This design comes from an exercise in tuning for small area on the open sky130 flow, not from production work. RTL that was checked went through simulation tests only; none was proved equivalent to the original. Not every run is shown, and edits may drop behaviour that the tests do not exercise. No functional check of the RTL was part of run 4. Power and IR drop assume default switching activity.

==> run.sh <==
#!/bin/bash
# synth_recipe.tcl (not shown) runs the flow's synth.tcl, then flattens the netlist and writes it again
# the make line also repeats each setting of config.mk as NAME=value (left out here)
make -C /OpenROAD-flow-scripts/flow DESIGN_CONFIG=/design/flow/config.mk WORK_HOME=/design/flow/orfs CLKGATE_MAP_FILE= SYNTH_SCRIPT=/design/flow/synth_recipe.tcl finish
==> design.v <==
`timescale 1ns / 1ps
module crc8_rtl(
    input clock,
    input reset,
    input enable,
    input init,
    input [7:0] char_in,
    output [7:0] crc_out);
    reg [7:0]   crc_reg;
    wire [7:0]  next_crc;
    assign crc_out = crc_reg;
    always @ (posedge clock)
    if(reset) begin
        crc_reg <= 8'h00;
    end
    else if(enable) begin
        if(init) begin
            crc_reg <= 8'h00;
        end
        else begin
            crc_reg <= next_crc;
        end
    end
    assign next_crc[0] = (char_in[2] ^ char_in[4] ^ char_in[5] ^ crc_reg[2] ^ crc_reg[4] ^ crc_reg[5]);
    assign next_crc[1] = (char_in[0] ^ char_in[3] ^ char_in[5] ^ char_in[6] ^ crc_reg[0] ^ crc_reg[3] ^ crc_reg[5] ^ crc_reg[6]);
    assign next_crc[2] = (char_in[0] ^ char_in[1] ^ char_in[4] ^ char_in[6] ^ char_in[7] ^ crc_reg[0] ^ crc_reg[1] ^ crc_reg[4] ^ crc_reg[6] ^ crc_reg[7]);
    assign next_crc[3] = (char_in[0] ^ char_in[1] ^ char_in[4] ^ char_in[7] ^ crc_reg[0] ^ crc_reg[1] ^ crc_reg[4] ^ crc_reg[7]);
    assign next_crc[4] = (char_in[0] ^ char_in[1] ^ char_in[4] ^ crc_reg[0] ^ crc_reg[1] ^ crc_reg[4]);
    assign next_crc[5] = (char_in[1] ^ char_in[2] ^ char_in[5] ^ crc_reg[1] ^ crc_reg[2] ^ crc_reg[5]);
    assign next_crc[6] = (char_in[0] ^ char_in[2] ^ char_in[3] ^ char_in[6] ^ crc_reg[0] ^ crc_reg[2] ^ crc_reg[3] ^ crc_reg[6]);
    assign next_crc[7] = (char_in[1] ^ char_in[3] ^ char_in[4] ^ char_in[7] ^ crc_reg[1] ^ crc_reg[3] ^ crc_reg[4] ^ crc_reg[7]);
endmodule
`timescale 1ns / 1ps
module pearson8_rtl(
    input clock,
    input reset,
    input enable,
    input init,
    input [7:0] char_in,
    output reg [7:0] hash_out
);
    localparam [2047:0] lut = {8'hd6, 8'h50, 8'h0f, 8'h0b, 8'h76, 8'hb5, 8'h5f, 8'h94, 8'h57, 8'h4a, 8'hef, 8'h25, 8'h8a, 8'h13, 8'hed, 8'h9b,
                            8'hbd, 8'haf, 8'hd2, 8'h6e, 8'h8f, 8'h74, 8'h0a, 8'had, 8'h23, 8'h92, 8'h7b, 8'h40, 8'hee, 8'h90, 8'h97, 8'h30,
                            8'h59, 8'h64, 8'hc8, 8'hb7, 8'h3d, 8'h8d, 8'h73, 8'hcc, 8'hd8, 8'hc7, 8'h00, 8'h85, 8'h14, 8'h2c, 8'h7c, 8'h81,
                            8'h1b, 8'hdd, 8'h55, 8'he3, 8'h93, 8'h87, 8'hab, 8'h19, 8'h16, 8'hf7, 8'h56, 8'h05, 8'hf0, 8'h39, 8'h04, 8'h0e,
                            8'hae, 8'h79, 8'h08, 8'h09, 8'h47, 8'h75, 8'h53, 8'he2, 8'h7d, 8'ha1, 8'h29, 8'h72, 8'hb4, 8'h5c, 8'h32, 8'h51,
                            8'hba, 8'hb9, 8'h4e, 8'h3f, 8'hc1, 8'h49, 8'h02, 8'h44, 8'hc4, 8'h4f, 8'h5a, 8'h70, 8'hec, 8'h5e, 8'h3a, 8'h67,
                            8'hf2, 8'h5d, 8'h95, 8'hac, 8'he6, 8'h83, 8'h9e, 8'h22, 8'h8c, 8'h99, 8'he9, 8'hb6, 8'h69, 8'ha4, 8'hd1, 8'hf9,
                            8'h9f, 8'h5b, 8'hbf, 8'h1c, 8'hc2, 8'h48, 8'h01, 8'h8e, 8'h06, 8'h86, 8'h63, 8'hb2, 8'h91, 8'haa, 8'he4, 8'hb3,
                            8'h7f, 8'ha8, 8'h2e, 8'hce, 8'hbb, 8'h4b, 8'h0c, 8'hda, 8'h6f, 8'hcf, 8'h36, 8'ha3, 8'h12, 8'h41, 8'hdb, 8'h28,
                            8'h80, 8'hf6, 8'hca, 8'h4d, 8'h66, 8'h0d, 8'h38, 8'hd0, 8'he7, 8'h78, 8'h34, 8'h1f, 8'h96, 8'h20, 8'hfb, 8'h27,
                            8'hff, 8'hbc, 8'hfa, 8'h26, 8'h3e, 8'h9c, 8'h7a, 8'h84, 8'h6b, 8'hc6, 8'h9d, 8'h54, 8'h2b, 8'hdf, 8'h6a, 8'hf4,
                            8'hf3, 8'hd5, 8'h07, 8'ha7, 8'hbe, 8'h68, 8'h15, 8'h42, 8'h52, 8'h24, 8'he0, 8'h77, 8'hf8, 8'hc9, 8'h37, 8'hb0,
                            8'hd9, 8'h2d, 8'h1d, 8'h60, 8'heb, 8'hd7, 8'h2f, 8'h03, 8'hcb, 8'h11, 8'h88, 8'h45, 8'h62, 8'h21, 8'h58, 8'hfc,
                            8'hb1, 8'hf1, 8'h6d, 8'ha2, 8'h6c, 8'h98, 8'h71, 8'h35, 8'hde, 8'ha9, 8'hfd, 8'ha0, 8'h7e, 8'h2a, 8'ha5, 8'h65,
                            8'hc5, 8'h31, 8'h46, 8'hd3, 8'h8b, 8'ha6, 8'hd4, 8'he8, 8'h1e, 8'h10, 8'h43, 8'h89, 8'hfe, 8'h33, 8'h61, 8'h1a,
                            8'h17, 8'hdc, 8'hc3, 8'h18, 8'he5, 8'hcd, 8'hb8, 8'h3c, 8'h4c, 8'hc0, 8'h3b, 8'hf5, 8'h9a, 8'he1, 8'h82, 8'hea};
    reg [7:0]   hash_reg;
    wire [7:0]  next_hash;
    assign hash_out = hash_reg;
    always @ (posedge clock)
    if(reset) begin
        hash_reg <= 8'h00;
    end
    else if(enable) begin
        if(init) begin
            hash_reg <= 8'h00;
        end
        else begin
            hash_reg <= next_hash;
        end
    end
    wire [7:0]  lut_index;
    assign lut_index = hash_reg ^ char_in;
    assign next_hash = lut[(8'd255 - lut_index)*8 +: 8];
endmodule
`timescale 1ns / 1ps
module bloom_filter_rtl(
    input clock, 
    input reset,
    input enable,
    input write,
    input check,
    input reg[7:0] hash1,
    input reg[7:0] hash2,
    output reg word_detected
);   
    reg [511:0] filter;
    always @(posedge clock)
    if(reset) begin
        filter <= 512'h0;
        word_detected <= 1'b0;
    end
    else if(enable) begin
        if(write) begin
            filter[hash1] <= 1'b1;
            filter[hash2 + 9'hff] <= 1'b1;
        end
        else if(check) begin
            if(filter[hash1] == 1'b1) begin
                if(filter[hash2 + 9'hff] == 1'b1) begin
                    word_detected <= 1'b1;
                end
                else begin
                word_detected <= 1'b0;
                end
            end
            else begin
                word_detected <= 1'b0;
            end
        end
        else begin
            word_detected <= 1'b0;
        end
    end
endmodule
`timescale 1ns / 1ps
module fifo_rtl(
    input clock, 
    input reset,
    input enable, 
    input write_en, 
    input read_en,
    input [7:0] data_in,
    output reg [7:0] data_out,
    output full, 
    output empty
);
  reg [5:0] wptr, rptr;  
  reg [7:0] memory [63:0];  
  assign full = ( (wptr == 6'b111111) & (rptr == 6'b000000) ? 1 : 0 );
  assign empty = (wptr == rptr) ? 1 : 0;
  always @(posedge clock)
    if (reset) begin
        memory[0] <= 0; memory[1] <= 0; memory[2] <= 0; memory[3] <= 0;
        memory[4] <= 0; memory[5] <= 0; memory[6] <= 0; memory[7] <= 0;
        memory[8] <= 0; memory[9] <= 0; memory[10] <= 0; memory[11] <= 0;
        memory[12] <= 0; memory[13] <= 0; memory[14] <= 0; memory[15] <= 0;
        memory[16] <= 0; memory[17] <= 0; memory[18] <= 0; memory[19] <= 0;
        memory[20] <= 0; memory[21] <= 0; memory[22] <= 0; memory[23] <= 0;
        memory[24] <= 0; memory[25] <= 0; memory[26] <= 0; memory[27] <= 0;
        memory[28] <= 0; memory[29] <= 0; memory[30] <= 0; memory[31] <= 0;
        memory[32] <= 0; memory[33] <= 0; memory[34] <= 0; memory[35] <= 0;
        memory[36] <= 0; memory[37] <= 0; memory[38] <= 0; memory[39] <= 0;
        memory[40] <= 0; memory[41] <= 0; memory[42] <= 0; memory[43] <= 0;
        memory[44] <= 0; memory[45] <= 0; memory[46] <= 0; memory[47] <= 0;
        memory[48] <= 0; memory[49] <= 0; memory[50] <= 0; memory[51] <= 0;
        memory[52] <= 0; memory[53] <= 0; memory[54] <= 0; memory[55] <= 0;
        memory[56] <= 0; memory[57] <= 0; memory[58] <= 0; memory[59] <= 0;
        memory[60] <= 0; memory[61] <= 0; memory[62] <= 0; memory[63] <= 0;
        data_out <= 0; wptr <= 0; rptr <= 0;
    end
    else begin
        if (write_en & !full & enable) begin
            memory[wptr] <= data_in;
            wptr <= wptr + 1;
        end
        if (read_en & !empty & enable) begin
            data_out <= memory[rptr];
            rptr <= rptr + 1;
        end
    end
endmodule
`timescale 1ns / 1ps
module censor_rtl(
    input clock,
    input reset,
    input enable,
    input bloom_write,
    input [7:0] char_in,
    output [7:0] char_out,
    output reg data_ready
    );
    reg prev_fifo_read;
    reg prev_space_detect_in;
    reg write;
    reg check;
    reg word_detected;
    reg space_detect_in;
    reg space_detect_out;
    reg censor_en;
    reg fifo_write;
    reg fifo_read;
    reg fifo2_read_int;
    reg [7:0] char_int;
    reg [7:0] crc_out;
    reg [7:0] hash_out;
    reg [7:0] crc_in;
    reg [7:0] hash_in;
    reg [7:0] char_in_count;
    reg [7:0] censor_in;
    reg [7:0] censor_out;
    wire fifo_full, fifo_empty, fifo2_full, fifo2_empty;
    wire [7:0] char_in_count_inc;
    wire [7:0] char_in_count_now;
    assign char_in_count_inc = char_in_count + 8'h01;
    assign char_in_count_now = fifo_write ? char_in_count_inc : char_in_count;
    assign space_detect_in = ~char_in[0] & ~char_in[1] & ~char_in[2] & ~char_in[3] & ~char_in[4] & char_in[5] & ~char_in[6] & ~char_in[7];
    assign space_detect_out = ~char_int[0] & ~char_int[1] & ~char_int[2] & ~char_int[3] & ~char_int[4] & char_int[5] & ~char_int[6] & ~char_int[7];
    assign write = bloom_write & space_detect_in;
    assign check = ~bloom_write & space_detect_in;
    assign fifo_write = ~bloom_write;
    assign crc_in = crc_out;
    assign hash_in = hash_out;
    assign censor_en = censor_out[0]&~space_detect_out;
    assign censor_in[0] = word_detected;
    assign censor_in[7:1] = 7'b0000000;
    assign char_out = ( (censor_en == 1'b1) ? 8'h2A : char_int );
    assign fifo2_read_int = ( (((prev_fifo_read == 1'b0) && (fifo_read==1'b1))|| space_detect_out) ? 1'b1 : 1'b0 );
    crc8_rtl crc8(clock, reset, enable, space_detect_in, char_in, crc_out);
    pearson8_rtl pearson8(clock, reset, enable, space_detect_in, char_in, hash_out);
    bloom_filter_rtl bloom_filter(clock, reset, enable, write, check, crc_in, hash_in, word_detected);
    fifo_rtl fifo(clock, reset, enable, fifo_write, fifo_read, char_in, char_int, fifo_full, fifo_empty);
    fifo_rtl fifo_to_censor(clock, reset, enable, prev_space_detect_in, fifo2_read_int, censor_in, censor_out, fifo2_full, fifo2_empty);         
    always @ (posedge clock) begin
        if(reset) begin
            data_ready <= 1'b0;
            fifo_read <= 1'b0;       
            char_in_count <= 8'h00;
            prev_fifo_read <= 1'b0;
            prev_space_detect_in <= 1'b0;
        end
        else if(enable) begin
            if(fifo_write) begin
                char_in_count <= char_in_count_inc;
            end
            else begin
                fifo_read <= 1'b0;
                data_ready <= 1'b0;
                char_in_count <= 8'h00;
            end
            if(char_in_count_now == 8'h2B) begin
                fifo_read <= 1'b1;
            end
            if(char_in_count_now == 8'h2C) begin
                data_ready <= 1'b1;
            end
            prev_fifo_read <= fifo_read;
            prev_space_detect_in <= (space_detect_in & ~bloom_write);
        end
    end
endmodule
==> config.mk <==
export PLATFORM = sky130hd
export DESIGN_NAME = censor_rtl
export DESIGN_NICKNAME = censor_rtl
export VERILOG_FILES = /design/flow/design.v
export SDC_FILE = /design/flow/constraint.sdc
export NUM_CORES = 4
export LEC_CHECK = 0
export CAP_MARGIN = 20
export CORE_MARGIN = 2
export CORE_UTILIZATION = 45
export PLACE_DENSITY = 0.6
export SLEW_MARGIN = 20
==> constraint.sdc <==
create_clock -name core_clock -period 10.0 [get_ports {clock}]
set_input_delay 2.0000 -clock core_clock [delete_from_list [all_inputs] [get_ports {clock}]]
set_output_delay 2.0000 -clock core_clock [all_outputs]
set_load 0.01 [all_outputs]
==> metrics.cfg, run 1 <==
[global_route]
use_met1_pct=33.8
antenna_found_initial=0
top_usage_layer=met2
track_usage_pct=24.1
grt.met2_usage_pct=38.9

[route]
routed_wl_um=150000
via_per_inst=5.98
ant_nets=0
top_layer=met4
num_vias=38338
dr_wl_met2_um=70800
post_drt_wl_per_cell_um=23.4

[final_layout]
inv_count=33
sh_seq_area_pct=48.3
clk_share_pct=6.68
nMultiInputCombCells=3292
bufAreaShareNonClock_pct=1.46
dominant_cells=flip-flops and latches
clkbuf_count=161
area_growth_pct=9.48
nFlopsAndLatches=1149
design_area_mm2=0.0596
mostFrequentLayoutCells=nor2_1, a21oi_1, edfxtp_1
reg.largest.list=fifo.memory (512), bloom_filter.filter (511), fifo_to_censor.memory (64)
layout_commonest_cell=nor2_1

[synth]
yosysSeqAreaShare_pct=52.9
synth-xor-area-share_pct=1.40
synth_top_area_share_pct=31.8
synth-compound-area-share_pct=10.8
avgSynthCellArea_um2=11.0
muxShareOfSynthArea_pct=14.4
async_flop_share_pct=0
synth_top_family_by_area=simple AND/OR/NAND/NOR gates
yosys-top-cells-area=edfxtp_1, dfxtp_1, mux4_2

[timing]
worstMarginPinSlew_ps=1190
slew_headroom_pct=20.7
finalSetupViolations=0
layout_setup_ws_ps=4250
tns_ps=0
fin_crit_ps=5750
fmax_ghz=0.174
fin_crit_sh_pct=57.5

[outcome]
outcome=finished clean

[cts]
cts_tree=built
clock_path_buffers=3
postCtsSetupRepairBufs=0

[critical_path]
cp.buffers_inverters=4
slowest_stage=a2111oi_0
timing.rr.start=pearson8.hash_reg[1]
cp_cell_sequence=clkdlybuf4s50_1, buf_4, xor2_2, buf_4, inv_2, ha_1, or2_2, nor2_1, o311a_1, a211oi_1, a211oi_1, a2111oi_0, a221o_1
cp-end-kind=flop
crit_start=char_in[1]
arrival_ps=6410

[hold_path]
min_path_cells=2

[floorplan]
pin_count=21
tapcell.inserted=1612
core_area_mm2=0.120

[place]
place.gp.congestion=0.966
dp_worst_setup_slack_ps=3670

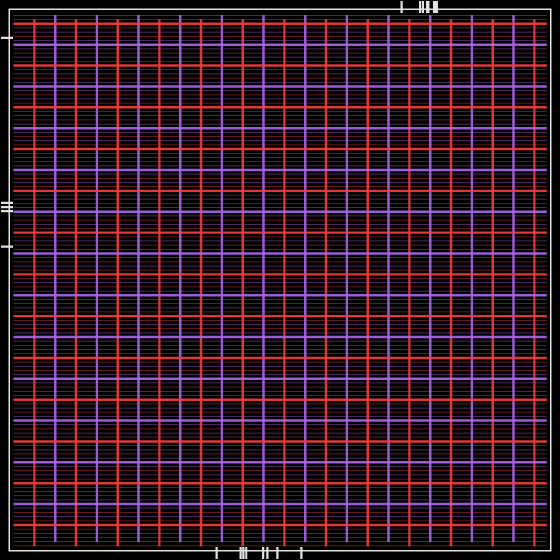
Fig. 1. Power grid (run 1).
Pins as bars on the die edge.
[red] VSS
[purple] VDD
rows: 127
signal pins: 21
met1 rails: 128
met4 straps: 25
met5 straps: 25

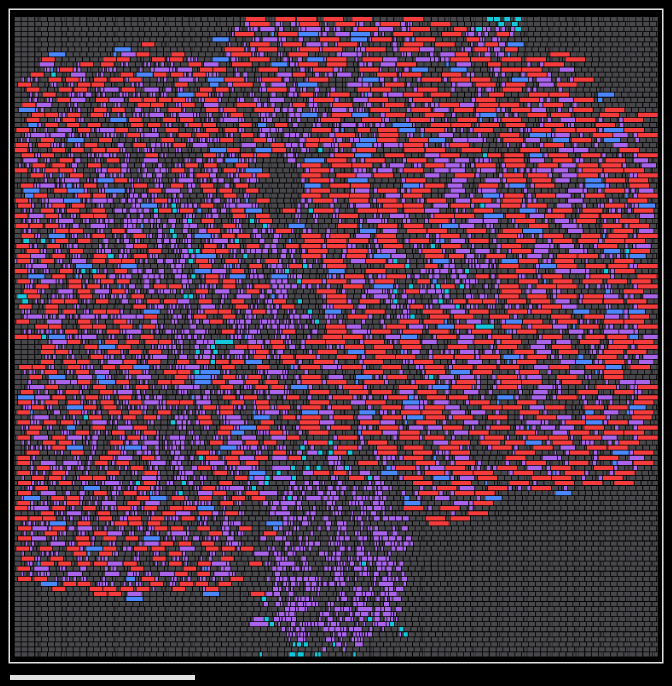
Fig. 2. Placed cells, one colour a class (run 1).
Bar = 100 um. Fill, decap, tap and diode cells in grey.
[cyan] remaining buffers and delay cells | cells: 107 | share of their area: 1.5%
[purple] remaining logic cells | cells: 3325 | share of their area: 42%
[blue] clock drivers and dummy loads | cells: 217 | share of their area: 6.9%
[red] registers | cells: 1149 | share of their area: 50%

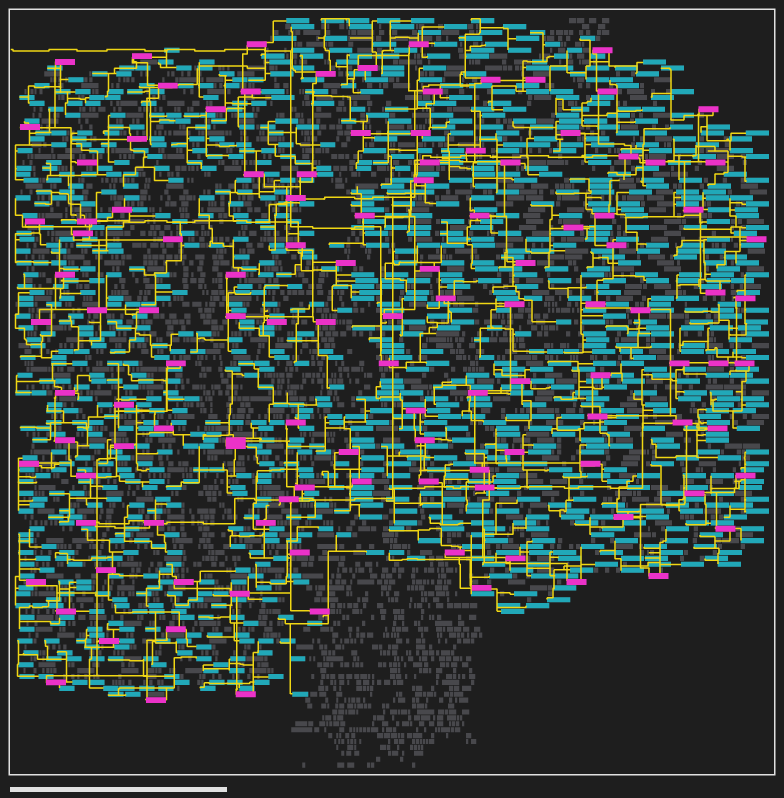
Fig. 3. Routed clock nets over the placement (run 1).
Bar = 100 um.
[magenta] clock-net drivers | count: 118
[yellow] clock wires | length: 14100 um
[cyan] flip-flops | count: 1149
routed clock nets: 119

Fig. 4: run 1, wires after detailed routing
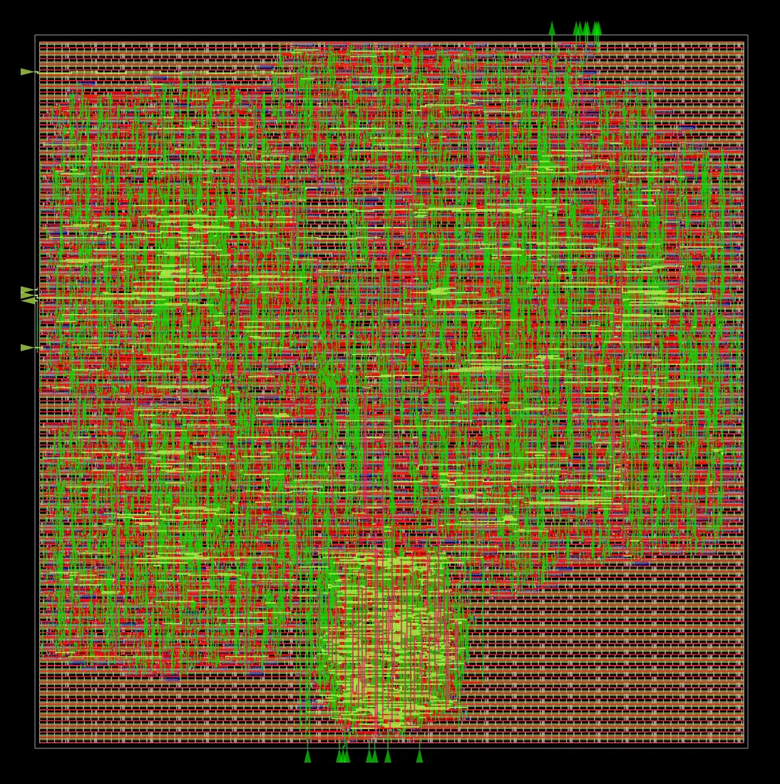

==> run 2: a larger rewrite; changed files in full <==
==> design.v <==
`timescale 1ns / 1ps
module crc8_rtl(
    input clock,
    input reset,
    input enable,
    input init,
    input [7:0] char_in,
    output [7:0] crc_out);
    reg [7:0]   crc_reg;
    wire [7:0]  next_crc;
    assign crc_out = crc_reg;
    always @ (posedge clock)
    if(reset) begin
        crc_reg <= 8'h00;
    end
    else if(enable) begin
        if(init) begin
            crc_reg <= 8'h00;
        end
        else begin
            crc_reg <= next_crc;
        end
    end
    assign next_crc[0] = (char_in[2] ^ char_in[4] ^ char_in[5] ^ crc_reg[2] ^ crc_reg[4] ^ crc_reg[5]);
    assign next_crc[1] = (char_in[0] ^ char_in[3] ^ char_in[5] ^ char_in[6] ^ crc_reg[0] ^ crc_reg[3] ^ crc_reg[5] ^ crc_reg[6]);
    assign next_crc[2] = (char_in[0] ^ char_in[1] ^ char_in[4] ^ char_in[6] ^ char_in[7] ^ crc_reg[0] ^ crc_reg[1] ^ crc_reg[4] ^ crc_reg[6] ^ crc_reg[7]);
    assign next_crc[3] = (char_in[0] ^ char_in[1] ^ char_in[4] ^ char_in[7] ^ crc_reg[0] ^ crc_reg[1] ^ crc_reg[4] ^ crc_reg[7]);
    assign next_crc[4] = (char_in[0] ^ char_in[1] ^ char_in[4] ^ crc_reg[0] ^ crc_reg[1] ^ crc_reg[4]);
    assign next_crc[5] = (char_in[1] ^ char_in[2] ^ char_in[5] ^ crc_reg[1] ^ crc_reg[2] ^ crc_reg[5]);
    assign next_crc[6] = (char_in[0] ^ char_in[2] ^ char_in[3] ^ char_in[6] ^ crc_reg[0] ^ crc_reg[2] ^ crc_reg[3] ^ crc_reg[6]);
    assign next_crc[7] = (char_in[1] ^ char_in[3] ^ char_in[4] ^ char_in[7] ^ crc_reg[1] ^ crc_reg[3] ^ crc_reg[4] ^ crc_reg[7]);
endmodule
`timescale 1ns / 1ps
module pearson8_rtl(
    input clock,
    input reset,
    input enable,
    input init,
    input [7:0] char_in,
    output reg [7:0] hash_out
);
    localparam [2047:0] lut = {8'hd6, 8'h50, 8'h0f, 8'h0b, 8'h76, 8'hb5, 8'h5f, 8'h94, 8'h57, 8'h4a, 8'hef, 8'h25, 8'h8a, 8'h13, 8'hed, 8'h9b,
                            8'hbd, 8'haf, 8'hd2, 8'h6e, 8'h8f, 8'h74, 8'h0a, 8'had, 8'h23, 8'h92, 8'h7b, 8'h40, 8'hee, 8'h90, 8'h97, 8'h30,
                            8'h59, 8'h64, 8'hc8, 8'hb7, 8'h3d, 8'h8d, 8'h73, 8'hcc, 8'hd8, 8'hc7, 8'h00, 8'h85, 8'h14, 8'h2c, 8'h7c, 8'h81,
                            8'h1b, 8'hdd, 8'h55, 8'he3, 8'h93, 8'h87, 8'hab, 8'h19, 8'h16, 8'hf7, 8'h56, 8'h05, 8'hf0, 8'h39, 8'h04, 8'h0e,
                            8'hae, 8'h79, 8'h08, 8'h09, 8'h47, 8'h75, 8'h53, 8'he2, 8'h7d, 8'ha1, 8'h29, 8'h72, 8'hb4, 8'h5c, 8'h32, 8'h51,
                            8'hba, 8'hb9, 8'h4e, 8'h3f, 8'hc1, 8'h49, 8'h02, 8'h44, 8'hc4, 8'h4f, 8'h5a, 8'h70, 8'hec, 8'h5e, 8'h3a, 8'h67,
                            8'hf2, 8'h5d, 8'h95, 8'hac, 8'he6, 8'h83, 8'h9e, 8'h22, 8'h8c, 8'h99, 8'he9, 8'hb6, 8'h69, 8'ha4, 8'hd1, 8'hf9,
                            8'h9f, 8'h5b, 8'hbf, 8'h1c, 8'hc2, 8'h48, 8'h01, 8'h8e, 8'h06, 8'h86, 8'h63, 8'hb2, 8'h91, 8'haa, 8'he4, 8'hb3,
                            8'h7f, 8'ha8, 8'h2e, 8'hce, 8'hbb, 8'h4b, 8'h0c, 8'hda, 8'h6f, 8'hcf, 8'h36, 8'ha3, 8'h12, 8'h41, 8'hdb, 8'h28,
                            8'h80, 8'hf6, 8'hca, 8'h4d, 8'h66, 8'h0d, 8'h38, 8'hd0, 8'he7, 8'h78, 8'h34, 8'h1f, 8'h96, 8'h20, 8'hfb, 8'h27,
                            8'hff, 8'hbc, 8'hfa, 8'h26, 8'h3e, 8'h9c, 8'h7a, 8'h84, 8'h6b, 8'hc6, 8'h9d, 8'h54, 8'h2b, 8'hdf, 8'h6a, 8'hf4,
                            8'hf3, 8'hd5, 8'h07, 8'ha7, 8'hbe, 8'h68, 8'h15, 8'h42, 8'h52, 8'h24, 8'he0, 8'h77, 8'hf8, 8'hc9, 8'h37, 8'hb0,
                            8'hd9, 8'h2d, 8'h1d, 8'h60, 8'heb, 8'hd7, 8'h2f, 8'h03, 8'hcb, 8'h11, 8'h88, 8'h45, 8'h62, 8'h21, 8'h58, 8'hfc,
                            8'hb1, 8'hf1, 8'h6d, 8'ha2, 8'h6c, 8'h98, 8'h71, 8'h35, 8'hde, 8'ha9, 8'hfd, 8'ha0, 8'h7e, 8'h2a, 8'ha5, 8'h65,
                            8'hc5, 8'h31, 8'h46, 8'hd3, 8'h8b, 8'ha6, 8'hd4, 8'he8, 8'h1e, 8'h10, 8'h43, 8'h89, 8'hfe, 8'h33, 8'h61, 8'h1a,
                            8'h17, 8'hdc, 8'hc3, 8'h18, 8'he5, 8'hcd, 8'hb8, 8'h3c, 8'h4c, 8'hc0, 8'h3b, 8'hf5, 8'h9a, 8'he1, 8'h82, 8'hea};
    reg [7:0]   hash_reg;
    wire [7:0]  next_hash;
    assign hash_out = hash_reg;
    always @ (posedge clock)
    if(reset) begin
        hash_reg <= 8'h00;
    end
    else if(enable) begin
        if(init) begin
            hash_reg <= 8'h00;
        end
        else begin
            hash_reg <= next_hash;
        end
    end
    wire [7:0]  lut_index;
    assign lut_index = hash_reg ^ char_in;
    assign next_hash = lut[(8'd255 - lut_index)*8 +: 8];
endmodule
`timescale 1ns / 1ps
module bloom_filter_rtl(
    input clock,
    input reset,
    input write,             
    input [7:0] hash1,       
    input [7:0] hash2,       
    output hit               
);
    reg  [254:0] fa;         
    reg  [255:1] fb;         
    reg          fs;         
    wire [15:0] a_lo, a_hi, b_lo, b_hi;
    genvar i;
    generate
        for (i = 0; i < 16; i = i + 1) begin : g_pre
            assign a_lo[i] = write & (hash1[3:0] == i);
            assign a_hi[i] = (hash1[7:4] == i);
            assign b_lo[i] = write & (hash2[3:0] == i);
            assign b_hi[i] = (hash2[7:4] == i);
        end
        for (i = 0; i < 255; i = i + 1) begin : g_a
            always @(posedge clock)
                fa[i] <= (fa[i] & ~reset) | (a_lo[i % 16] & a_hi[i / 16]);
        end
        for (i = 1; i < 256; i = i + 1) begin : g_b
            always @(posedge clock)
                fb[i] <= (fb[i] & ~reset) | (b_lo[i % 16] & b_hi[i / 16]);
        end
    endgenerate
    always @(posedge clock)
        fs <= (fs & ~reset) | (a_lo[15] & a_hi[15]) | (b_lo[0] & b_hi[0]);
    wire [255:0] va = {fs, fa};
    wire [255:0] vb = {fb, fs};
    assign hit = va[hash1] & vb[hash2];
endmodule
`timescale 1ns / 1ps
module fifo_rtl #(parameter DEPTH = 44) (
    input clock,
    input shift,
    input [7:0] data_in,
    output [7:0] q,
    output [7:0] q_next
);
    reg [8*DEPTH-1:0] line;
    always @(posedge clock)
        if (shift) line <= {line[8*DEPTH-9:0], data_in};
    assign q = line[8*DEPTH-1 -: 8];
    assign q_next = line[8*DEPTH-9 -: 8];
endmodule
`timescale 1ns / 1ps
module censor_rtl(
    input clock,
    input reset,
    input enable,
    input bloom_write,
    input [7:0] char_in,
    output [7:0] char_out,
    output data_ready
    );
    localparam NFLAG = 22;       
    wire space_in = (char_in == 8'h20);
    wire take_text = enable & ~bloom_write;
    wire [7:0] crc, hash;
    wire hit;
    wire [7:0] oldest, next_oldest;
    crc8_rtl crc8(clock, reset, enable, space_in, char_in, crc);
    pearson8_rtl pearson8(clock, reset, enable, space_in, char_in, hash);
    bloom_filter_rtl bloom_filter(clock, reset, ~reset & enable & bloom_write & space_in, crc, hash, hit);
    fifo_rtl #(.DEPTH(44)) line(clock, take_text, char_in, oldest, next_oldest);
    reg [5:0] count;
    assign data_ready = count[5] & count[3] & count[2];
    always @(posedge clock)
        if (reset) count <= 6'd0;
        else if (take_text & ~data_ready) count <= count + 6'd1;
    reg in_word;
    always @(posedge clock)
        if (reset) in_word <= 1'b0;
        else if (enable) in_word <= space_in ? 1'b0 : (in_word | ~bloom_write);
    wire push = take_text & space_in & in_word;
    wire out_space = (oldest == 8'h20);
    wire next_space = (next_oldest == 8'h20);
    wire pop = take_text & data_ready & ~out_space & next_space;
    reg [NFLAG-1:0] flags;
    reg [4:0] nflags;
    always @(posedge clock)
        if (push) flags <= {flags[NFLAG-2:0], hit};
    always @(posedge clock)
        if (reset) nflags <= 5'd0;
        else if (push & ~pop) nflags <= nflags + 5'd1;
        else if (pop & ~push) nflags <= nflags - 5'd1;
    wire [4:0] head_idx = nflags - 5'd1;
    wire head = flags[head_idx];
    wire censor = head & ~out_space;
    assign char_out = censor ? 8'h2A : oldest;
endmodule
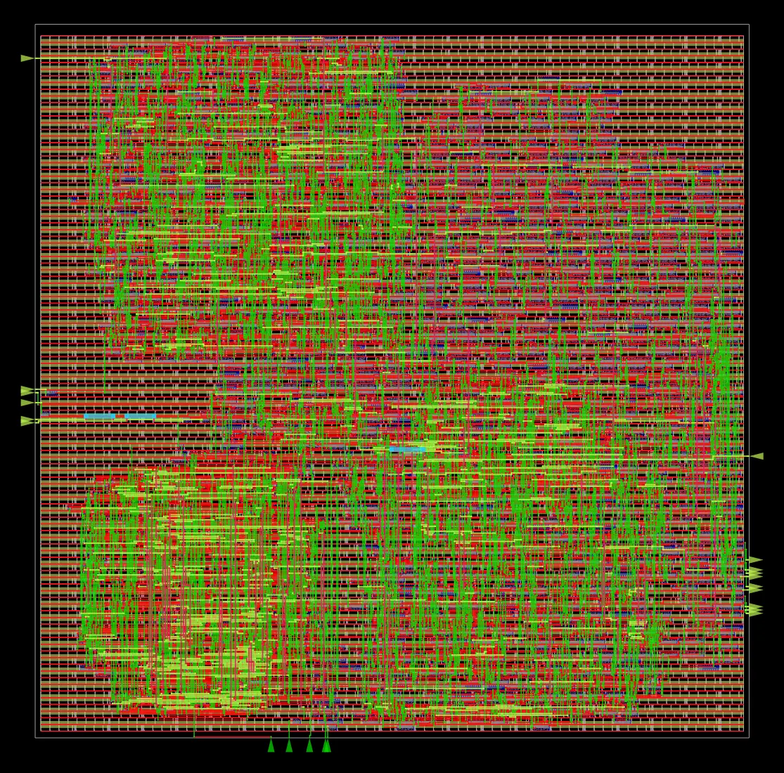
Fig. 5. Wires after detailed routing (run 2).
highest routed layer: met5
DR WL/cell: 22.4 um
vias post-DR: 24968
final WL: 94600 um

==> run 2 against run 1 <==
  * Via count shrank 35%
  * Combinational power shrank 22%
  * Synthesized area shrank 32%
  * Synthesized cell count fell by 35%
  * Routed wire length decreased by 37%
  * Clock power down 25%
  * Power is 23% lower
  * First-iteration DRC count is 42% lower
  * Register-to-register slack improved by 590 ps
  * Core utilization increased by 0.86 points
==> metrics.cfg, run 2 <==
[critical_path]
crit_start=nflags[0]
cp.buffers_inverters=2  ; -2
slowest_stage=dfxtp_1
cp_cell_sequence=inv_1, ha_1, xor2_1, mux4_2, a21oi_1, o31ai_1, nand2_1, and2_1, clkdlybuf4s50_1
cp-end-kind=output pin
slowest_delay_ps=710
arrival_ps=3760  ; -2650 ps

[pwr]
p_comb_w=0.00266
clockPowerShare_pct=33.6

[timing]
grt_setup_unrepaired=false
fin_crit_ps=5760  ; +9.01 ps
slew_headroom_pct=24.6  ; +4.0 points
layout_setup_ws_ps=4240  ; -9.01 ps
finalSetupViolations=0  ; unchanged
tns_ps=0  ; unchanged
worstMarginPinSlew_ps=1130  ; -59.8 ps
fin_crit_sh_pct=57.6  ; +0.090 points
fmax_ghz=0.174  ; -0.16%

[synth]
synth_nets=3213
synth_top_area_share_pct=30.5  ; -1.3 points
avgSynthCellArea_um2=11.6  ; +4.9%
synth-xor-area-share_pct=1.42  ; +0.018 points
synth-compound-area-share_pct=14.5  ; +3.7 points
yosysSeqAreaShare_pct=59.7  ; +6.8 points
synth_top_family_by_area=compound AO/OA/AOI/OAI gates

[cts]
cts_tree=built
postCtsSetupRepairBufs=0  ; unchanged
clock_path_buffers=3  ; unchanged

[final_layout]
regArea_mm2=0.0220
final_nets=3110
bufAreaShareNonClock_pct=1.46  ; -0.0017 points
nFlopsAndLatches=913  ; -21%
reg.largest.list=line.line (352), bloom_filter.fa (255), bloom_filter.fb (255)
clkbuf_count=127  ; -21%
dominant_cells=flip-flops and latches
nMultiInputCombCells=1480  ; -55%
sh_seq_area_pct=54.0  ; +5.6 points
layout_commonest_cell=dfxtp_1
inv_count=526  ; +1500%
area_growth_pct=10.7
design_area_mm2=0.0408  ; -31%
mostFrequentLayoutCells=dfxtp_1, inv_1, o22ai_1
clk_share_pct=7.42  ; +0.73 points

[global_route]
antenna_found_initial=3  ; +3
track_usage_pct=22.1  ; -2.0 points
grt.met2_usage_pct=34.9  ; -4.0 points
use_met1_pct=29.9  ; -3.9 points
top_usage_layer=met2

[place]
dp_worst_setup_slack_ps=3980  ; +307 ps
place.gp.congestion=0.911  ; -5.7%
io_buffers=20

[floorplan]
pin_count=21  ; unchanged
core_area_mm2=0.0808  ; -33%
tapcell.inserted=1060  ; -34%

[outcome]
outcome=finished clean

[hold_path]
min_path_cells=0  ; -2
min_to=line.line[17]

[route]
dr_wl_met2_um=44000  ; -38%
ant_nets=0  ; unchanged
via_per_inst=5.92  ; -1.0%

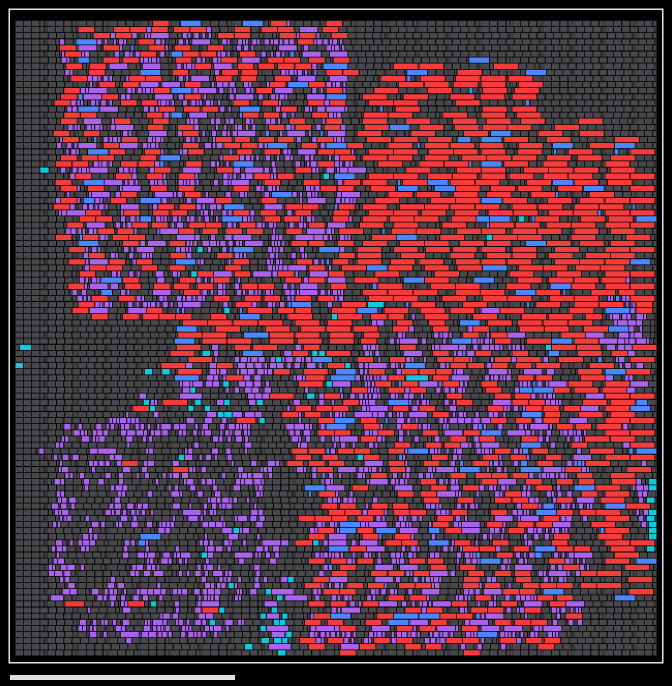
Fig. 6. Placed cells, one colour a class (run 2).
Bar = 100 um. Fill, decap, tap and diode cells in grey.
[red] registers | cells: 913 | share of their area: 56%
[blue] clock drivers and dummy loads | cells: 172 | share of their area: 7.7%
[cyan] remaining buffers and delay cells | cells: 67 | share of their area: 1.5%
[purple] remaining logic cells | cells: 2006 | share of their area: 35%

Fig. 7: run 2, routed clock nets over the placement
Bar = 100 um.
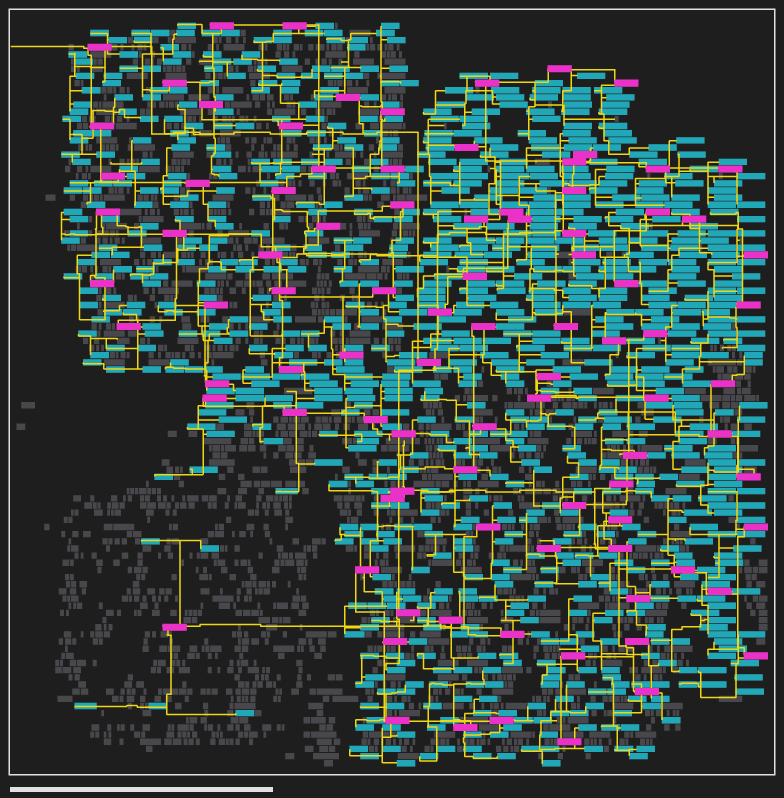

==> run 3: too many edits to list; what changed since run 2 <==
design.v: 172 -> 3124 lines; modules unchanged: 3
  pearson8_rtl: edited, 43 -> 16 lines
  pearson8_lut: new, 2906 lines
  bloom_filter_rtl: edited, 35 -> 49 lines
  bf_dec4n: new, 13 lines
  bf_ao16n: new, 14 lines
  bf_rd256: new, 12 lines
  c_inv: new, 1 lines
  c_and2: new, 1 lines
  c_or2: new, 1 lines
  c_nand2: new, 1 lines
  c_nor2: new, 1 lines
  c_nand3: new, 1 lines
  c_nand4: new, 1 lines
  c_and4: new, 1 lines
  c_xor2: new, 1 lines
  c_a21o: new, 1 lines
  c_a22o: new, 1 lines
  c_a31oi: new, 1 lines
  c_a32o: new, 1 lines
  c_a32oi: new, 1 lines
  c_a311oi: new, 1 lines
  c_o21a: new, 1 lines
  c_o21ai: new, 1 lines
  c_o22a: new, 1 lines
  c_o22ai: new, 1 lines
  c_o311ai: new, 1 lines
==> module c_o311ai as of run 3 <==
module c_o311ai(input A1, input A2, input A3, input B1, input C1, output Y); assign Y = ~((A1 | A2 | A3) & B1 & C1); endmodule
==> module c_a32o as of run 3 <==
module c_a32o(input A1, input A2, input A3, input B1, input B2, output X); assign X = (A1 & A2 & A3) | (B1 & B2); endmodule
==> module c_nand4 as of run 3 <==
module c_nand4(input A, input B, input C, input D, output Y); assign Y = ~(A & B & C & D); endmodule
==> module c_a31oi as of run 3 <==
module c_a31oi(input A1, input A2, input A3, input B1, output Y); assign Y = ~((A1 & A2 & A3) | B1); endmodule
==> module c_a22o as of run 3 <==
module c_a22o(input A1, input A2, input B1, input B2, output X); assign X = (A1 & A2) | (B1 & B2); endmodule
==> module c_o22a as of run 3 <==
module c_o22a(input A1, input A2, input B1, input B2, output X); assign X = (A1 | A2) & (B1 | B2); endmodule
==> module c_nand2 as of run 3 <==
module c_nand2(input A, input B, output Y); assign Y = ~(A & B); endmodule
==> module c_xor2 as of run 3 <==
module c_xor2(input A, input B, output X); assign X = A ^ B; endmodule
==> module c_or2 as of run 3 <==
module c_or2(input A, input B, output X); assign X = A | B; endmodule
==> module c_o21ai as of run 3 <==
module c_o21ai(input A1, input A2, input B1, output Y); assign Y = ~((A1 | A2) & B1); endmodule
==> module c_nor2 as of run 3 <==
module c_nor2(input A, input B, output Y); assign Y = ~(A | B); endmodule
==> module c_a32oi as of run 3 <==
module c_a32oi(input A1, input A2, input A3, input B1, input B2, output Y); assign Y = ~((A1 & A2 & A3) | (B1 & B2)); endmodule
==> module pearson8_rtl as of run 3 <==
module pearson8_rtl(
    input clock,
    input reset,
    input enable,
    input init,
    input [7:0] char_in,
    output [7:0] hash_out
);
    reg  [7:0] hash_reg;
    wire [7:0] next_hash;
    assign hash_out = hash_reg;
    pearson8_lut lut(.x(hash_reg ^ char_in), .y(next_hash));
    always @(posedge clock)
        if (reset) hash_reg <= 8'h00;
        else if (enable) hash_reg <= init ? 8'h00 : next_hash;
endmodule
==> module c_nand3 as of run 3 <==
module c_nand3(input A, input B, input C, output Y); assign Y = ~(A & B & C); endmodule
==> module bloom_filter_rtl as of run 3 <==
module bloom_filter_rtl(
    input clock,
    input reset,
    input write,             
    input [7:0] hash1,       
    input [7:0] hash2,       
    output hit               
);
    reg  [254:0] fa_n;       
    reg  [255:1] fb_n;       
    reg          fs_n;       
    wire [15:0] a_lo_n, a_hi_n, b_lo_n, b_hi_n;
    bf_dec4n da_lo(hash1[3:0], a_lo_n);
    bf_dec4n da_hi(hash1[7:4], a_hi_n);
    bf_dec4n db_lo(hash2[3:0], b_lo_n);
    bf_dec4n db_hi(hash2[7:4], b_hi_n);
    wire write_n;
    c_inv iw(write, write_n);
    wire [15:0] wa_lo_n, wb_lo_n;
    genvar i;
    generate
        for (i = 0; i < 16; i = i + 1) begin : g_w
            c_or2 ua(a_lo_n[i], write_n, wa_lo_n[i]);
            c_or2 ub(b_lo_n[i], write_n, wb_lo_n[i]);
        end
    endgenerate
    wire [254:0] fa_d;
    wire [255:1] fb_d;
    generate
        for (i = 0; i < 255; i = i + 1) begin : g_a
            c_o22a u(fa_n[i], reset, wa_lo_n[i % 16], a_hi_n[i / 16], fa_d[i]);
        end
        for (i = 1; i < 256; i = i + 1) begin : g_b
            c_o22a u(fb_n[i], reset, wb_lo_n[i % 16], b_hi_n[i / 16], fb_d[i]);
        end
    endgenerate
    wire fs_a, fs_d;
    c_o22a us0(fs_n, reset, wa_lo_n[15], a_hi_n[15], fs_a);
    c_o21a us1(wb_lo_n[0], b_hi_n[0], fs_a, fs_d);
    always @(posedge clock) begin
        fa_n <= fa_d;
        fb_n <= fb_d;
        fs_n <= fs_d;
    end
    wire ha, hb;
    bf_rd256 ra({fs_n, fa_n}, a_lo_n, a_hi_n, ha);
    bf_rd256 rb({fb_n, fs_n}, b_lo_n, b_hi_n, hb);
    c_and2 uh(ha, hb, hit);
endmodule
==> module bf_ao16n as of run 3 <==
module bf_ao16n(input [15:0] v_n, input [15:0] sel_n, output y_n);
    wire [7:0] p;        
    wire [3:0] q;
    genvar i;
    generate
        for (i = 0; i < 8; i = i + 1) begin : g_p
            c_o22ai u(v_n[2*i], sel_n[2*i], v_n[2*i+1], sel_n[2*i+1], p[i]);
        end
        for (i = 0; i < 4; i = i + 1) begin : g_q
            c_nor2 u(p[2*i], p[2*i+1], q[i]);
        end
    endgenerate
    c_and4 ua(q[0], q[1], q[2], q[3], y_n);
endmodule
==> module c_o21a as of run 3 <==
module c_o21a(input A1, input A2, input B1, output X); assign X = (A1 | A2) & B1; endmodule
==> module c_o22ai as of run 3 <==
module c_o22ai(input A1, input A2, input B1, input B2, output Y); assign Y = ~((A1 | A2) & (B1 | B2)); endmodule
==> module bf_dec4n as of run 3 <==
module bf_dec4n(input [3:0] x, output [15:0] y);
    wire [3:0] xn;
    genvar i;
    generate
        for (i = 0; i < 4; i = i + 1) begin : g_n
            c_inv u(x[i], xn[i]);
        end
        for (i = 0; i < 16; i = i + 1) begin : g
            c_nand4 u(i & 1 ? x[0] : xn[0], i & 2 ? x[1] : xn[1],
                      i & 4 ? x[2] : xn[2], i & 8 ? x[3] : xn[3], y[i]);
        end
    endgenerate
endmodule
==> module c_inv as of run 3 <==
module c_inv(input A, output Y); assign Y = ~A; endmodule
==> module bf_rd256 as of run 3 <==
module bf_rd256(input [255:0] v_n, input [15:0] lo_n, input [15:0] hi_n, output y);
    wire [15:0] g_n;
    genvar k;
    generate
        for (k = 0; k < 16; k = k + 1) begin : g_grp
            bf_ao16n u(v_n[16*k +: 16], lo_n, g_n[k]);
        end
    endgenerate
    wire y_n;
    bf_ao16n top(g_n, hi_n, y_n);
    c_inv ui(y_n, y);
endmodule
==> module c_and2 as of run 3 <==
module c_and2(input A, input B, output X); assign X = A & B; endmodule
==> module c_a311oi as of run 3 <==
module c_a311oi(input A1, input A2, input A3, input B1, input C1, output Y); assign Y = ~((A1 & A2 & A3) | B1 | C1); endmodule
==> module c_and4 as of run 3 <==
module c_and4(input A, input B, input C, input D, output X); assign X = A & B & C & D; endmodule
==> module c_a21o as of run 3 <==
module c_a21o(input A1, input A2, input B1, output X); assign X = (A1 & A2) | B1; endmodule
--- a/config.mk
+++ b/config.mk
@@ -8,5 +8,8 @@
 export CAP_MARGIN = 20
 export CORE_MARGIN = 2
-export CORE_UTILIZATION = 45
-export PLACE_DENSITY = 0.6
+export CORE_UTILIZATION = 70
+export CTS_CLUSTER_DIAMETER = 100
+export CTS_CLUSTER_SIZE = 20
+export PLACE_DENSITY = 0.8
 export SLEW_MARGIN = 20
+export SYNTH_HIERARCHICAL = 1
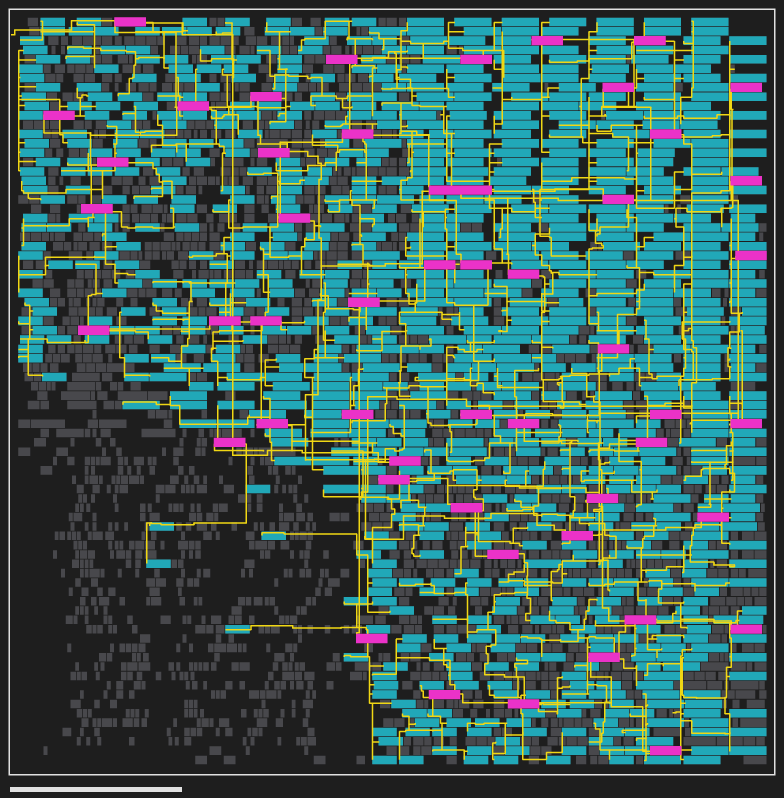
Fig. 8. Routed clock nets over the placement (run 3).
Bar = 50 um.
[magenta] clock-net drivers | count: 51
[cyan] flip-flops | count: 913
[yellow] clock wires | length: 9020 um
routed clock nets: 52
flops lie: all over the die

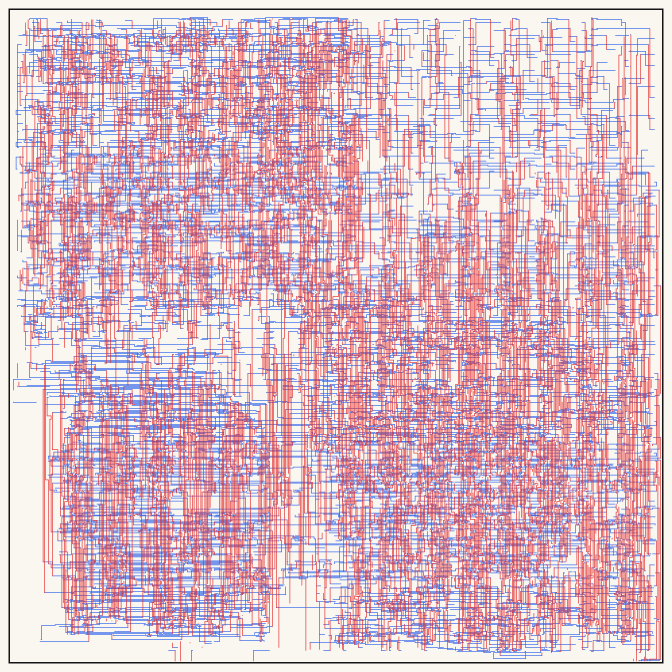
Fig. 9. Routed metal, one colour a layer (run 3).
Only two layers are drawn.
[blue] M1 | wire length: 36.8 mm
[red] M2 | wire length: 47.9 mm

==> run 3 against run 2 <==
  * Fmax down 1.6%
  * Hold slack worse by 6.2 ps
  * Synthesized area down 9.4%
  * Routed wire length up 15%
  * Sequential power about the same
  * Sequential cell count unchanged
  * Core utilization up 26 points
  * Final cell count down 20%
  * Clock power down 35%
  * Register-to-register slack worse by 590 ps
  * Synthesized cell count down 18%
  * Global-route usage up 21 points
  * Critical endpoint is now char_out[6]
  * Largest cell class unchanged
==> metrics.cfg, run 3 <==
[cts]
postCtsSetupRepairBufs=0  ; unchanged
clock_path_buffers=3  ; unchanged
cts_tree=built

[synth]
synth_top_family_by_area=compound AO/OA/AOI/OAI gates
synth-compound-area-share_pct=21.8  ; +7.3 points
synth_nets=2632  ; -18%
avgSynthCellArea_um2=12.8  ; +10%
synth_top_area_share_pct=33.6  ; +3.2 points

[timing]
fin_crit_ps=5860  ; +96.3 ps
layout_setup_ws_ps=4140  ; -96.3 ps
tns_ps=0  ; unchanged
fin_crit_sh_pct=58.6  ; +0.96 points
worstMarginPinSlew_ps=1330  ; +206 ps
slew_headroom_pct=11.1  ; -13 points
grt_setup_unrepaired=false
finalSetupViolations=0  ; unchanged

[final_layout]
sh_seq_area_pct=60.8  ; +6.9 points
regArea_mm2=0.0220  ; about the same
bufAreaShareNonClock_pct=1.80  ; +0.34 points
final_nets=2735  ; -12%
reg.largest.list=line.line (352), bloom_filter.fa_n (255), bloom_filter.fb_n (255)
nMultiInputCombCells=1606  ; +8.5%
nFlopsAndLatches=913  ; unchanged
dominant_cells=flip-flops and latches
clk_share_pct=4.05  ; -3.4 points
mostFrequentLayoutCells=dfxtp_1, o22a_1, edfxtp_1

[critical_path]
slowest_stage=dfxtp_1
arrival_ps=3860  ; +100 ps
cp_cell_sequence=inv_1, ha_1, xor2_2, mux4_2, a211oi_1, nor4_4, nor2b_1, clkdlybuf4s50_1
slowest_delay_ps=730  ; +20 ps
crit_start=nflags[0]

[route]
dr_wl_met2_um=47900  ; +8.9%
via_per_inst=7.86  ; +33%
top_layer=met5
post_drt_wl_per_cell_um=32.1  ; +43%

[floorplan]
tapcell.inserted=615  ; -42%
pin_count=21  ; unchanged
core_area_mm2=0.0474  ; -41%

[global_route]
grt.met2_usage_pct=66.5  ; +32 points
use_met1_pct=54.4  ; +24 points
top_usage_layer=met2
track_usage_pct=43.2  ; +21 points

[place]
io_buffers=20  ; unchanged

[hold_path]
min_to=line.line[30]
min_path_cells=0  ; unchanged

[outcome]
outcome=finished clean

Fig. 10: run 3, power grid
Pins as bars on the die edge.
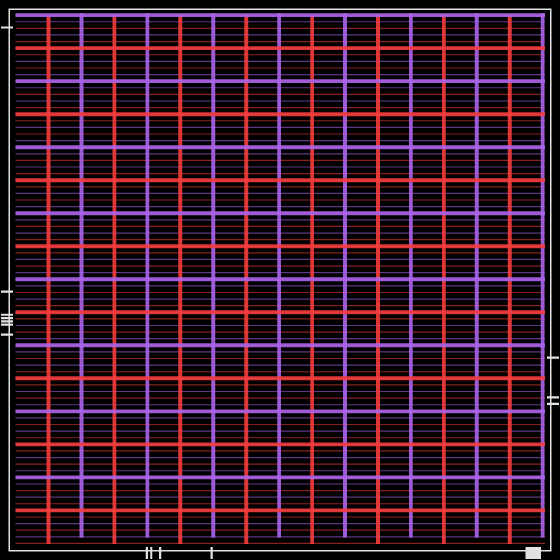

==> run 3 -> run 4 <==
--- a/design.v
+++ b/design.v
@@ -2,49 +2,63 @@
 module crc8_rtl(
     input clock,
-    input reset,
-    input enable,
-    input init,
+    input load,
+    input hold,
     input [7:0] char_in,
     output [7:0] crc_out);
-    reg [7:0]   crc_reg;
-    wire [7:0]  next_crc;
+    reg  [7:0] crc_reg;
+    wire [7:0] x, n, d;
     assign crc_out = crc_reg;
-    always @ (posedge clock)
-    if(reset) begin
-        crc_reg <= 8'h00;
-    end
-    else if(enable) begin
-        if(init) begin
-            crc_reg <= 8'h00;
+    genvar i;
+    generate
+        for (i = 0; i < 8; i = i + 1) begin : g_x
+            c_xor2 u(crc_reg[i], char_in[i], x[i]);
         end
-        else begin
-            crc_reg <= next_crc;
+    endgenerate
+    wire x01, x47, x13, x25, x36, x036;
+    c_xor2 s0(x[0], x[1], x01);
+    c_xor2 s1(x[4], x[7], x47);
+    c_xor2 s2(x[1], x[3], x13);
+    c_xor2 s3(x[2], x[5], x25);
+    c_xor2 s4(x[3], x[6], x36);
+    c_xor2 s5(x36, x[0], x036);
+    c_xor2 o0(x25, x[4], n[0]);          
+    c_xor2 o1(x036, x[5], n[1]);         
+    c_xor2 o2(n[3], x[6], n[2]);         
+    c_xor2 o3(x01, x47, n[3]);           
+    c_xor2 o4(x01, x[4], n[4]);          
+    c_xor2 o5(x25, x[1], n[5]);          
+    c_xor2 o6(x036, x[2], n[6]);         
+    c_xor2 o7(x13, x47, n[7]);           
+    generate
+        for (i = 0; i < 8; i = i + 1) begin : g_d
+            c_a22o u(n[i], load, crc_reg[i], hold, d[i]);
         end
-    end
-    assign next_crc[0] = (char_in[2] ^ char_in[4] ^ char_in[5] ^ crc_reg[2] ^ crc_reg[4] ^ crc_reg[5]);
-    assign next_crc[1] = (char_in[0] ^ char_in[3] ^ char_in[5] ^ char_in[6] ^ crc_reg[0] ^ crc_reg[3] ^ crc_reg[5] ^ crc_reg[6]);
-    assign next_crc[2] = (char_in[0] ^ char_in[1] ^ char_in[4] ^ char_in[6] ^ char_in[7] ^ crc_reg[0] ^ crc_reg[1] ^ crc_reg[4] ^ crc_reg[6] ^ crc_reg[7]);
-    assign next_crc[3] = (char_in[0] ^ char_in[1] ^ char_in[4] ^ char_in[7] ^ crc_reg[0] ^ crc_reg[1] ^ crc_reg[4] ^ crc_reg[7]);
-    assign next_crc[4] = (char_in[0] ^ char_in[1] ^ char_in[4] ^ crc_reg[0] ^ crc_reg[1] ^ crc_reg[4]);
-    assign next_crc[5] = (char_in[1] ^ char_in[2] ^ char_in[5] ^ crc_reg[1] ^ crc_reg[2] ^ crc_reg[5]);
-    assign next_crc[6] = (char_in[0] ^ char_in[2] ^ char_in[3] ^ char_in[6] ^ crc_reg[0] ^ crc_reg[2] ^ crc_reg[3] ^ crc_reg[6]);
-    assign next_crc[7] = (char_in[1] ^ char_in[3] ^ char_in[4] ^ char_in[7] ^ crc_reg[1] ^ crc_reg[3] ^ crc_reg[4] ^ crc_reg[7]);
+    endgenerate
+    always @(posedge clock) crc_reg <= d;
 endmodule
 `timescale 1ns / 1ps
 module pearson8_rtl(
     input clock,
-    input reset,
-    input enable,
-    input init,
+    input load,              
+    input hold,              
     input [7:0] char_in,
     output [7:0] hash_out
 );
     reg  [7:0] hash_reg;
-    wire [7:0] next_hash;
+    wire [7:0] x, next_hash, d;
     assign hash_out = hash_reg;
-    pearson8_lut lut(.x(hash_reg ^ char_in), .y(next_hash));
-    always @(posedge clock)
-        if (reset) hash_reg <= 8'h00;
-        else if (enable) hash_reg <= init ? 8'h00 : next_hash;
+    genvar i;
+    generate
+        for (i = 0; i < 8; i = i + 1) begin : g_x
+            c_xor2 u(hash_reg[i], char_in[i], x[i]);
+        end
+    endgenerate
+    pearson8_lut lut(.x(x), .y(next_hash));
+    generate
+        for (i = 0; i < 8; i = i + 1) begin : g_d
+            c_a22o u(next_hash[i], load, hash_reg[i], hold, d[i]);
+        end
+    endgenerate
+    always @(posedge clock) hash_reg <= d;
 endmodule
 module pearson8_lut(x, y);
@@ -3093,6 +3107,8 @@
     wire hit;
     wire [7:0] oldest, next_oldest;
-    crc8_rtl crc8(clock, reset, enable, space_in, char_in, crc);
-    pearson8_rtl pearson8(clock, reset, enable, space_in, char_in, hash);
+    wire hash_load = enable & ~reset & ~space_in;
+    wire hash_hold = ~enable & ~reset;
+    crc8_rtl crc8(clock, hash_load, hash_hold, char_in, crc);
+    pearson8_rtl pearson8(clock, hash_load, hash_hold, char_in, hash);
     bloom_filter_rtl bloom_filter(clock, reset, ~reset & enable & bloom_write & space_in, crc, hash, hit);
     fifo_rtl #(.DEPTH(44)) line(clock, take_text, char_in, oldest, next_oldest);
--- a/config.mk
+++ b/config.mk
@@ -8,8 +8,8 @@
 export CAP_MARGIN = 20
 export CORE_MARGIN = 2
-export CORE_UTILIZATION = 70
+export CORE_UTILIZATION = 60
 export CTS_CLUSTER_DIAMETER = 100
 export CTS_CLUSTER_SIZE = 20
-export PLACE_DENSITY = 0.8
+export PLACE_DENSITY = 0.75
 export SLEW_MARGIN = 20
 export SYNTH_HIERARCHICAL = 1
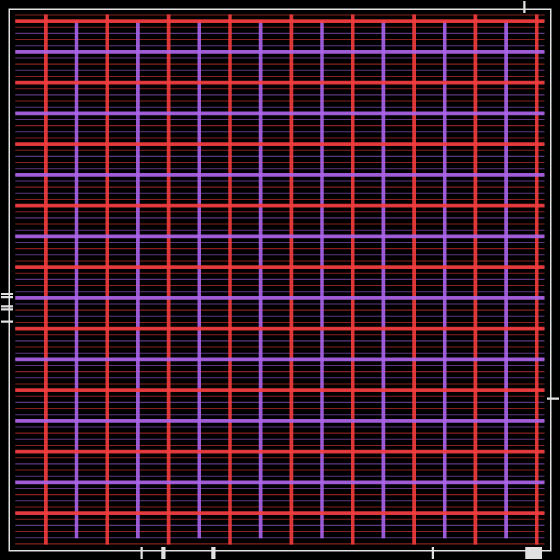
Fig. 11. Power grid (run 4).
Pins as bars on the die edge.
[red] VSS
[purple] VDD
met4 straps: 17
rows: 86

==> run 4 against run 3 <==
  * Global-route usage decreased by 13 points
  * Register-to-register slack got worse by 280 ps
  * Design area decreased by 0.87%
  * Clock-buffer cell count down 3
  * Core utilization decreased by 11 points
  * Hold slack better by 13 ps
  * Non-clock buffer count decreased by 24
  * First-iteration DRC count is 38% lower
  * Worst setup slack lost 270 ps
  * Sequential cell count unchanged
  * Highest routed layer unchanged
==> metrics.cfg, run 4 <==
[critical_path]
slowest_stage=nor2_1
cp_cell_sequence=clkdlybuf4s50_1, xor2_1, buf_4, inv_1, nor2_1, inv_1, nor2_1, inv_1, a31oi_1, o21ai_1, a31oi_1, o22ai_1, a22o_1
crit_start=char_in[2]
slowest_delay_ps=1080  ; +350 ps

[timing]
grt_setup_unrepaired=false
fin_crit_sh_pct=61.2  ; +2.7 points
slew_headroom_pct=13.0  ; +1.9 points
worstMarginPinSlew_ps=1300  ; -32.9 ps
tns_ps=0  ; unchanged
finalSetupViolations=0  ; unchanged
layout_setup_ws_ps=3880  ; -269 ps

[synth]
async_flop_share_pct=0
avgSynthCellArea_um2=12.8  ; +0.45%
synth-compound-area-share_pct=22.1  ; +0.34 points

[hold_path]
min_path_cells=0  ; unchanged
min_to=line.line[65]

[route]
via_per_inst=6.93  ; -12%
dr_wl_met2_um=41000  ; -14%
post_drt_wl_per_cell_um=26.2  ; -18%
top_layer=met5
drc_errors=0

[global_route]
grt.met2_usage_pct=48.4  ; -18 points
top_usage_layer=met2
grt_pass1_wl_um=135000
use_met1_pct=42.9  ; -11 points

[floorplan]
tapcell.inserted=704  ; +14%
core_area_mm2=0.0548  ; +15%
pin_count=21  ; unchanged

[place]
dp_hpwl_um=55700
io_buffers=20  ; unchanged

[final_layout]
final_nets=2679  ; -2.0%
nMultiInputCombCells=1574  ; -2.0%
dominant_cells=flip-flops and latches
mostFrequentLayoutCells=dfxtp_1, o22a_1, edfxtp_1
sh_seq_area_pct=61.4  ; +0.53 points
nFlopsAndLatches=913  ; unchanged
reg.largest.list=line.line (352), bloom_filter.fa_n (255), bloom_filter.fb_n (255)
bufAreaShareNonClock_pct=1.35  ; -0.45 points

[cts]
postCtsSetupRepairBufs=0  ; unchanged
clock_path_buffers=3  ; unchanged

[outcome]
outcome=finished clean

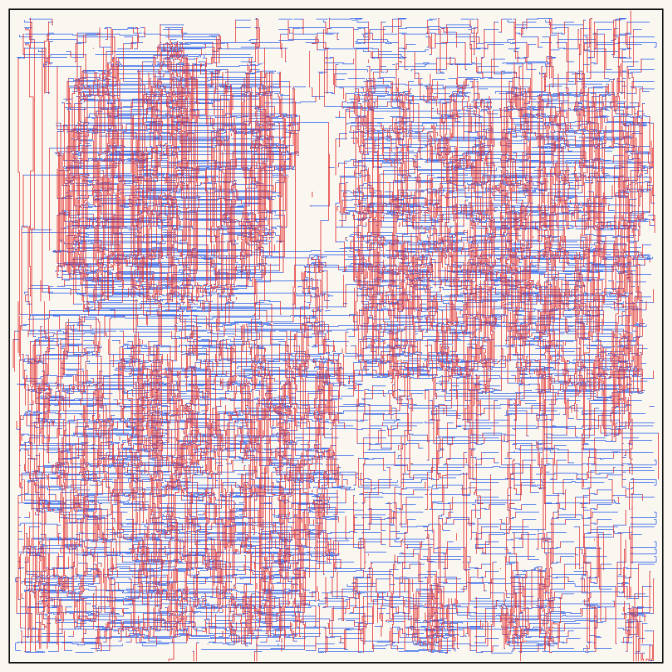
Fig. 12. Routed metal, one colour a layer (run 4).
Only two layers are drawn.
[blue] M1 | wire length: 37.8 mm
[red] M2 | wire length: 41.0 mm

Fig. 13: run 4, routed clock nets over the placement
Bar = 50 um.
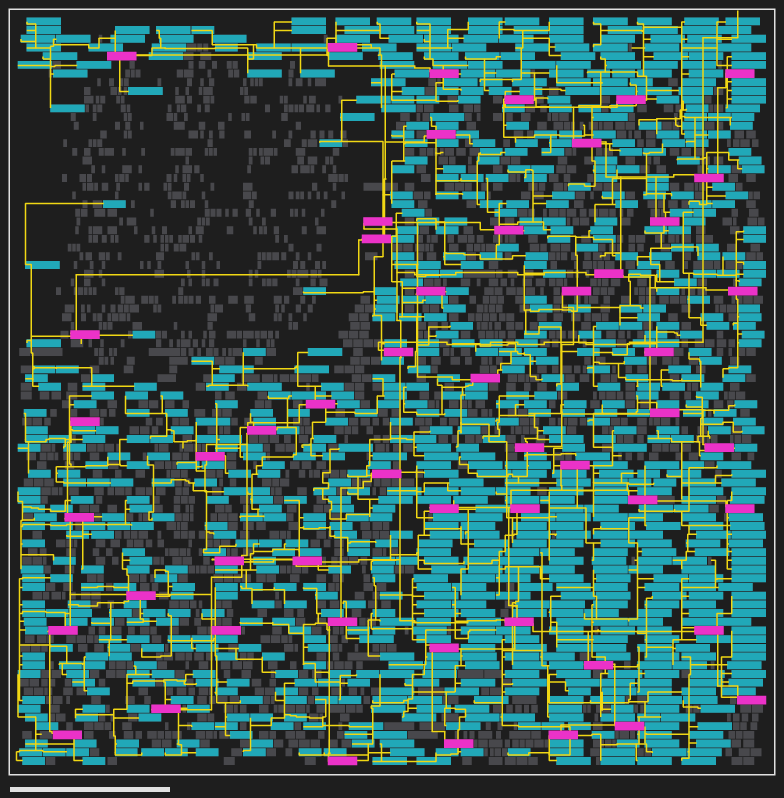

==> run 4 -> run 5 <==
--- a/design.v
+++ b/design.v
@@ -3013,8 +3013,8 @@
         fs_n <= fs_d;
     end
-    wire ha, hb;
-    bf_rd256 ra({fs_n, fa_n}, a_lo_n, a_hi_n, ha);
-    bf_rd256 rb({fb_n, fs_n}, b_lo_n, b_hi_n, hb);
-    c_and2 uh(ha, hb, hit);
+    wire ha_n, hb_n;
+    bf_rd256 ra({fs_n, fa_n}, a_lo_n, a_hi_n, ha_n);
+    bf_rd256 rb({fb_n, fs_n}, b_lo_n, b_hi_n, hb_n);
+    c_nor2 uh(ha_n, hb_n, hit);
 endmodule
 module bf_dec4n(input [3:0] x, output [15:0] y);
@@ -3033,5 +3033,5 @@
 module bf_ao16n(input [15:0] v_n, input [15:0] sel_n, output y_n);
     wire [7:0] p;        
-    wire [3:0] q;
+    wire [1:0] q;
     genvar i;
     generate
@@ -3039,11 +3039,10 @@
             c_o22ai u(v_n[2*i], sel_n[2*i], v_n[2*i+1], sel_n[2*i+1], p[i]);
         end
-        for (i = 0; i < 4; i = i + 1) begin : g_q
-            c_nor2 u(p[2*i], p[2*i+1], q[i]);
-        end
     endgenerate
-    c_and4 ua(q[0], q[1], q[2], q[3], y_n);
+    c_or4 u0(p[0], p[1], p[2], p[3], q[0]);
+    c_or4 u1(p[4], p[5], p[6], p[7], q[1]);
+    c_nor2 un(q[0], q[1], y_n);
 endmodule
-module bf_rd256(input [255:0] v_n, input [15:0] lo_n, input [15:0] hi_n, output y);
+module bf_rd256(input [255:0] v_n, input [15:0] lo_n, input [15:0] hi_n, output y_n);
     wire [15:0] g_n;
     genvar k;
@@ -3053,7 +3052,5 @@
         end
     endgenerate
-    wire y_n;
     bf_ao16n top(g_n, hi_n, y_n);
-    c_inv ui(y_n, y);
 endmodule
 module c_inv(input A, output Y); assign Y = ~A; endmodule
@@ -3062,4 +3059,5 @@
 module c_nand2(input A, input B, output Y); assign Y = ~(A & B); endmodule
 module c_nor2(input A, input B, output Y); assign Y = ~(A | B); endmodule
+module c_or4(input A, input B, input C, input D, output X); assign X = A | B | C | D; endmodule
 module c_nand3(input A, input B, input C, output Y); assign Y = ~(A & B & C); endmodule
 module c_nand4(input A, input B, input C, input D, output Y); assign Y = ~(A & B & C & D); endmodule
--- a/config.mk
+++ b/config.mk
@@ -8,8 +8,9 @@
 export CAP_MARGIN = 20
 export CORE_MARGIN = 2
-export CORE_UTILIZATION = 60
-export CTS_CLUSTER_DIAMETER = 100
-export CTS_CLUSTER_SIZE = 20
-export PLACE_DENSITY = 0.75
+export CORE_UTILIZATION = 70
+export CTS_BUF_LIST = sky130_fd_sc_hd__clkbuf_8
+export CTS_CLUSTER_DIAMETER = 80
+export CTS_CLUSTER_SIZE = 16
+export PLACE_DENSITY = 0.8
 export SLEW_MARGIN = 20
 export SYNTH_HIERARCHICAL = 1
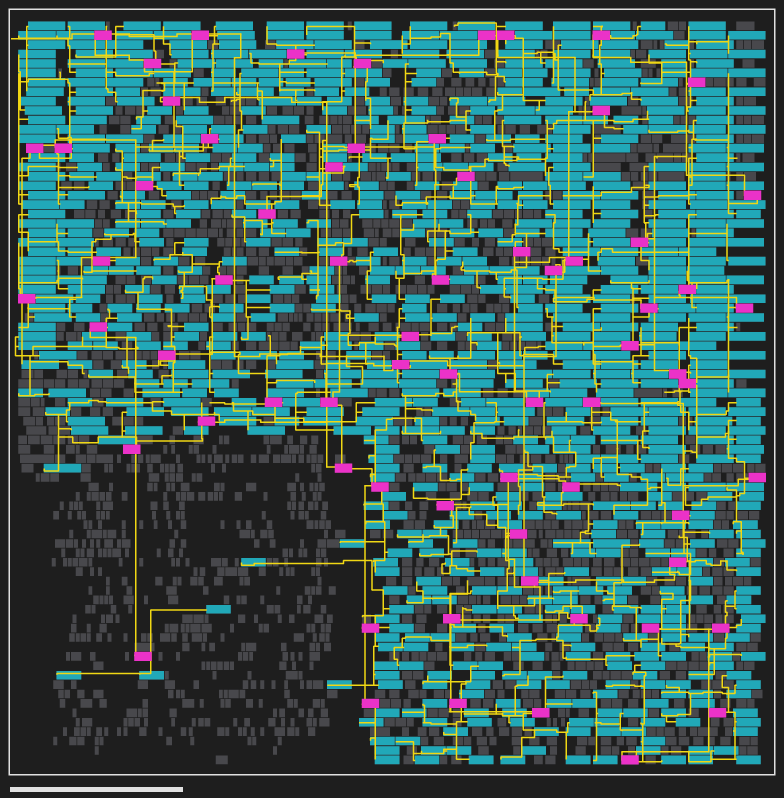
Fig. 14. Routed clock nets over the placement (run 5).
Bar = 50 um.
[yellow] clock wires | length: 8660 um
[cyan] flip-flops | count: 913
[magenta] clock-net drivers | count: 68
flops lie: all over the die
routed clock nets: 69

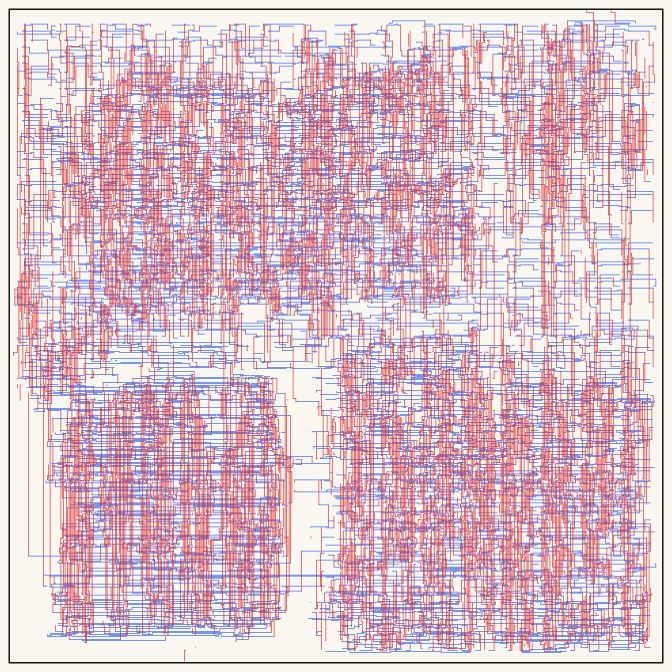
Fig. 15. Routed metal, one colour a layer (run 5).
Only two layers are drawn.
[blue] M1 | wire length: 35.1 mm
[red] M2 | wire length: 42.5 mm

==> run 5 against run 4 <==
  * Core utilization grew 10 points
  * Clock-buffer cell count shrank 7
  * Via count grew 3.8%
  * Final cell count shrank 4.1%
  * Largest cell class unchanged
  * Clock skew grew 11 ps
  * Design area shrank 1.8%
  * Synthesized area shrank 0.54%
  * Combinational power is essentially flat
  * Fmax grew 2.2%
  * Critical path depth shrank 5
  * Still clean
==> metrics.cfg, run 5 <==
[outcome]
outcome=finished clean

[synth]
synth-compound-area-share_pct=22.2  ; +0.12 points
async_flop_share_pct=0  ; unchanged

[timing]
finalSetupViolations=0  ; unchanged
layout_setup_ws_ps=4010  ; +133 ps
grt_setup_unrepaired=false
slew_headroom_pct=22.2  ; +9.2 points

[final_layout]
bufAreaShareNonClock_pct=1.35  ; about the same
final_nets=2624  ; -2.1%
dominant_cells=flip-flops and latches
sh_seq_area_pct=62.5  ; +1.1 points
nFlopsAndLatches=913  ; unchanged
mostFrequentLayoutCells=dfxtp_1, o22a_1, edfxtp_1
reg.largest.list=line.line (352), bloom_filter.fa_n (255), bloom_filter.fb_n (255)
nMultiInputCombCells=1506  ; -4.3%

[critical_path]
slowest_delay_ps=780  ; -300 ps
crit_start=nflags[0]

[global_route]
grt_pass1_wl_um=138000  ; +2.6%
grt.met2_usage_pct=57.4  ; +9.0 points
use_met1_pct=50.0  ; +7.1 points

[floorplan]
pin_count=21  ; unchanged
tapcell.inserted=607  ; -14%

[hold_path]
min_path_cells=0  ; unchanged
min_to=line.line[91]

[route]
drc_errors=0  ; unchanged
top_layer=met4

[cts]
clock_path_buffers=3  ; unchanged

[place]
dp_hpwl_um=55800  ; +0.19%

Fig. 16: run 5, power grid
Pins as bars on the die edge.
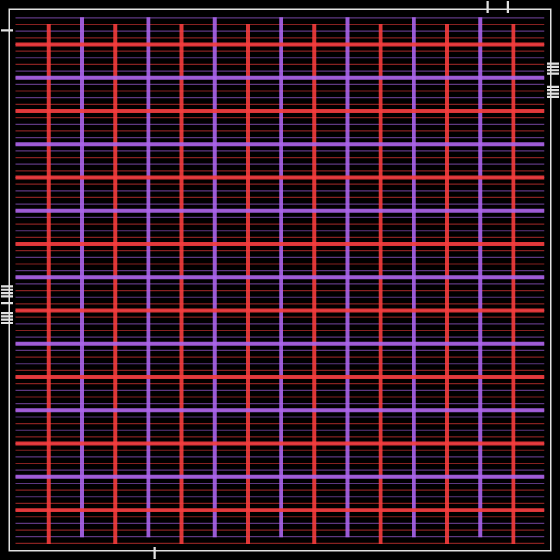

==> run 5 -> run 6 <==
==> flow/run.sh (new file) <==
#!/bin/bash
# The standard layout (standard.sh: ORFS synthesis through finish), with
# two changes passed to ORFS through its own variables:
#  - clock tree synthesis with clkbuf_8 buffers, clusters of at most 16 sinks
#    within 80 um, and no dummy loads;
#  - input and output ports are buffered with buf_1 cells (repair may still
#    resize them).
# make's full output goes to standard.log here; ORFS writes each step's log
# under orfs/logs/.
set -euo pipefail
export CTS_ARGS="-sink_clustering_enable -repair_clock_nets -sink_clustering_size 16 -sink_clustering_max_diameter 80 -buf_list sky130_fd_sc_hd__clkbuf_8 -dont_use_dummy_load"
export BUFFER_PORTS_ARGS="-buffer_cell sky130_fd_sc_hd__buf_1"
bash standard.sh > standard.log 2>&1
==> standard.sh (new file) <==
#!/bin/bash
# synth_recipe.tcl (not shown) runs the flow's synth.tcl, then flattens the netlist and writes it again
# the make line also repeats each setting of config.mk as NAME=value (left out here)
make -C /OpenROAD-flow-scripts/flow DESIGN_CONFIG=/design/flow/config.mk WORK_HOME=/design/flow/orfs CLKGATE_MAP_FILE= SYNTH_SCRIPT=/design/flow/synth_recipe.tcl "${@:-finish}"
--- a/config.mk
+++ b/config.mk
@@ -8,9 +8,9 @@
 export CAP_MARGIN = 20
 export CORE_MARGIN = 2
-export CORE_UTILIZATION = 70
+export CORE_UTILIZATION = 55
 export CTS_BUF_LIST = sky130_fd_sc_hd__clkbuf_8
 export CTS_CLUSTER_DIAMETER = 80
 export CTS_CLUSTER_SIZE = 16
-export PLACE_DENSITY = 0.8
+export PLACE_DENSITY = 0.7
 export SLEW_MARGIN = 20
 export SYNTH_HIERARCHICAL = 1
removed: run.sh
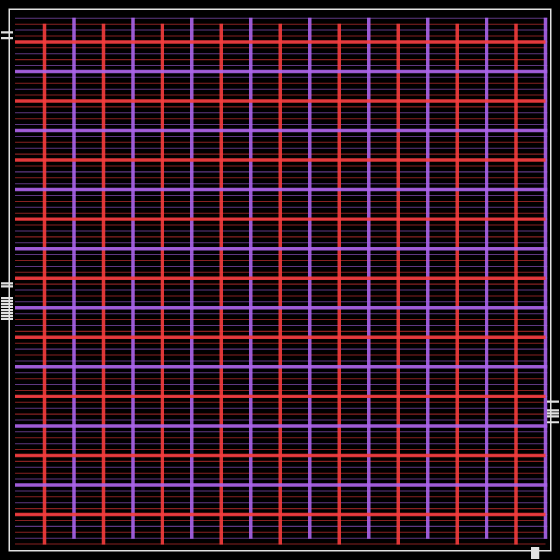
Fig. 17. Power grid (run 6).
Pins as bars on the die edge.
[red] VSS
[purple] VDD
rows: 89
met1 rails: 90

==> run 6 against run 5 <==
  * Worst setup slack gained 610 ps
  * Largest cell class unchanged
  * Still clean
  * Final cell count increased by 3.7%
  * Critical path depth is 5 higher
  * Core utilization fell by 17 points
  * Clock-buffer cell count fell by 6
==> metrics.cfg, run 6 <==
[outcome]
outcome=finished clean

[route]
drt_iter0_drc=2586
drc_errors=0  ; unchanged
post_drt_wl_per_cell_um=24.8
top_layer=met4
routed_wl_um=83900
ant_nets=0

[floorplan]
pin_count=21  ; unchanged
start_util_pct=55.7
die_x_um=249
fp-row-count=89
tapcell.inserted=773  ; +27%

[final_layout]
final_nets=2624  ; unchanged
bufAreaShareNonClock_pct=0.982  ; -0.36 points
layout_commonest_cell=dfxtp_1
sh_seq_area_pct=62.8  ; +0.33 points
multiInputGateArea_mm2=0.0105
largest_reg_flops=352
nFlopsAndLatches=913  ; unchanged
nMultiInputCombCells=1506  ; unchanged
multi_input_area_share_pct=30.0
mostFrequentLayoutCells=dfxtp_1, o22a_1, edfxtp_1
reg.largest.list=line.line (352), bloom_filter.fa_n (255), bloom_filter.fb_n (255)
dominant_cells=flip-flops and latches

[synth]
synth_top_cell_by_area=edfxtp_1
async_flop_share_pct=0  ; unchanged
synth-simple-area-share_pct=7.80
ys_ff_latch=913
synth-compound-area-share_pct=22.2  ; unchanged
synth.most_common_cell=dfxtp_1

[cts]
clock_path_buffers=3  ; unchanged
htree_levels=3
postCtsSetupRepairBufs=0

[timing]
finalSetupViolations=0  ; unchanged
layout_setup_ws_ps=4620  ; +607 ps
final_hold_viol_count=0
grt_setup_unrepaired=false
slew_headroom_pct=17.8  ; -4.5 points

[global_route]
use_met1_pct=37.1  ; -13 points
antenna_found_initial=0
grt.met2_usage_pct=41.3  ; -16 points
grt_pass1_wl_um=129000  ; -6.7%

[pwr]
clockPowerShare_pct=21.6
irDropWorstVdd_mv=0.153
p_seq_w=0.00406
finalPower_w=0.00776

[place]
place.gp.congestion=0.974
post_dp_cell_area_mm2=0.0341
dp_hpwl_um=51400  ; -7.8%

[hold_path]
min_to=line.line[169]
min_path_cells=0  ; unchanged

[critical_path]
timing.rr.start=pearson8.hash_reg[2]
path_common_cell=inv_1
slowest_delay_ps=760  ; -20 ps
crit_start=char_in[2]
cp.buffers_inverters=4

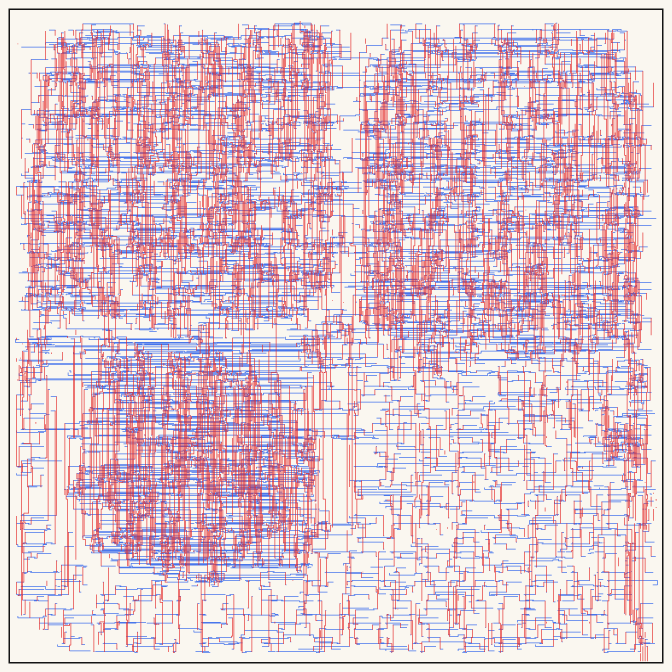
Fig. 18. Routed metal, one colour a layer (run 6).
Only two layers are drawn.
[blue] M1 | wire length: 36.4 mm
[red] M2 | wire length: 38.4 mm

Fig. 19: run 6, wires after detailed routing
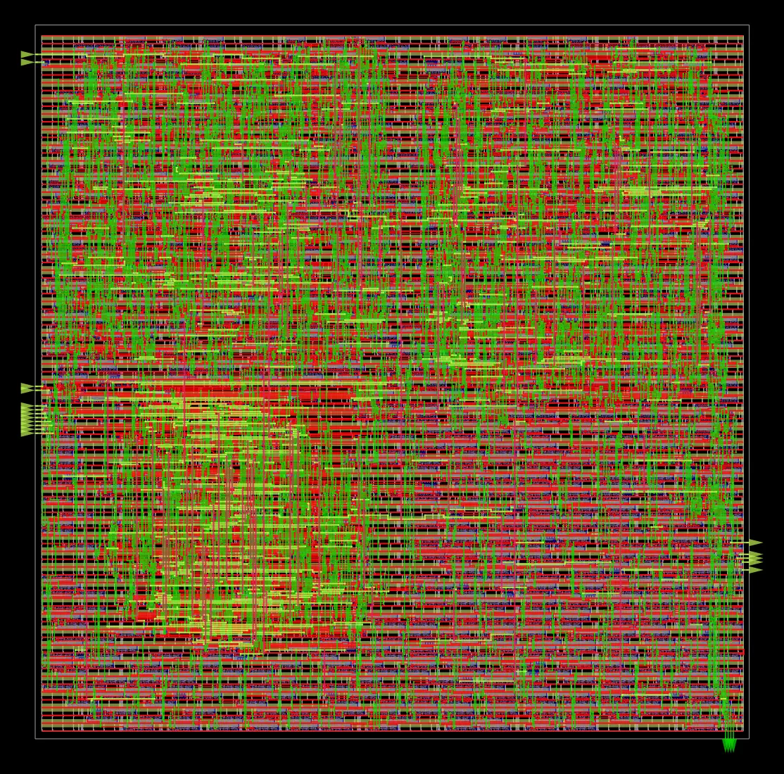

==> run 6 -> run 7 <==
--- a/design.v
+++ b/design.v
@@ -2981,18 +2981,8 @@
     reg          fs_n;       
     wire [15:0] a_lo_n, a_hi_n, b_lo_n, b_hi_n;
-    bf_dec4n da_lo(hash1[3:0], a_lo_n);
-    bf_dec4n da_hi(hash1[7:4], a_hi_n);
-    bf_dec4n db_lo(hash2[3:0], b_lo_n);
-    bf_dec4n db_hi(hash2[7:4], b_hi_n);
-    wire write_n;
-    c_inv iw(write, write_n);
     wire [15:0] wa_lo_n, wb_lo_n;
+    bf_dec8n da(hash1, write, a_lo_n, wa_lo_n, a_hi_n);
+    bf_dec8n db(hash2, write, b_lo_n, wb_lo_n, b_hi_n);
     genvar i;
-    generate
-        for (i = 0; i < 16; i = i + 1) begin : g_w
-            c_or2 ua(a_lo_n[i], write_n, wa_lo_n[i]);
-            c_or2 ub(b_lo_n[i], write_n, wb_lo_n[i]);
-        end
-    endgenerate
     wire [254:0] fa_d;
     wire [255:1] fb_d;
@@ -3018,14 +3008,23 @@
     c_nor2 uh(ha_n, hb_n, hit);
 endmodule
-module bf_dec4n(input [3:0] x, output [15:0] y);
-    wire [3:0] xn;
+module bf_dec8n(input [7:0] x, input w, output [15:0] lo_n, output [15:0] wlo_n, output [15:0] hi_n);
+    wire [7:0] xn;
+    wire [3:0] p, q, wq, r, s;       
     genvar i;
     generate
-        for (i = 0; i < 4; i = i + 1) begin : g_n
+        for (i = 0; i < 8; i = i + 1) begin : g_n
             c_inv u(x[i], xn[i]);
         end
-        for (i = 0; i < 16; i = i + 1) begin : g
-            c_nand4 u(i & 1 ? x[0] : xn[0], i & 2 ? x[1] : xn[1],
-                      i & 4 ? x[2] : xn[2], i & 8 ? x[3] : xn[3], y[i]);
+        for (i = 0; i < 4; i = i + 1) begin : g_p
+            c_nor2 up(i & 1 ? xn[0] : x[0], i & 2 ? xn[1] : x[1], p[i]);
+            c_nor2 uq(i & 1 ? xn[2] : x[2], i & 2 ? xn[3] : x[3], q[i]);
+            c_and3 uw(w, i & 1 ? x[2] : xn[2], i & 2 ? x[3] : xn[3], wq[i]);
+            c_nor2 ur(i & 1 ? xn[4] : x[4], i & 2 ? xn[5] : x[5], r[i]);
+            c_nor2 us(i & 1 ? xn[6] : x[6], i & 2 ? xn[7] : x[7], s[i]);
+        end
+        for (i = 0; i < 16; i = i + 1) begin : g_o
+            c_nand2 ul(p[i % 4], q[i / 4], lo_n[i]);
+            c_nand2 uw(p[i % 4], wq[i / 4], wlo_n[i]);
+            c_nand2 uh(r[i % 4], s[i / 4], hi_n[i]);
         end
     endgenerate
@@ -3060,4 +3059,5 @@
 module c_nor2(input A, input B, output Y); assign Y = ~(A | B); endmodule
 module c_or4(input A, input B, input C, input D, output X); assign X = A | B | C | D; endmodule
+module c_and3(input A, input B, input C, output X); assign X = A & B & C; endmodule
 module c_nand3(input A, input B, input C, output Y); assign Y = ~(A & B & C); endmodule
 module c_nand4(input A, input B, input C, input D, output Y); assign Y = ~(A & B & C & D); endmodule
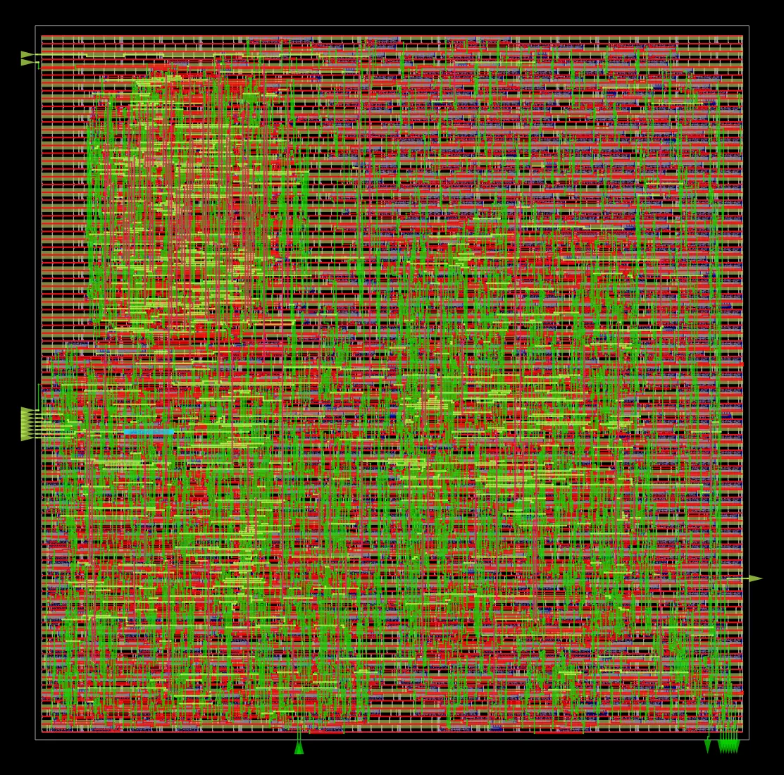
Fig. 20. Wires after detailed routing (run 7).
met2 wire length: 40100 um
vias post-DR: 22972

==> run 7 against run 6 <==
  * Now fails the layout checks on max-slew violations
  * Synthesized cell count rose by 1.6%
  * Core utilization fell by 0.092 points
  * Largest cell class unchanged
  * First-iteration DRC count fell by 9.4%
==> metrics.cfg, run 7 <==
[hold_path]
min_to=line.line[56]

[final_layout]
nMultiInputCombCells=1546  ; +2.7%
mostFrequentLayoutCells=dfxtp_1, o22a_1, edfxtp_1
reg.largest.list=line.line (352), bloom_filter.fa_n (255), bloom_filter.fb_n (255)
nFlopsAndLatches=913  ; unchanged
bufAreaShareNonClock_pct=0.831  ; -0.15 points
sh_seq_area_pct=63.0  ; +0.22 points
layout_commonest_cell=dfxtp_1

[critical_path]
cp.buffers_inverters=2  ; -2
timing.rr.start=pearson8.hash_reg[3]
crit_start=nflags[0]
slowest_delay_ps=700  ; -60 ps

[synth]
synth.most_common_cell=dfxtp_1
synth-compound-area-share_pct=22.3  ; +0.050 points
async_flop_share_pct=0  ; unchanged
ys_ff_latch=913  ; unchanged
synth_top_cell_by_area=edfxtp_1

[place]
post_dp_cell_area_mm2=0.0340  ; -0.27%
place.gp.congestion=0.944  ; -3.1%
dp_hpwl_um=51800  ; +0.69%

[timing]
final_hold_viol_count=0  ; unchanged
drv_slew=61
finalSetupViolations=0  ; unchanged
grt_setup_unrepaired=false

[outcome]
failed_checks=max-slew violations
outcome=finished with violations

[pwr]
irDropWorstVdd_mv=0.152  ; -0.51%
clockPowerShare_pct=21.8  ; +0.2 points
p_seq_w=0.00404  ; about the same

[route]
drc_errors=0  ; unchanged
post_drt_wl_per_cell_um=25.0  ; +0.67%
drt_iter0_drc=2344  ; -9.4%
ant_nets=0  ; unchanged

[floorplan]
fp-row-count=89  ; unchanged
start_util_pct=55.6  ; about the same
pin_count=21  ; unchanged
die_x_um=248  ; -0.11%

[global_route]
use_met1_pct=36.7  ; -0.36 points
antenna_found_initial=3  ; +3

[cts]
postCtsSetupRepairBufs=0  ; unchanged

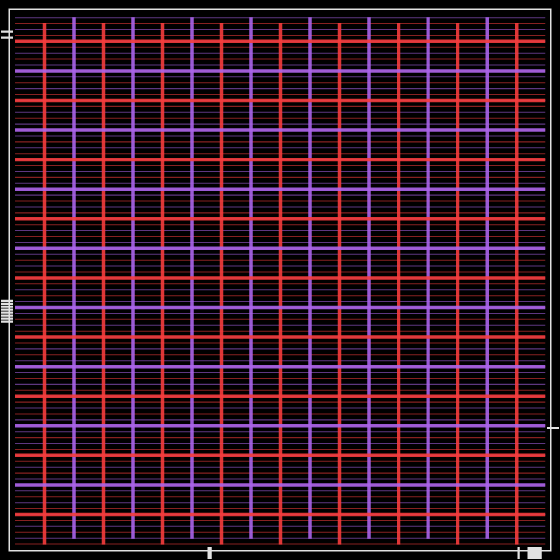
Fig. 21. Power grid (run 7).
Pins as bars on the die edge.
[purple] VDD
[red] VSS
met1 rails: 90
rows: 89
met4 straps: 17
signal pins: 21

Fig. 22: run 7, routed clock nets over the placement
Bar = 50 um.
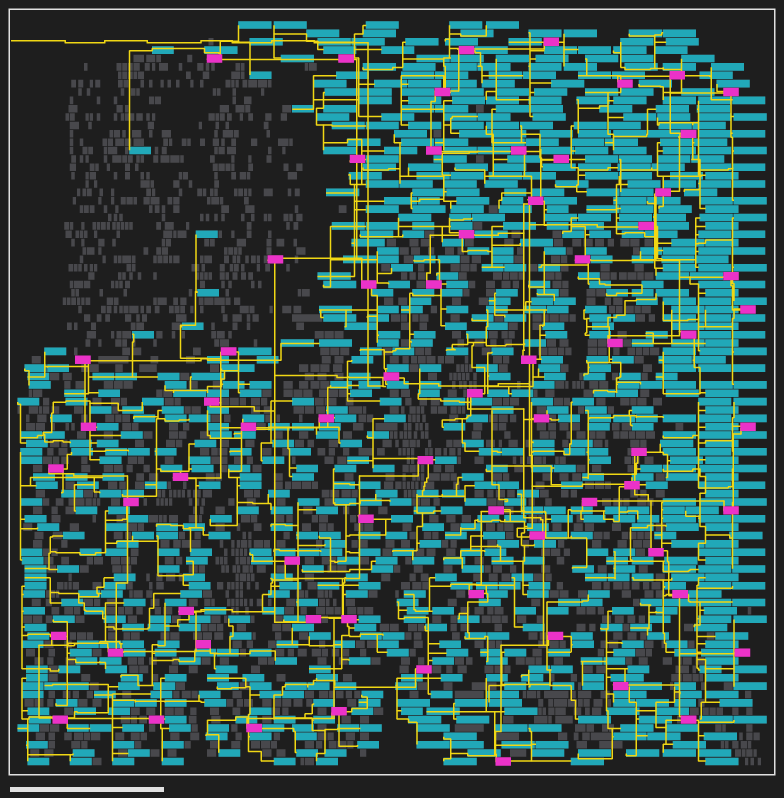

==> run 7 -> run 8 <==
--- a/config.mk
+++ b/config.mk
@@ -13,4 +13,4 @@
 export CTS_CLUSTER_SIZE = 16
 export PLACE_DENSITY = 0.7
-export SLEW_MARGIN = 20
+export SLEW_MARGIN = 40
 export SYNTH_HIERARCHICAL = 1
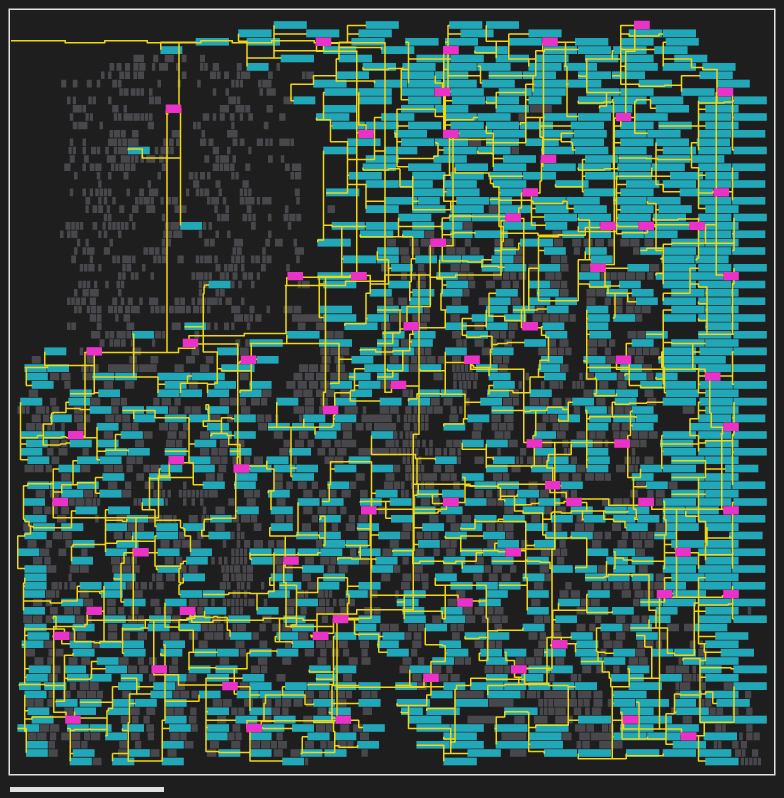
Fig. 23. Routed clock nets over the placement (run 8).
Bar = 50 um.
[magenta] clock-net drivers | count: 67
[cyan] flip-flops | count: 913
[yellow] clock wires | length: 9310 um
routed clock nets: 68

==> run 8 against run 7 <==
  * Now clean on timing, DRC and antenna
  * Synthesized cell count stayed put
  * Fmax is 0.60% higher
  * Power is 0.24% higher
  * Register-to-register slack better by 40 ps
  * Synthesized area stayed put
  * Critical endpoint unchanged
  * Highest routed layer unchanged
==> metrics.cfg, run 8 <==
[synth]
async_flop_share_pct=0  ; unchanged
ys_ff_latch=913  ; unchanged
synth_top_cell_by_area=edfxtp_1
synth.most_common_cell=dfxtp_1
synth-compound-area-share_pct=22.3  ; unchanged

[route]
drc_errors=0  ; unchanged
dr_wl_met2_um=40200  ; +0.15%
drt_iter0_drc=2504  ; +6.8%
post_drt_wl_per_cell_um=25.1  ; +0.42%
ant_nets=0  ; unchanged
top_layer=met5

[final_layout]
nFlopsAndLatches=913  ; unchanged
nMultiInputCombCells=1546  ; unchanged
reg.largest.list=line.line (352), bloom_filter.fa_n (255), bloom_filter.fb_n (255)
instances_no_fill=3418
layout_commonest_cell=dfxtp_1
sh_seq_area_pct=62.9  ; -0.18 points
bufAreaShareNonClock_pct=1.08  ; +0.25 points
design_area_mm2=0.0350
buffers=49

[global_route]
use_met1_pct=36.4  ; -0.32 points
top_usage_layer=met2

[pwr]
irDropWorstVdd_mv=0.143  ; -6.2%
p_seq_w=0.00404  ; about the same

[floorplan]
pin_count=21  ; unchanged
fp-row-count=89  ; unchanged
start_util_pct=55.6  ; unchanged

[critical_path]
crit_cells=8
slowest_delay_ps=690  ; about the same
cp.buffers_inverters=2  ; unchanged
timing.rr.start=pearson8.hash_reg[3]
crit_start=nflags[0]

[cts]
htree_levels=3
postCtsSetupRepairBufs=0  ; unchanged

[place]
place.gp.congestion=0.944  ; unchanged
dp_hpwl_um=52200  ; +0.85%
post_dp_cell_area_mm2=0.0341  ; +0.23%
place_inst=3350

[timing]
fin_crit_ps=5290
final_hold_viol_count=0  ; unchanged
finalSetupViolations=0  ; unchanged
drv_slew=0  ; -100%

[hold_path]
min_to=line.line[39]

[outcome]
outcome=finished clean

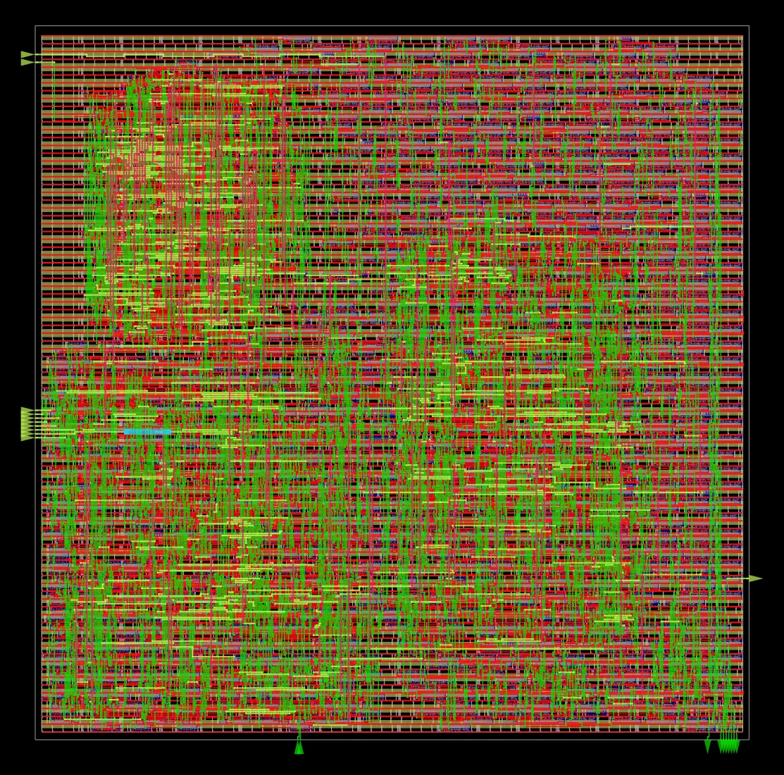
Fig. 24. Wires after detailed routing (run 8).
vias post-DR: 23099
All-Layer GR Usage: 27.4%
metal3 WL: 5720 um

Fig. 25: run 8, routed metal, one colour a layer
Only two layers are drawn.
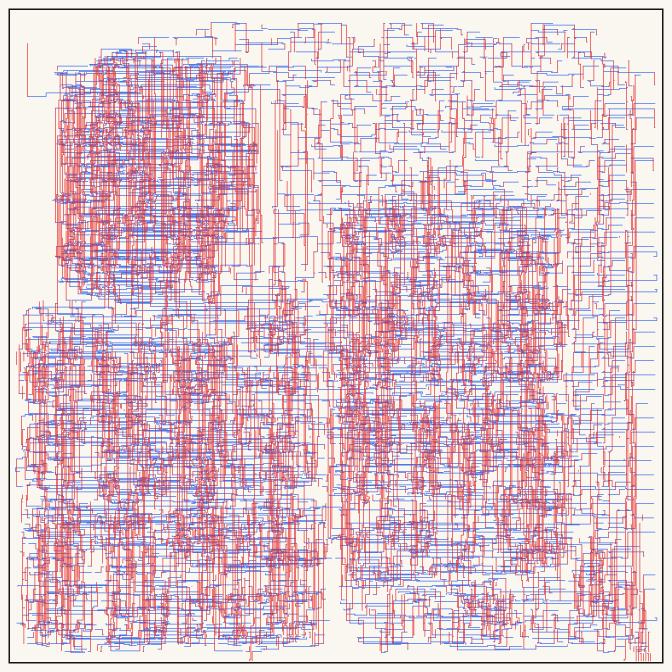

==> run 8 -> run 9 <==
--- a/config.mk
+++ b/config.mk
@@ -8,9 +8,9 @@
 export CAP_MARGIN = 20
 export CORE_MARGIN = 2
-export CORE_UTILIZATION = 55
+export CORE_UTILIZATION = 60
 export CTS_BUF_LIST = sky130_fd_sc_hd__clkbuf_8
 export CTS_CLUSTER_DIAMETER = 80
 export CTS_CLUSTER_SIZE = 16
-export PLACE_DENSITY = 0.7
+export PLACE_DENSITY = 0.75
 export SLEW_MARGIN = 40
 export SYNTH_HIERARCHICAL = 1
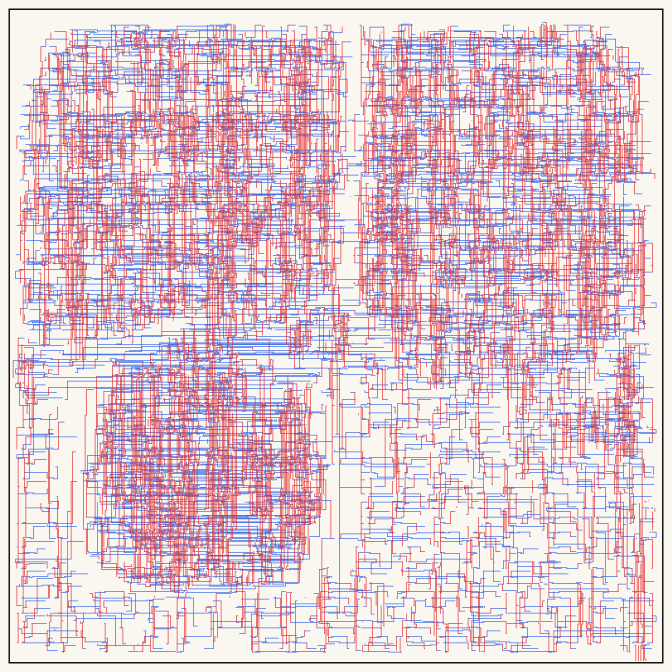
Fig. 26. Routed metal, one colour a layer (run 9).
Only two layers are drawn.
[red] M2 | wire length: 36.7 mm
[blue] M1 | wire length: 34.8 mm

==> run 9 against run 8 <==
  * Critical path depth grew 5
  * First-iteration DRC count grew 7.0%
  * Global-route usage grew 0.91 points
  * Sequential cell count is the same
  * Hold slack gained 15 ps
  * Critical path type is now primary input to flop
  * Critical endpoint is now pearson8.hash_reg[5]
  * Largest power group unchanged
==> metrics.cfg, run 9 <==
[outcome]
outcome=finished clean

[timing]
drv_slew=0  ; unchanged
worstMarginPinSlew_ps=930
fmax_ghz=0.181
final_hold_viol_count=0  ; unchanged
fin_crit_ps=5530  ; +249 ps

[synth]
async_flop_share_pct=0  ; unchanged
synth_nets=2565
synth_top_cell_by_area=edfxtp_1
ys_ff_latch=913  ; unchanged

[critical_path]
crit_cells=13  ; +5
crit_start=char_in[2]
cp.buffers_inverters=4  ; +2
timing.rr.start=pearson8.hash_reg[2]

[cts]
htree_levels=3  ; unchanged
clk_latency_ps=670
postCtsSetupRepairBufs=0  ; unchanged

[route]
ant_nets=0  ; unchanged
drt_iter0_drc=2680  ; +7.0%
drc_errors=0  ; unchanged
top_layer=met5
via_per_inst=6.90
dr_wl_met2_um=36700  ; -8.8%

[global_route]
use_met1_pct=39.9  ; +3.5 points
track_usage_pct=28.3  ; +0.91 points

[floorplan]
tapcell.inserted=696
pin_count=21  ; unchanged
fp-row-count=85  ; -4.5%

[place]
place_inst=3270  ; -2.4%
post_dp_cell_area_mm2=0.0339  ; -0.44%
io_buffers=20
dp_hpwl_um=50200  ; -3.9%
place.gp.congestion=0.954  ; +1.0%
dp_worst_setup_slack_ps=4000

[hold_path]
min_to=line.line[27]

[final_layout]
layout-drive-gt1-share_pct=4.13
bufAreaShareNonClock_pct=0.912  ; -0.17 points
nMultiInputCombCells=1546  ; unchanged
layout_commonest_cell=dfxtp_1
nFlopsAndLatches=913  ; unchanged
sh_seq_area_pct=63.2  ; +0.30 points
design_area_mm2=0.0349  ; -0.48%
instances_no_fill=3338  ; -2.3%
buffers=46  ; -6.1%

[pwr]
clockPowerShare_pct=21.7
p_seq_w=0.00403  ; about the same
irDropWorstVdd_mv=0.130  ; -8.8%
p_per_area_mw_per_mm2=221

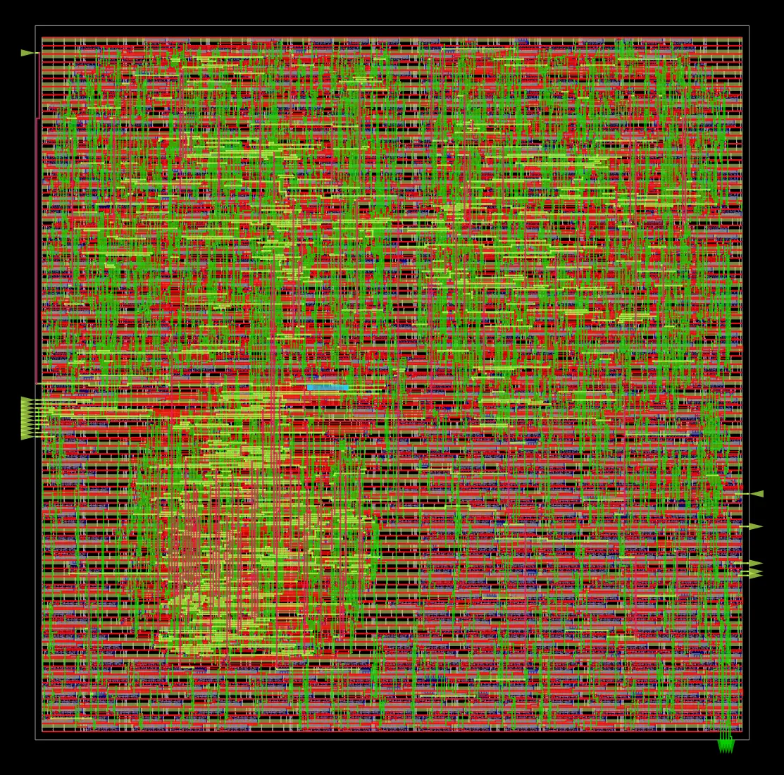
Fig. 27. Wires after detailed routing (run 9).
DR WL/cell: 24.3 um
metal3 WL: 6240 um

Fig. 28: run 9, routed clock nets over the placement
Bar = 50 um.
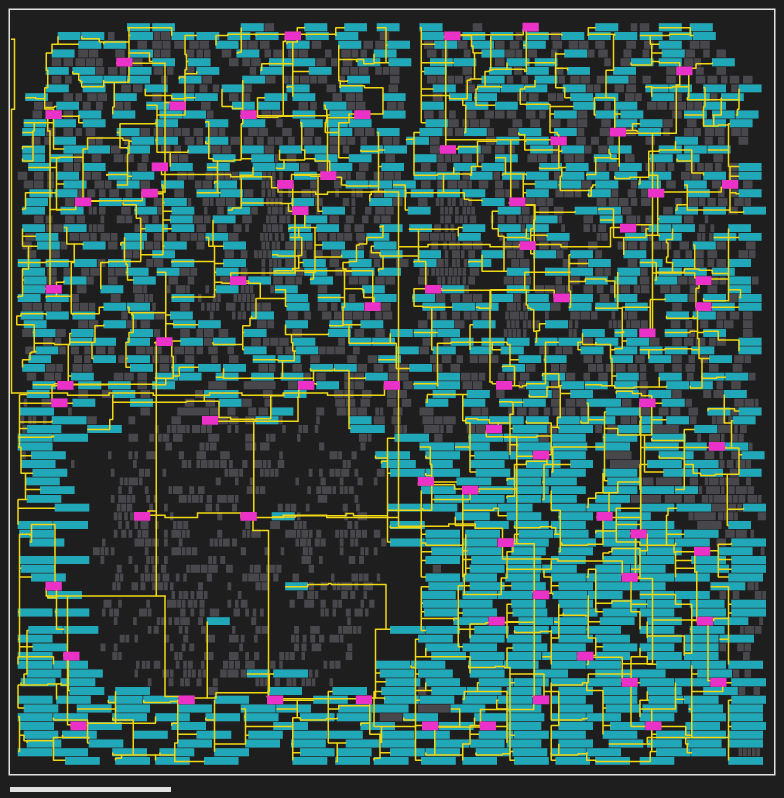

==> run 9 -> run 10 <==
--- a/config.mk
+++ b/config.mk
@@ -8,9 +8,9 @@
 export CAP_MARGIN = 20
 export CORE_MARGIN = 2
-export CORE_UTILIZATION = 60
+export CORE_UTILIZATION = 65
 export CTS_BUF_LIST = sky130_fd_sc_hd__clkbuf_8
 export CTS_CLUSTER_DIAMETER = 80
 export CTS_CLUSTER_SIZE = 16
-export PLACE_DENSITY = 0.75
+export PLACE_DENSITY = 0.8
 export SLEW_MARGIN = 40
 export SYNTH_HIERARCHICAL = 1
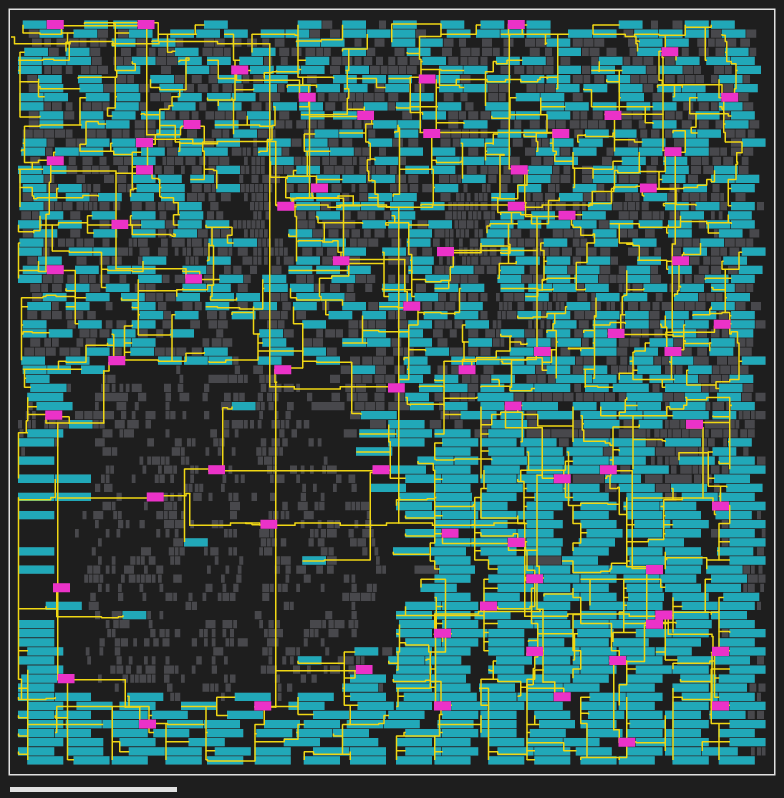
Fig. 29. Routed clock nets over the placement (run 10).
Bar = 50 um.
[yellow] clock wires | length: 8510 um
[cyan] flip-flops | count: 913
[magenta] clock-net drivers | count: 68
routed clock nets: 69

==> run 10 against run 9 <==
  * Still clean on timing, DRC and antenna
  * Non-clock buffer count rose by 2
  * Power up 0.80%
  * Sequential share of layout area shrank 0.066 points
  * Fmax fell by 0.83%
  * Synthesized area stayed put
  * Critical path depth stayed put
  * Final cell count decreased by 0.66%
  * Clock-buffer cell count grew 1
  * Worst setup slack worse by 46 ps
==> metrics.cfg, run 10 <==
[cts]
postCtsSetupRepairBufs=0  ; unchanged
htree_levels=3  ; unchanged
clk_latency_ps=700  ; +30 ps

[route]
drc_errors=0  ; unchanged
post_drt_wl_per_cell_um=25.5  ; +5.1%
via_per_inst=7.05  ; +2.3%
drt_iter0_drc=2915  ; +8.8%
top_layer=met4
dr_wl_met2_um=38800  ; +5.8%
ant_nets=0  ; unchanged

[pwr]
p_seq_w=0.00404  ; about the same
clockPowerShare_pct=21.6  ; about the same
p_leak_nw=11.2
irDropWorstVdd_mv=0.141  ; +8.4%

[floorplan]
pin_count=21  ; unchanged
tapcell.inserted=672  ; -3.4%
fp-row-count=82  ; -3.5%

[synth]
async_flop_share_pct=0  ; unchanged
synth_top_cell_by_area=edfxtp_1
synth_nets=2565  ; unchanged
synth_common_cells=dfxtp_1, o22a_1, edfxtp_1

[outcome]
outcome=finished clean

[global_route]
track_usage_pct=31.6  ; +3.3 points
use_met1_pct=43.3  ; +3.4 points

[hold_path]
min_to=line.line[39]

[final_layout]
design_area_mm2=0.0349  ; +0.10%
nMultiInputCombCells=1546  ; unchanged
layout_commonest_cell=dfxtp_1
bufAreaShareNonClock_pct=1.06  ; +0.15 points
sh_seq_area_pct=63.1  ; -0.066 points
layout-drive-gt1-share_pct=4.27  ; +0.15 points
instances_no_fill=3316  ; -0.66%
mostFrequentLayoutCells=dfxtp_1, o22a_1, edfxtp_1

[critical_path]
cp.buffers_inverters=4  ; unchanged
timing.rr.start=pearson8.hash_reg[2]
crit_cells=13  ; unchanged

[place]
dp_worst_setup_slack_ps=3920  ; -75.8 ps
place.gp.congestion=0.973  ; +2.1%
post_dp_cell_area_mm2=0.0339  ; about the same
dp_hpwl_um=53200  ; +6.0%
io_buffers=20  ; unchanged
place_inst=3246  ; -0.73%

[timing]
fmax_ghz=0.179  ; -0.83%
fin_crit_ps=5580  ; +46.3 ps
drv_slew=0  ; unchanged

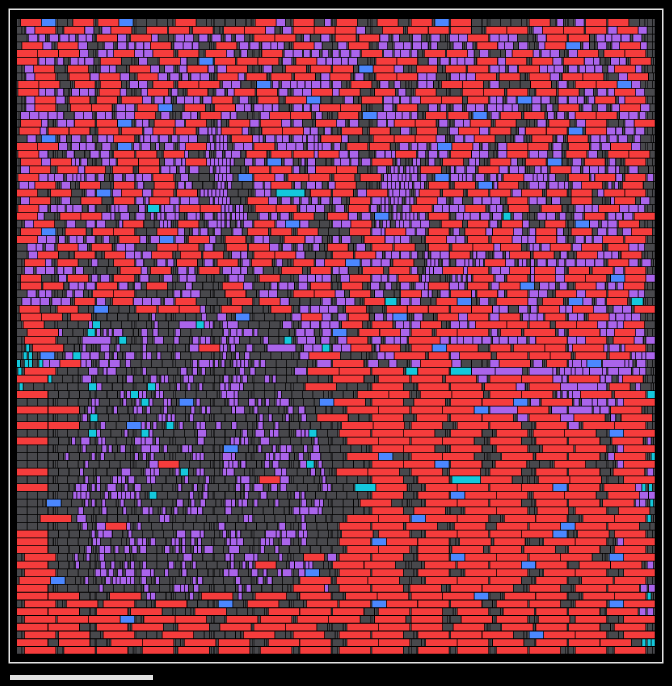
Fig. 30. Placed cells, one colour a class (run 10).
Bar = 50 um. Fill, decap, tap and diode cells in grey.
[purple] remaining logic cells | cells: 1615 | share of their area: 32%
[blue] clock-net drivers | cells: 68 | share of their area: 2.7%
[cyan] remaining buffers and delay cells | cells: 48 | share of their area: 1.1%
[red] registers | cells: 913 | share of their area: 65%

Fig. 31: run 10, wires after detailed routing
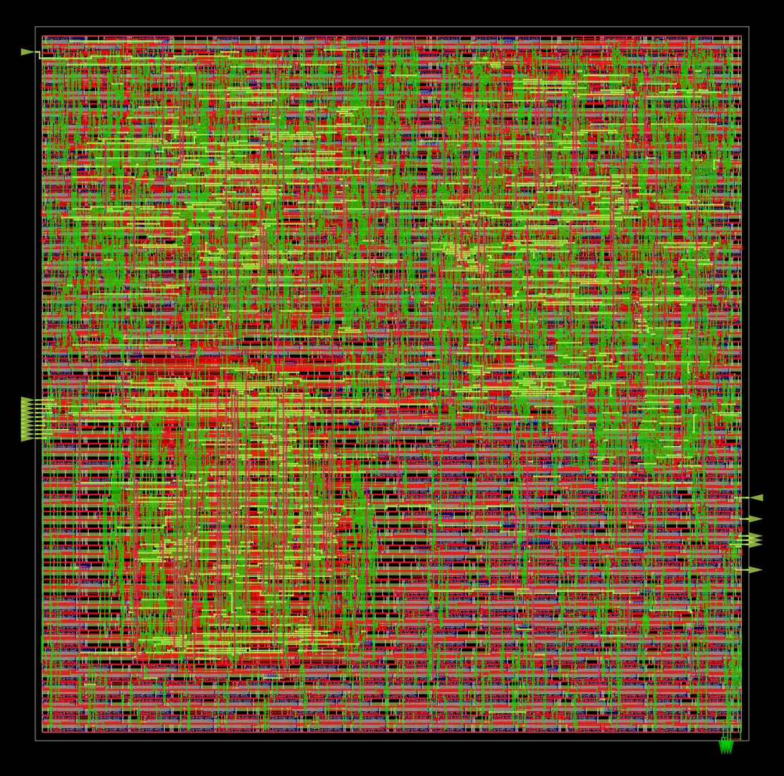

==> run 10 -> run 11 <==
==> flow/run.sh (replaced) <==
#!/bin/bash
# The standard layout (standard.sh: ORFS synthesis through finish), with
# two changes passed to ORFS through its own variables:
#  - clock tree synthesis with clkbuf_8 buffers, clusters of at most 18 sinks
#    within 80 um, and no dummy loads;
#  - input and output ports are buffered with buf_1 cells (repair may still
#    resize them).
# make's full output goes to standard.log here; ORFS writes each step's log
# under orfs/logs/.
set -euo pipefail
export CTS_ARGS="-sink_clustering_enable -repair_clock_nets -sink_clustering_size 18 -sink_clustering_max_diameter 80 -buf_list sky130_fd_sc_hd__clkbuf_8 -dont_use_dummy_load"
export BUFFER_PORTS_ARGS="-buffer_cell sky130_fd_sc_hd__buf_1"
bash standard.sh > standard.log 2>&1
--- a/config.mk
+++ b/config.mk
@@ -8,9 +8,9 @@
 export CAP_MARGIN = 20
 export CORE_MARGIN = 2
-export CORE_UTILIZATION = 65
+export CORE_UTILIZATION = 55
 export CTS_BUF_LIST = sky130_fd_sc_hd__clkbuf_8
 export CTS_CLUSTER_DIAMETER = 80
-export CTS_CLUSTER_SIZE = 16
-export PLACE_DENSITY = 0.8
+export CTS_CLUSTER_SIZE = 18
+export PLACE_DENSITY = 0.7
 export SLEW_MARGIN = 40
 export SYNTH_HIERARCHICAL = 1
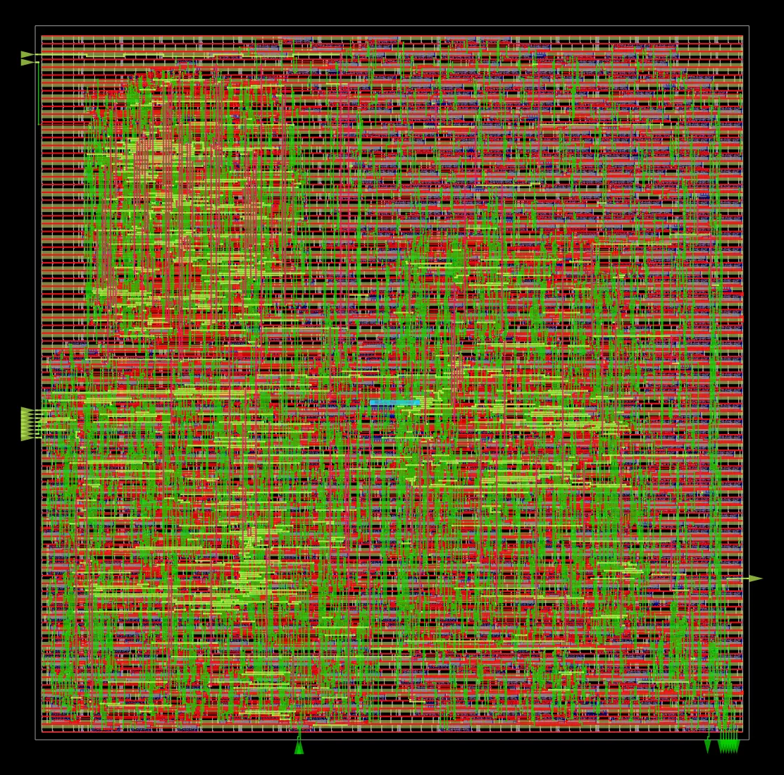
Fig. 32. Wires after detailed routing (run 11).
final WL: 85300 um
met2 wire length: 39900 um

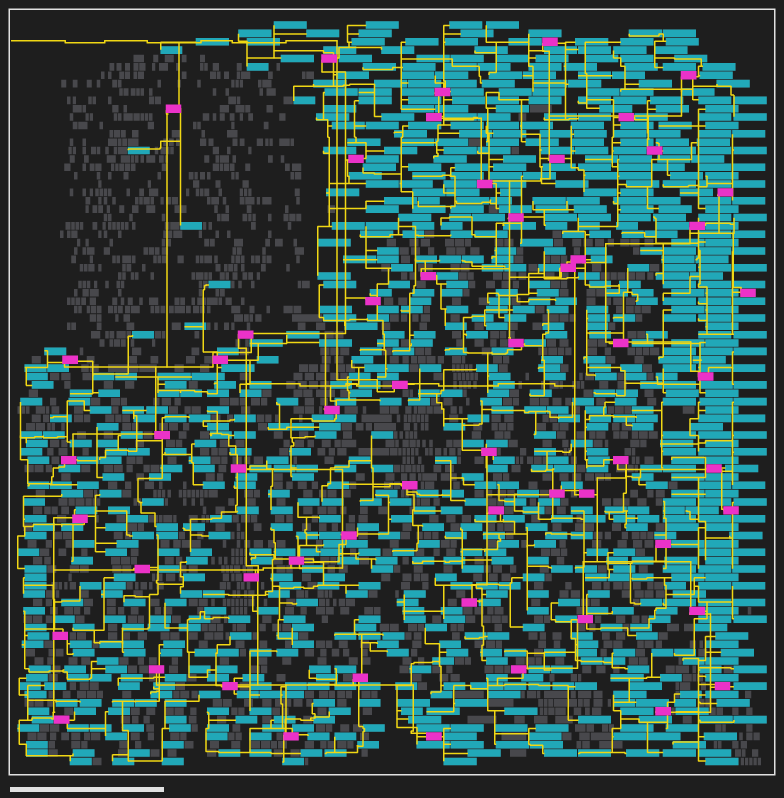
Fig. 33. Routed clock nets over the placement (run 11).
Bar = 50 um.
[magenta] clock-net drivers | count: 57
[cyan] flip-flops | count: 913
[yellow] clock wires | length: 8880 um
routed clock nets: 58

==> run 11 against run 10 <==
  * Clock-buffer cell count decreased by 11
  * Global-route usage decreased by 4.5 points
  * Die area increased by 18%
  * Clock power decreased by 7%
  * Final cell count increased by 2.8%
  * Sequential power about the same
  * Fmax increased by 5.1%
  * Combinational power decreased by 2%
  * Still clean
  * Sequential share of layout area about the same
  * Largest power group unchanged
  * Synthesized area unchanged
==> metrics.cfg, run 11 <==
[timing]
fin_crit_ps=5310  ; -272 ps
fmax_ghz=0.188  ; +5.1%
drv_slew=0  ; unchanged

[final_layout]
layout-drive-gt1-share_pct=4.06  ; -0.21 points
layout_commonest_cell=dfxtp_1
sh_seq_area_pct=63.1  ; about the same
bufAreaShareNonClock_pct=1.09  ; +0.029 points
instances_no_fill=3408  ; +2.8%
design_area_mm2=0.0349  ; about the same
mostFrequentLayoutCells=dfxtp_1, o22a_1, edfxtp_1

[place]
place_inst=3350  ; +3.2%
io_buffers=20  ; unchanged
place.gp.congestion=0.944  ; -3.0%
post_dp_cell_area_mm2=0.0341  ; +0.52%
dp_hpwl_um=52200  ; -1.8%
dp_worst_setup_slack_ps=4290  ; +370 ps

[synth]
yosys-top-cells-area=edfxtp_1, dfxtp_1, o22a_1
synth_top_area_share_pct=34.2
synth_top_family_by_area=compound AO/OA/AOI/OAI gates
synth_nets=2565  ; unchanged
synth_common_cells=dfxtp_1, o22a_1, edfxtp_1
async_flop_share_pct=0  ; unchanged
synth_top_cell_by_area=edfxtp_1

[pwr]
irDropWorstVdd_mv=0.153  ; +8.5%
swShare_pct=34.9
internal_power_w=0.00496
clockPowerShare_pct=20.5  ; -1.1 points
p_leak_nw=11.1  ; -0.58%
p_seq_w=0.00404  ; about the same

[route]
ant_nets=0  ; unchanged
top_layer=met5
via_per_inst=6.75  ; -4.2%
drt_iter0_drc=2332  ; -20%
post_drt_wl_per_cell_um=25.0  ; -1.9%
drc_errors=0  ; unchanged

[critical_path]
critPathRequiredTime_ps=8000
crit_cells=8  ; -5
cp.buffers_inverters=2  ; -2

[global_route]
track_usage_pct=27.1  ; -4.5 points
use_met1_pct=36.2  ; -7.1 points
first_global_vias=22338

[floorplan]
tapcell.inserted=773  ; +15%
pin_count=21  ; unchanged
fp-row-count=89  ; +8.5%

[cts]
clk_latency_ps=720  ; +20 ps
postCtsSetupRepairBufs=0  ; unchanged

[hold_path]
min_to=line.line[29]

[outcome]
outcome=finished clean


==> notes/layouts.md <==
Pictures saved along the way, in no particular order.

Routed metal, one colour a layer.
Only two layers are drawn.
picture 1
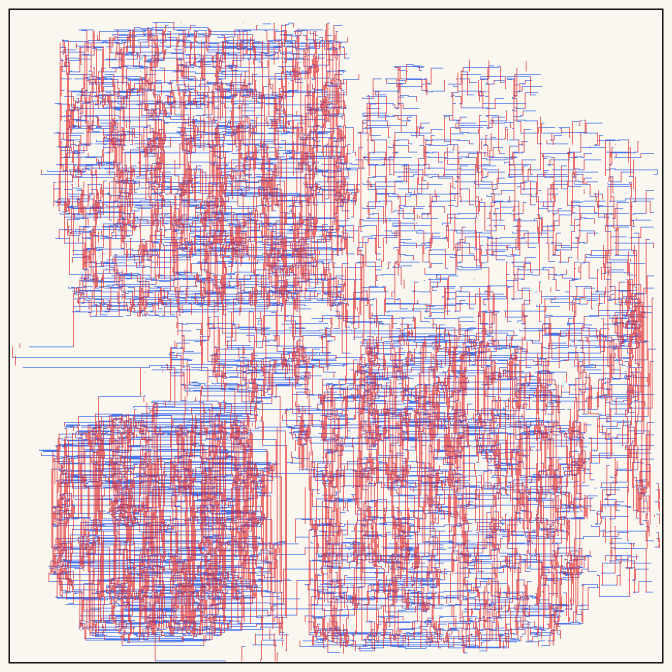
picture 2
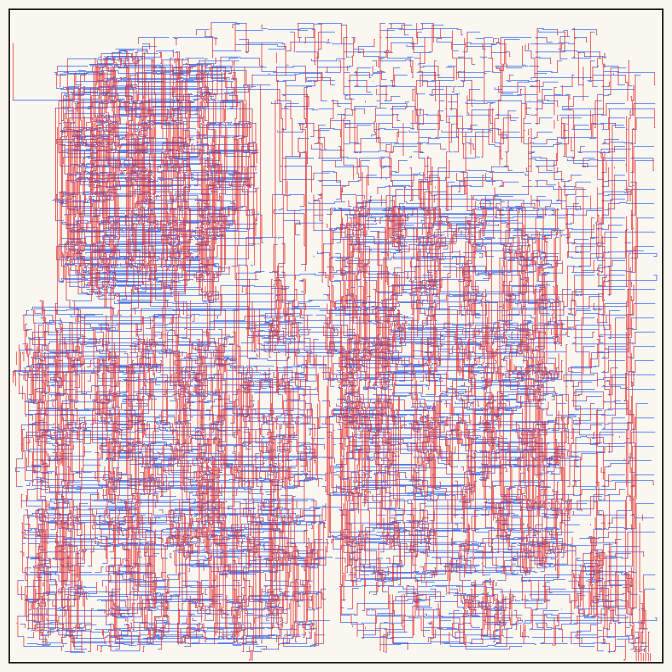
picture 3
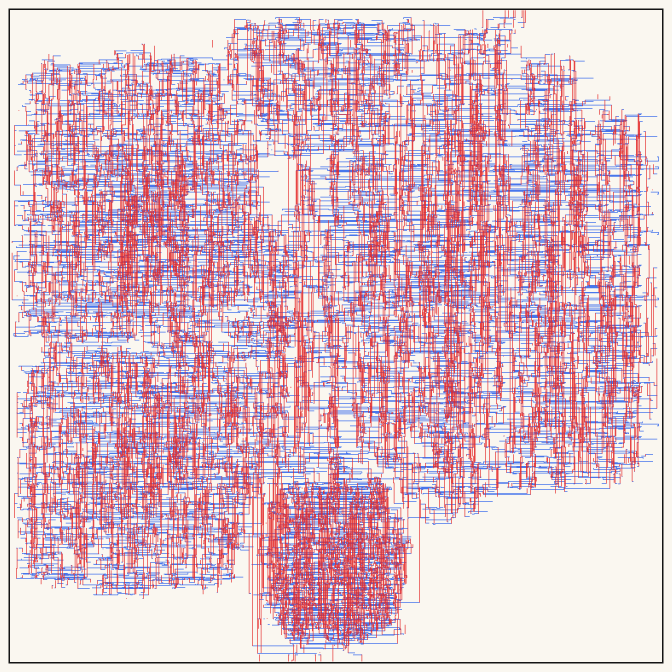
picture 4
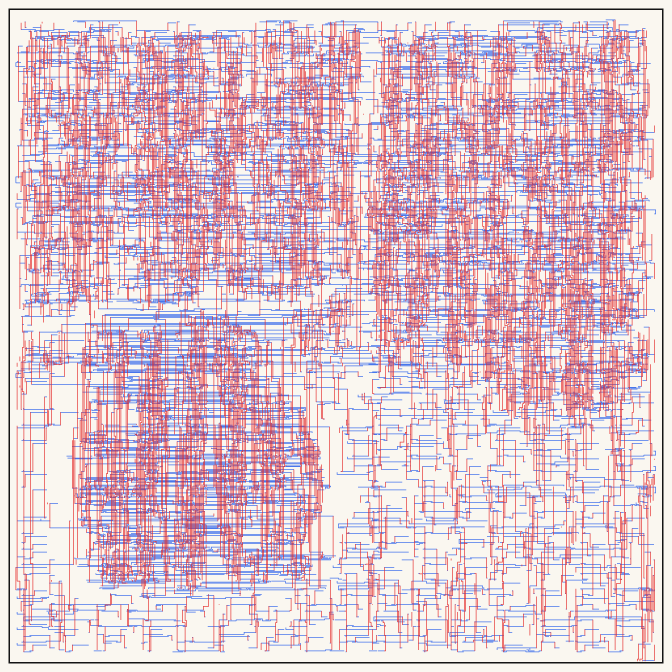
- most wire: picture 3
- run 2 = picture 1
- run 10 = picture 4
- run 11 = picture 2
- run 1 = picture 3


## Gallery

Placed cells, one colour a class.
Bar = 50 um. Fill, decap, tap and diode cells in grey.
(a)
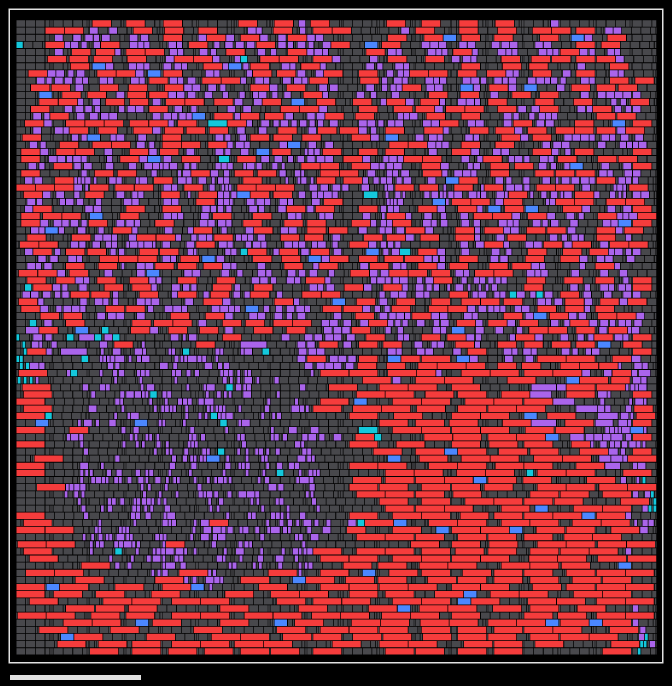
(b)
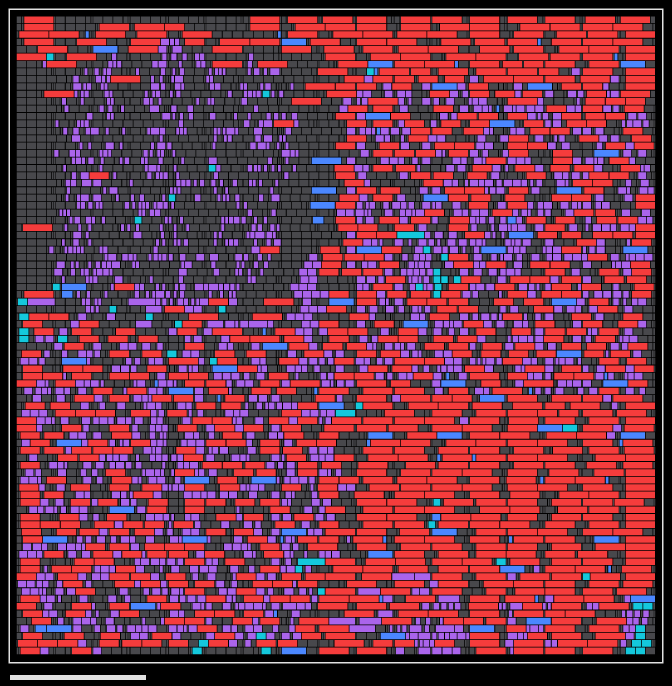
(c)
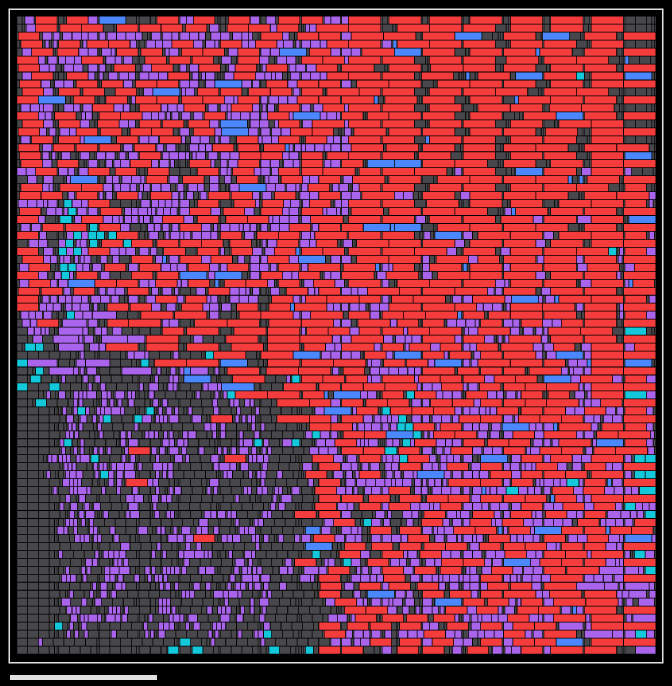
(d)
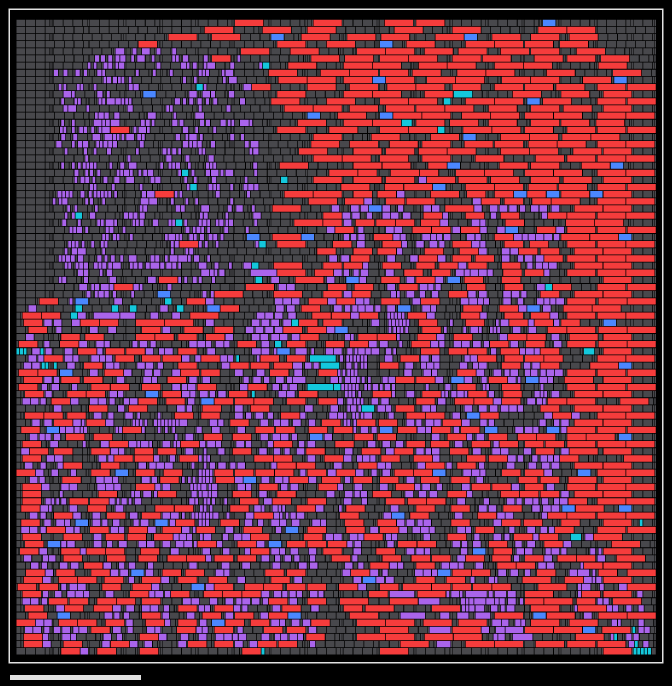
Run 4 is (b).
Run 8 is (d).
Run 3 is (c).
Run 6 is (a).

-- re-timing with driven ports --
The flow's constraints put no driver on any port. The routed layouts listed below were extracted and timed again, unchanged, in two steps. Step 1 (the two cells are an assumption about what drives the block):
set clk [get_ports {clock}]
set_driving_cell -lib_cell sky130_fd_sc_hd__clkbuf_16 $clk
set_driving_cell -lib_cell sky130_fd_sc_hd__buf_2 [delete_from_list [all_inputs] $clk]
Step 2 times the ports against the registers' clock, not the clock port: input delays grow and output delays shrink by t, the midpoint of the rising clock arrivals with the driver on. a / b / c = ideal ports / drivers / drivers and shift; a / b = the first two.
| run | shift t [ns] | setup slack, ns | clock arrival spread, ns | worst register clock-pin slew, ns | cell pins on the clock port's net |
|---|---|---|---|---|---|
| run 1 | 0.798 | 4.250 / 4.299 / 3.501 | 0.024 / 0.024 | 0.06 / 0.06 | 1 |
| run 2 | 0.706 | 4.241 / 4.173 / 3.858 | 0.041 / 0.041 | 0.07 / 0.07 | 1 |
| run 3 | 0.716 | 4.144 / 4.078 / 3.542 | 0.066 / 0.066 | 0.12 / 0.12 | 1 |
| run 4 | 0.690 | 3.875 / 3.890 / 3.201 | 0.041 / 0.041 | 0.09 / 0.09 | 1 |
| run 5 | 0.726 | 4.009 / 3.951 / 3.569 | 0.055 / 0.055 | 0.11 / 0.11 | 1 |
| run 6 | 0.702 | 4.615 / 4.652 / 3.950 | 0.076 / 0.076 | 0.11 / 0.11 | 1 |
| run 7 | 0.689 | 4.682 / 4.627 / 4.048 | 0.095 / 0.095 | 0.11 / 0.11 | 1 |
| run 8 | 0.711 | 4.714 / 4.659 / 4.084 | 0.075 / 0.076 | 0.11 / 0.11 | 1 |
| run 9 | 0.682 | 4.465 / 4.494 / 3.811 | 0.081 / 0.081 | 0.10 / 0.10 | 1 |
| run 10 | 0.715 | 4.419 / 4.459 / 3.745 | 0.098 / 0.097 | 0.10 / 0.10 | 1 |
| run 11 | 0.728 | 4.691 / 4.636 / 4.093 | 0.120 / 0.120 | 0.12 / 0.12 | 1 |
For run 1, which loses most, drivers alone change the setup slack by +0.049 ns; drivers and shift together by -0.749 ns.
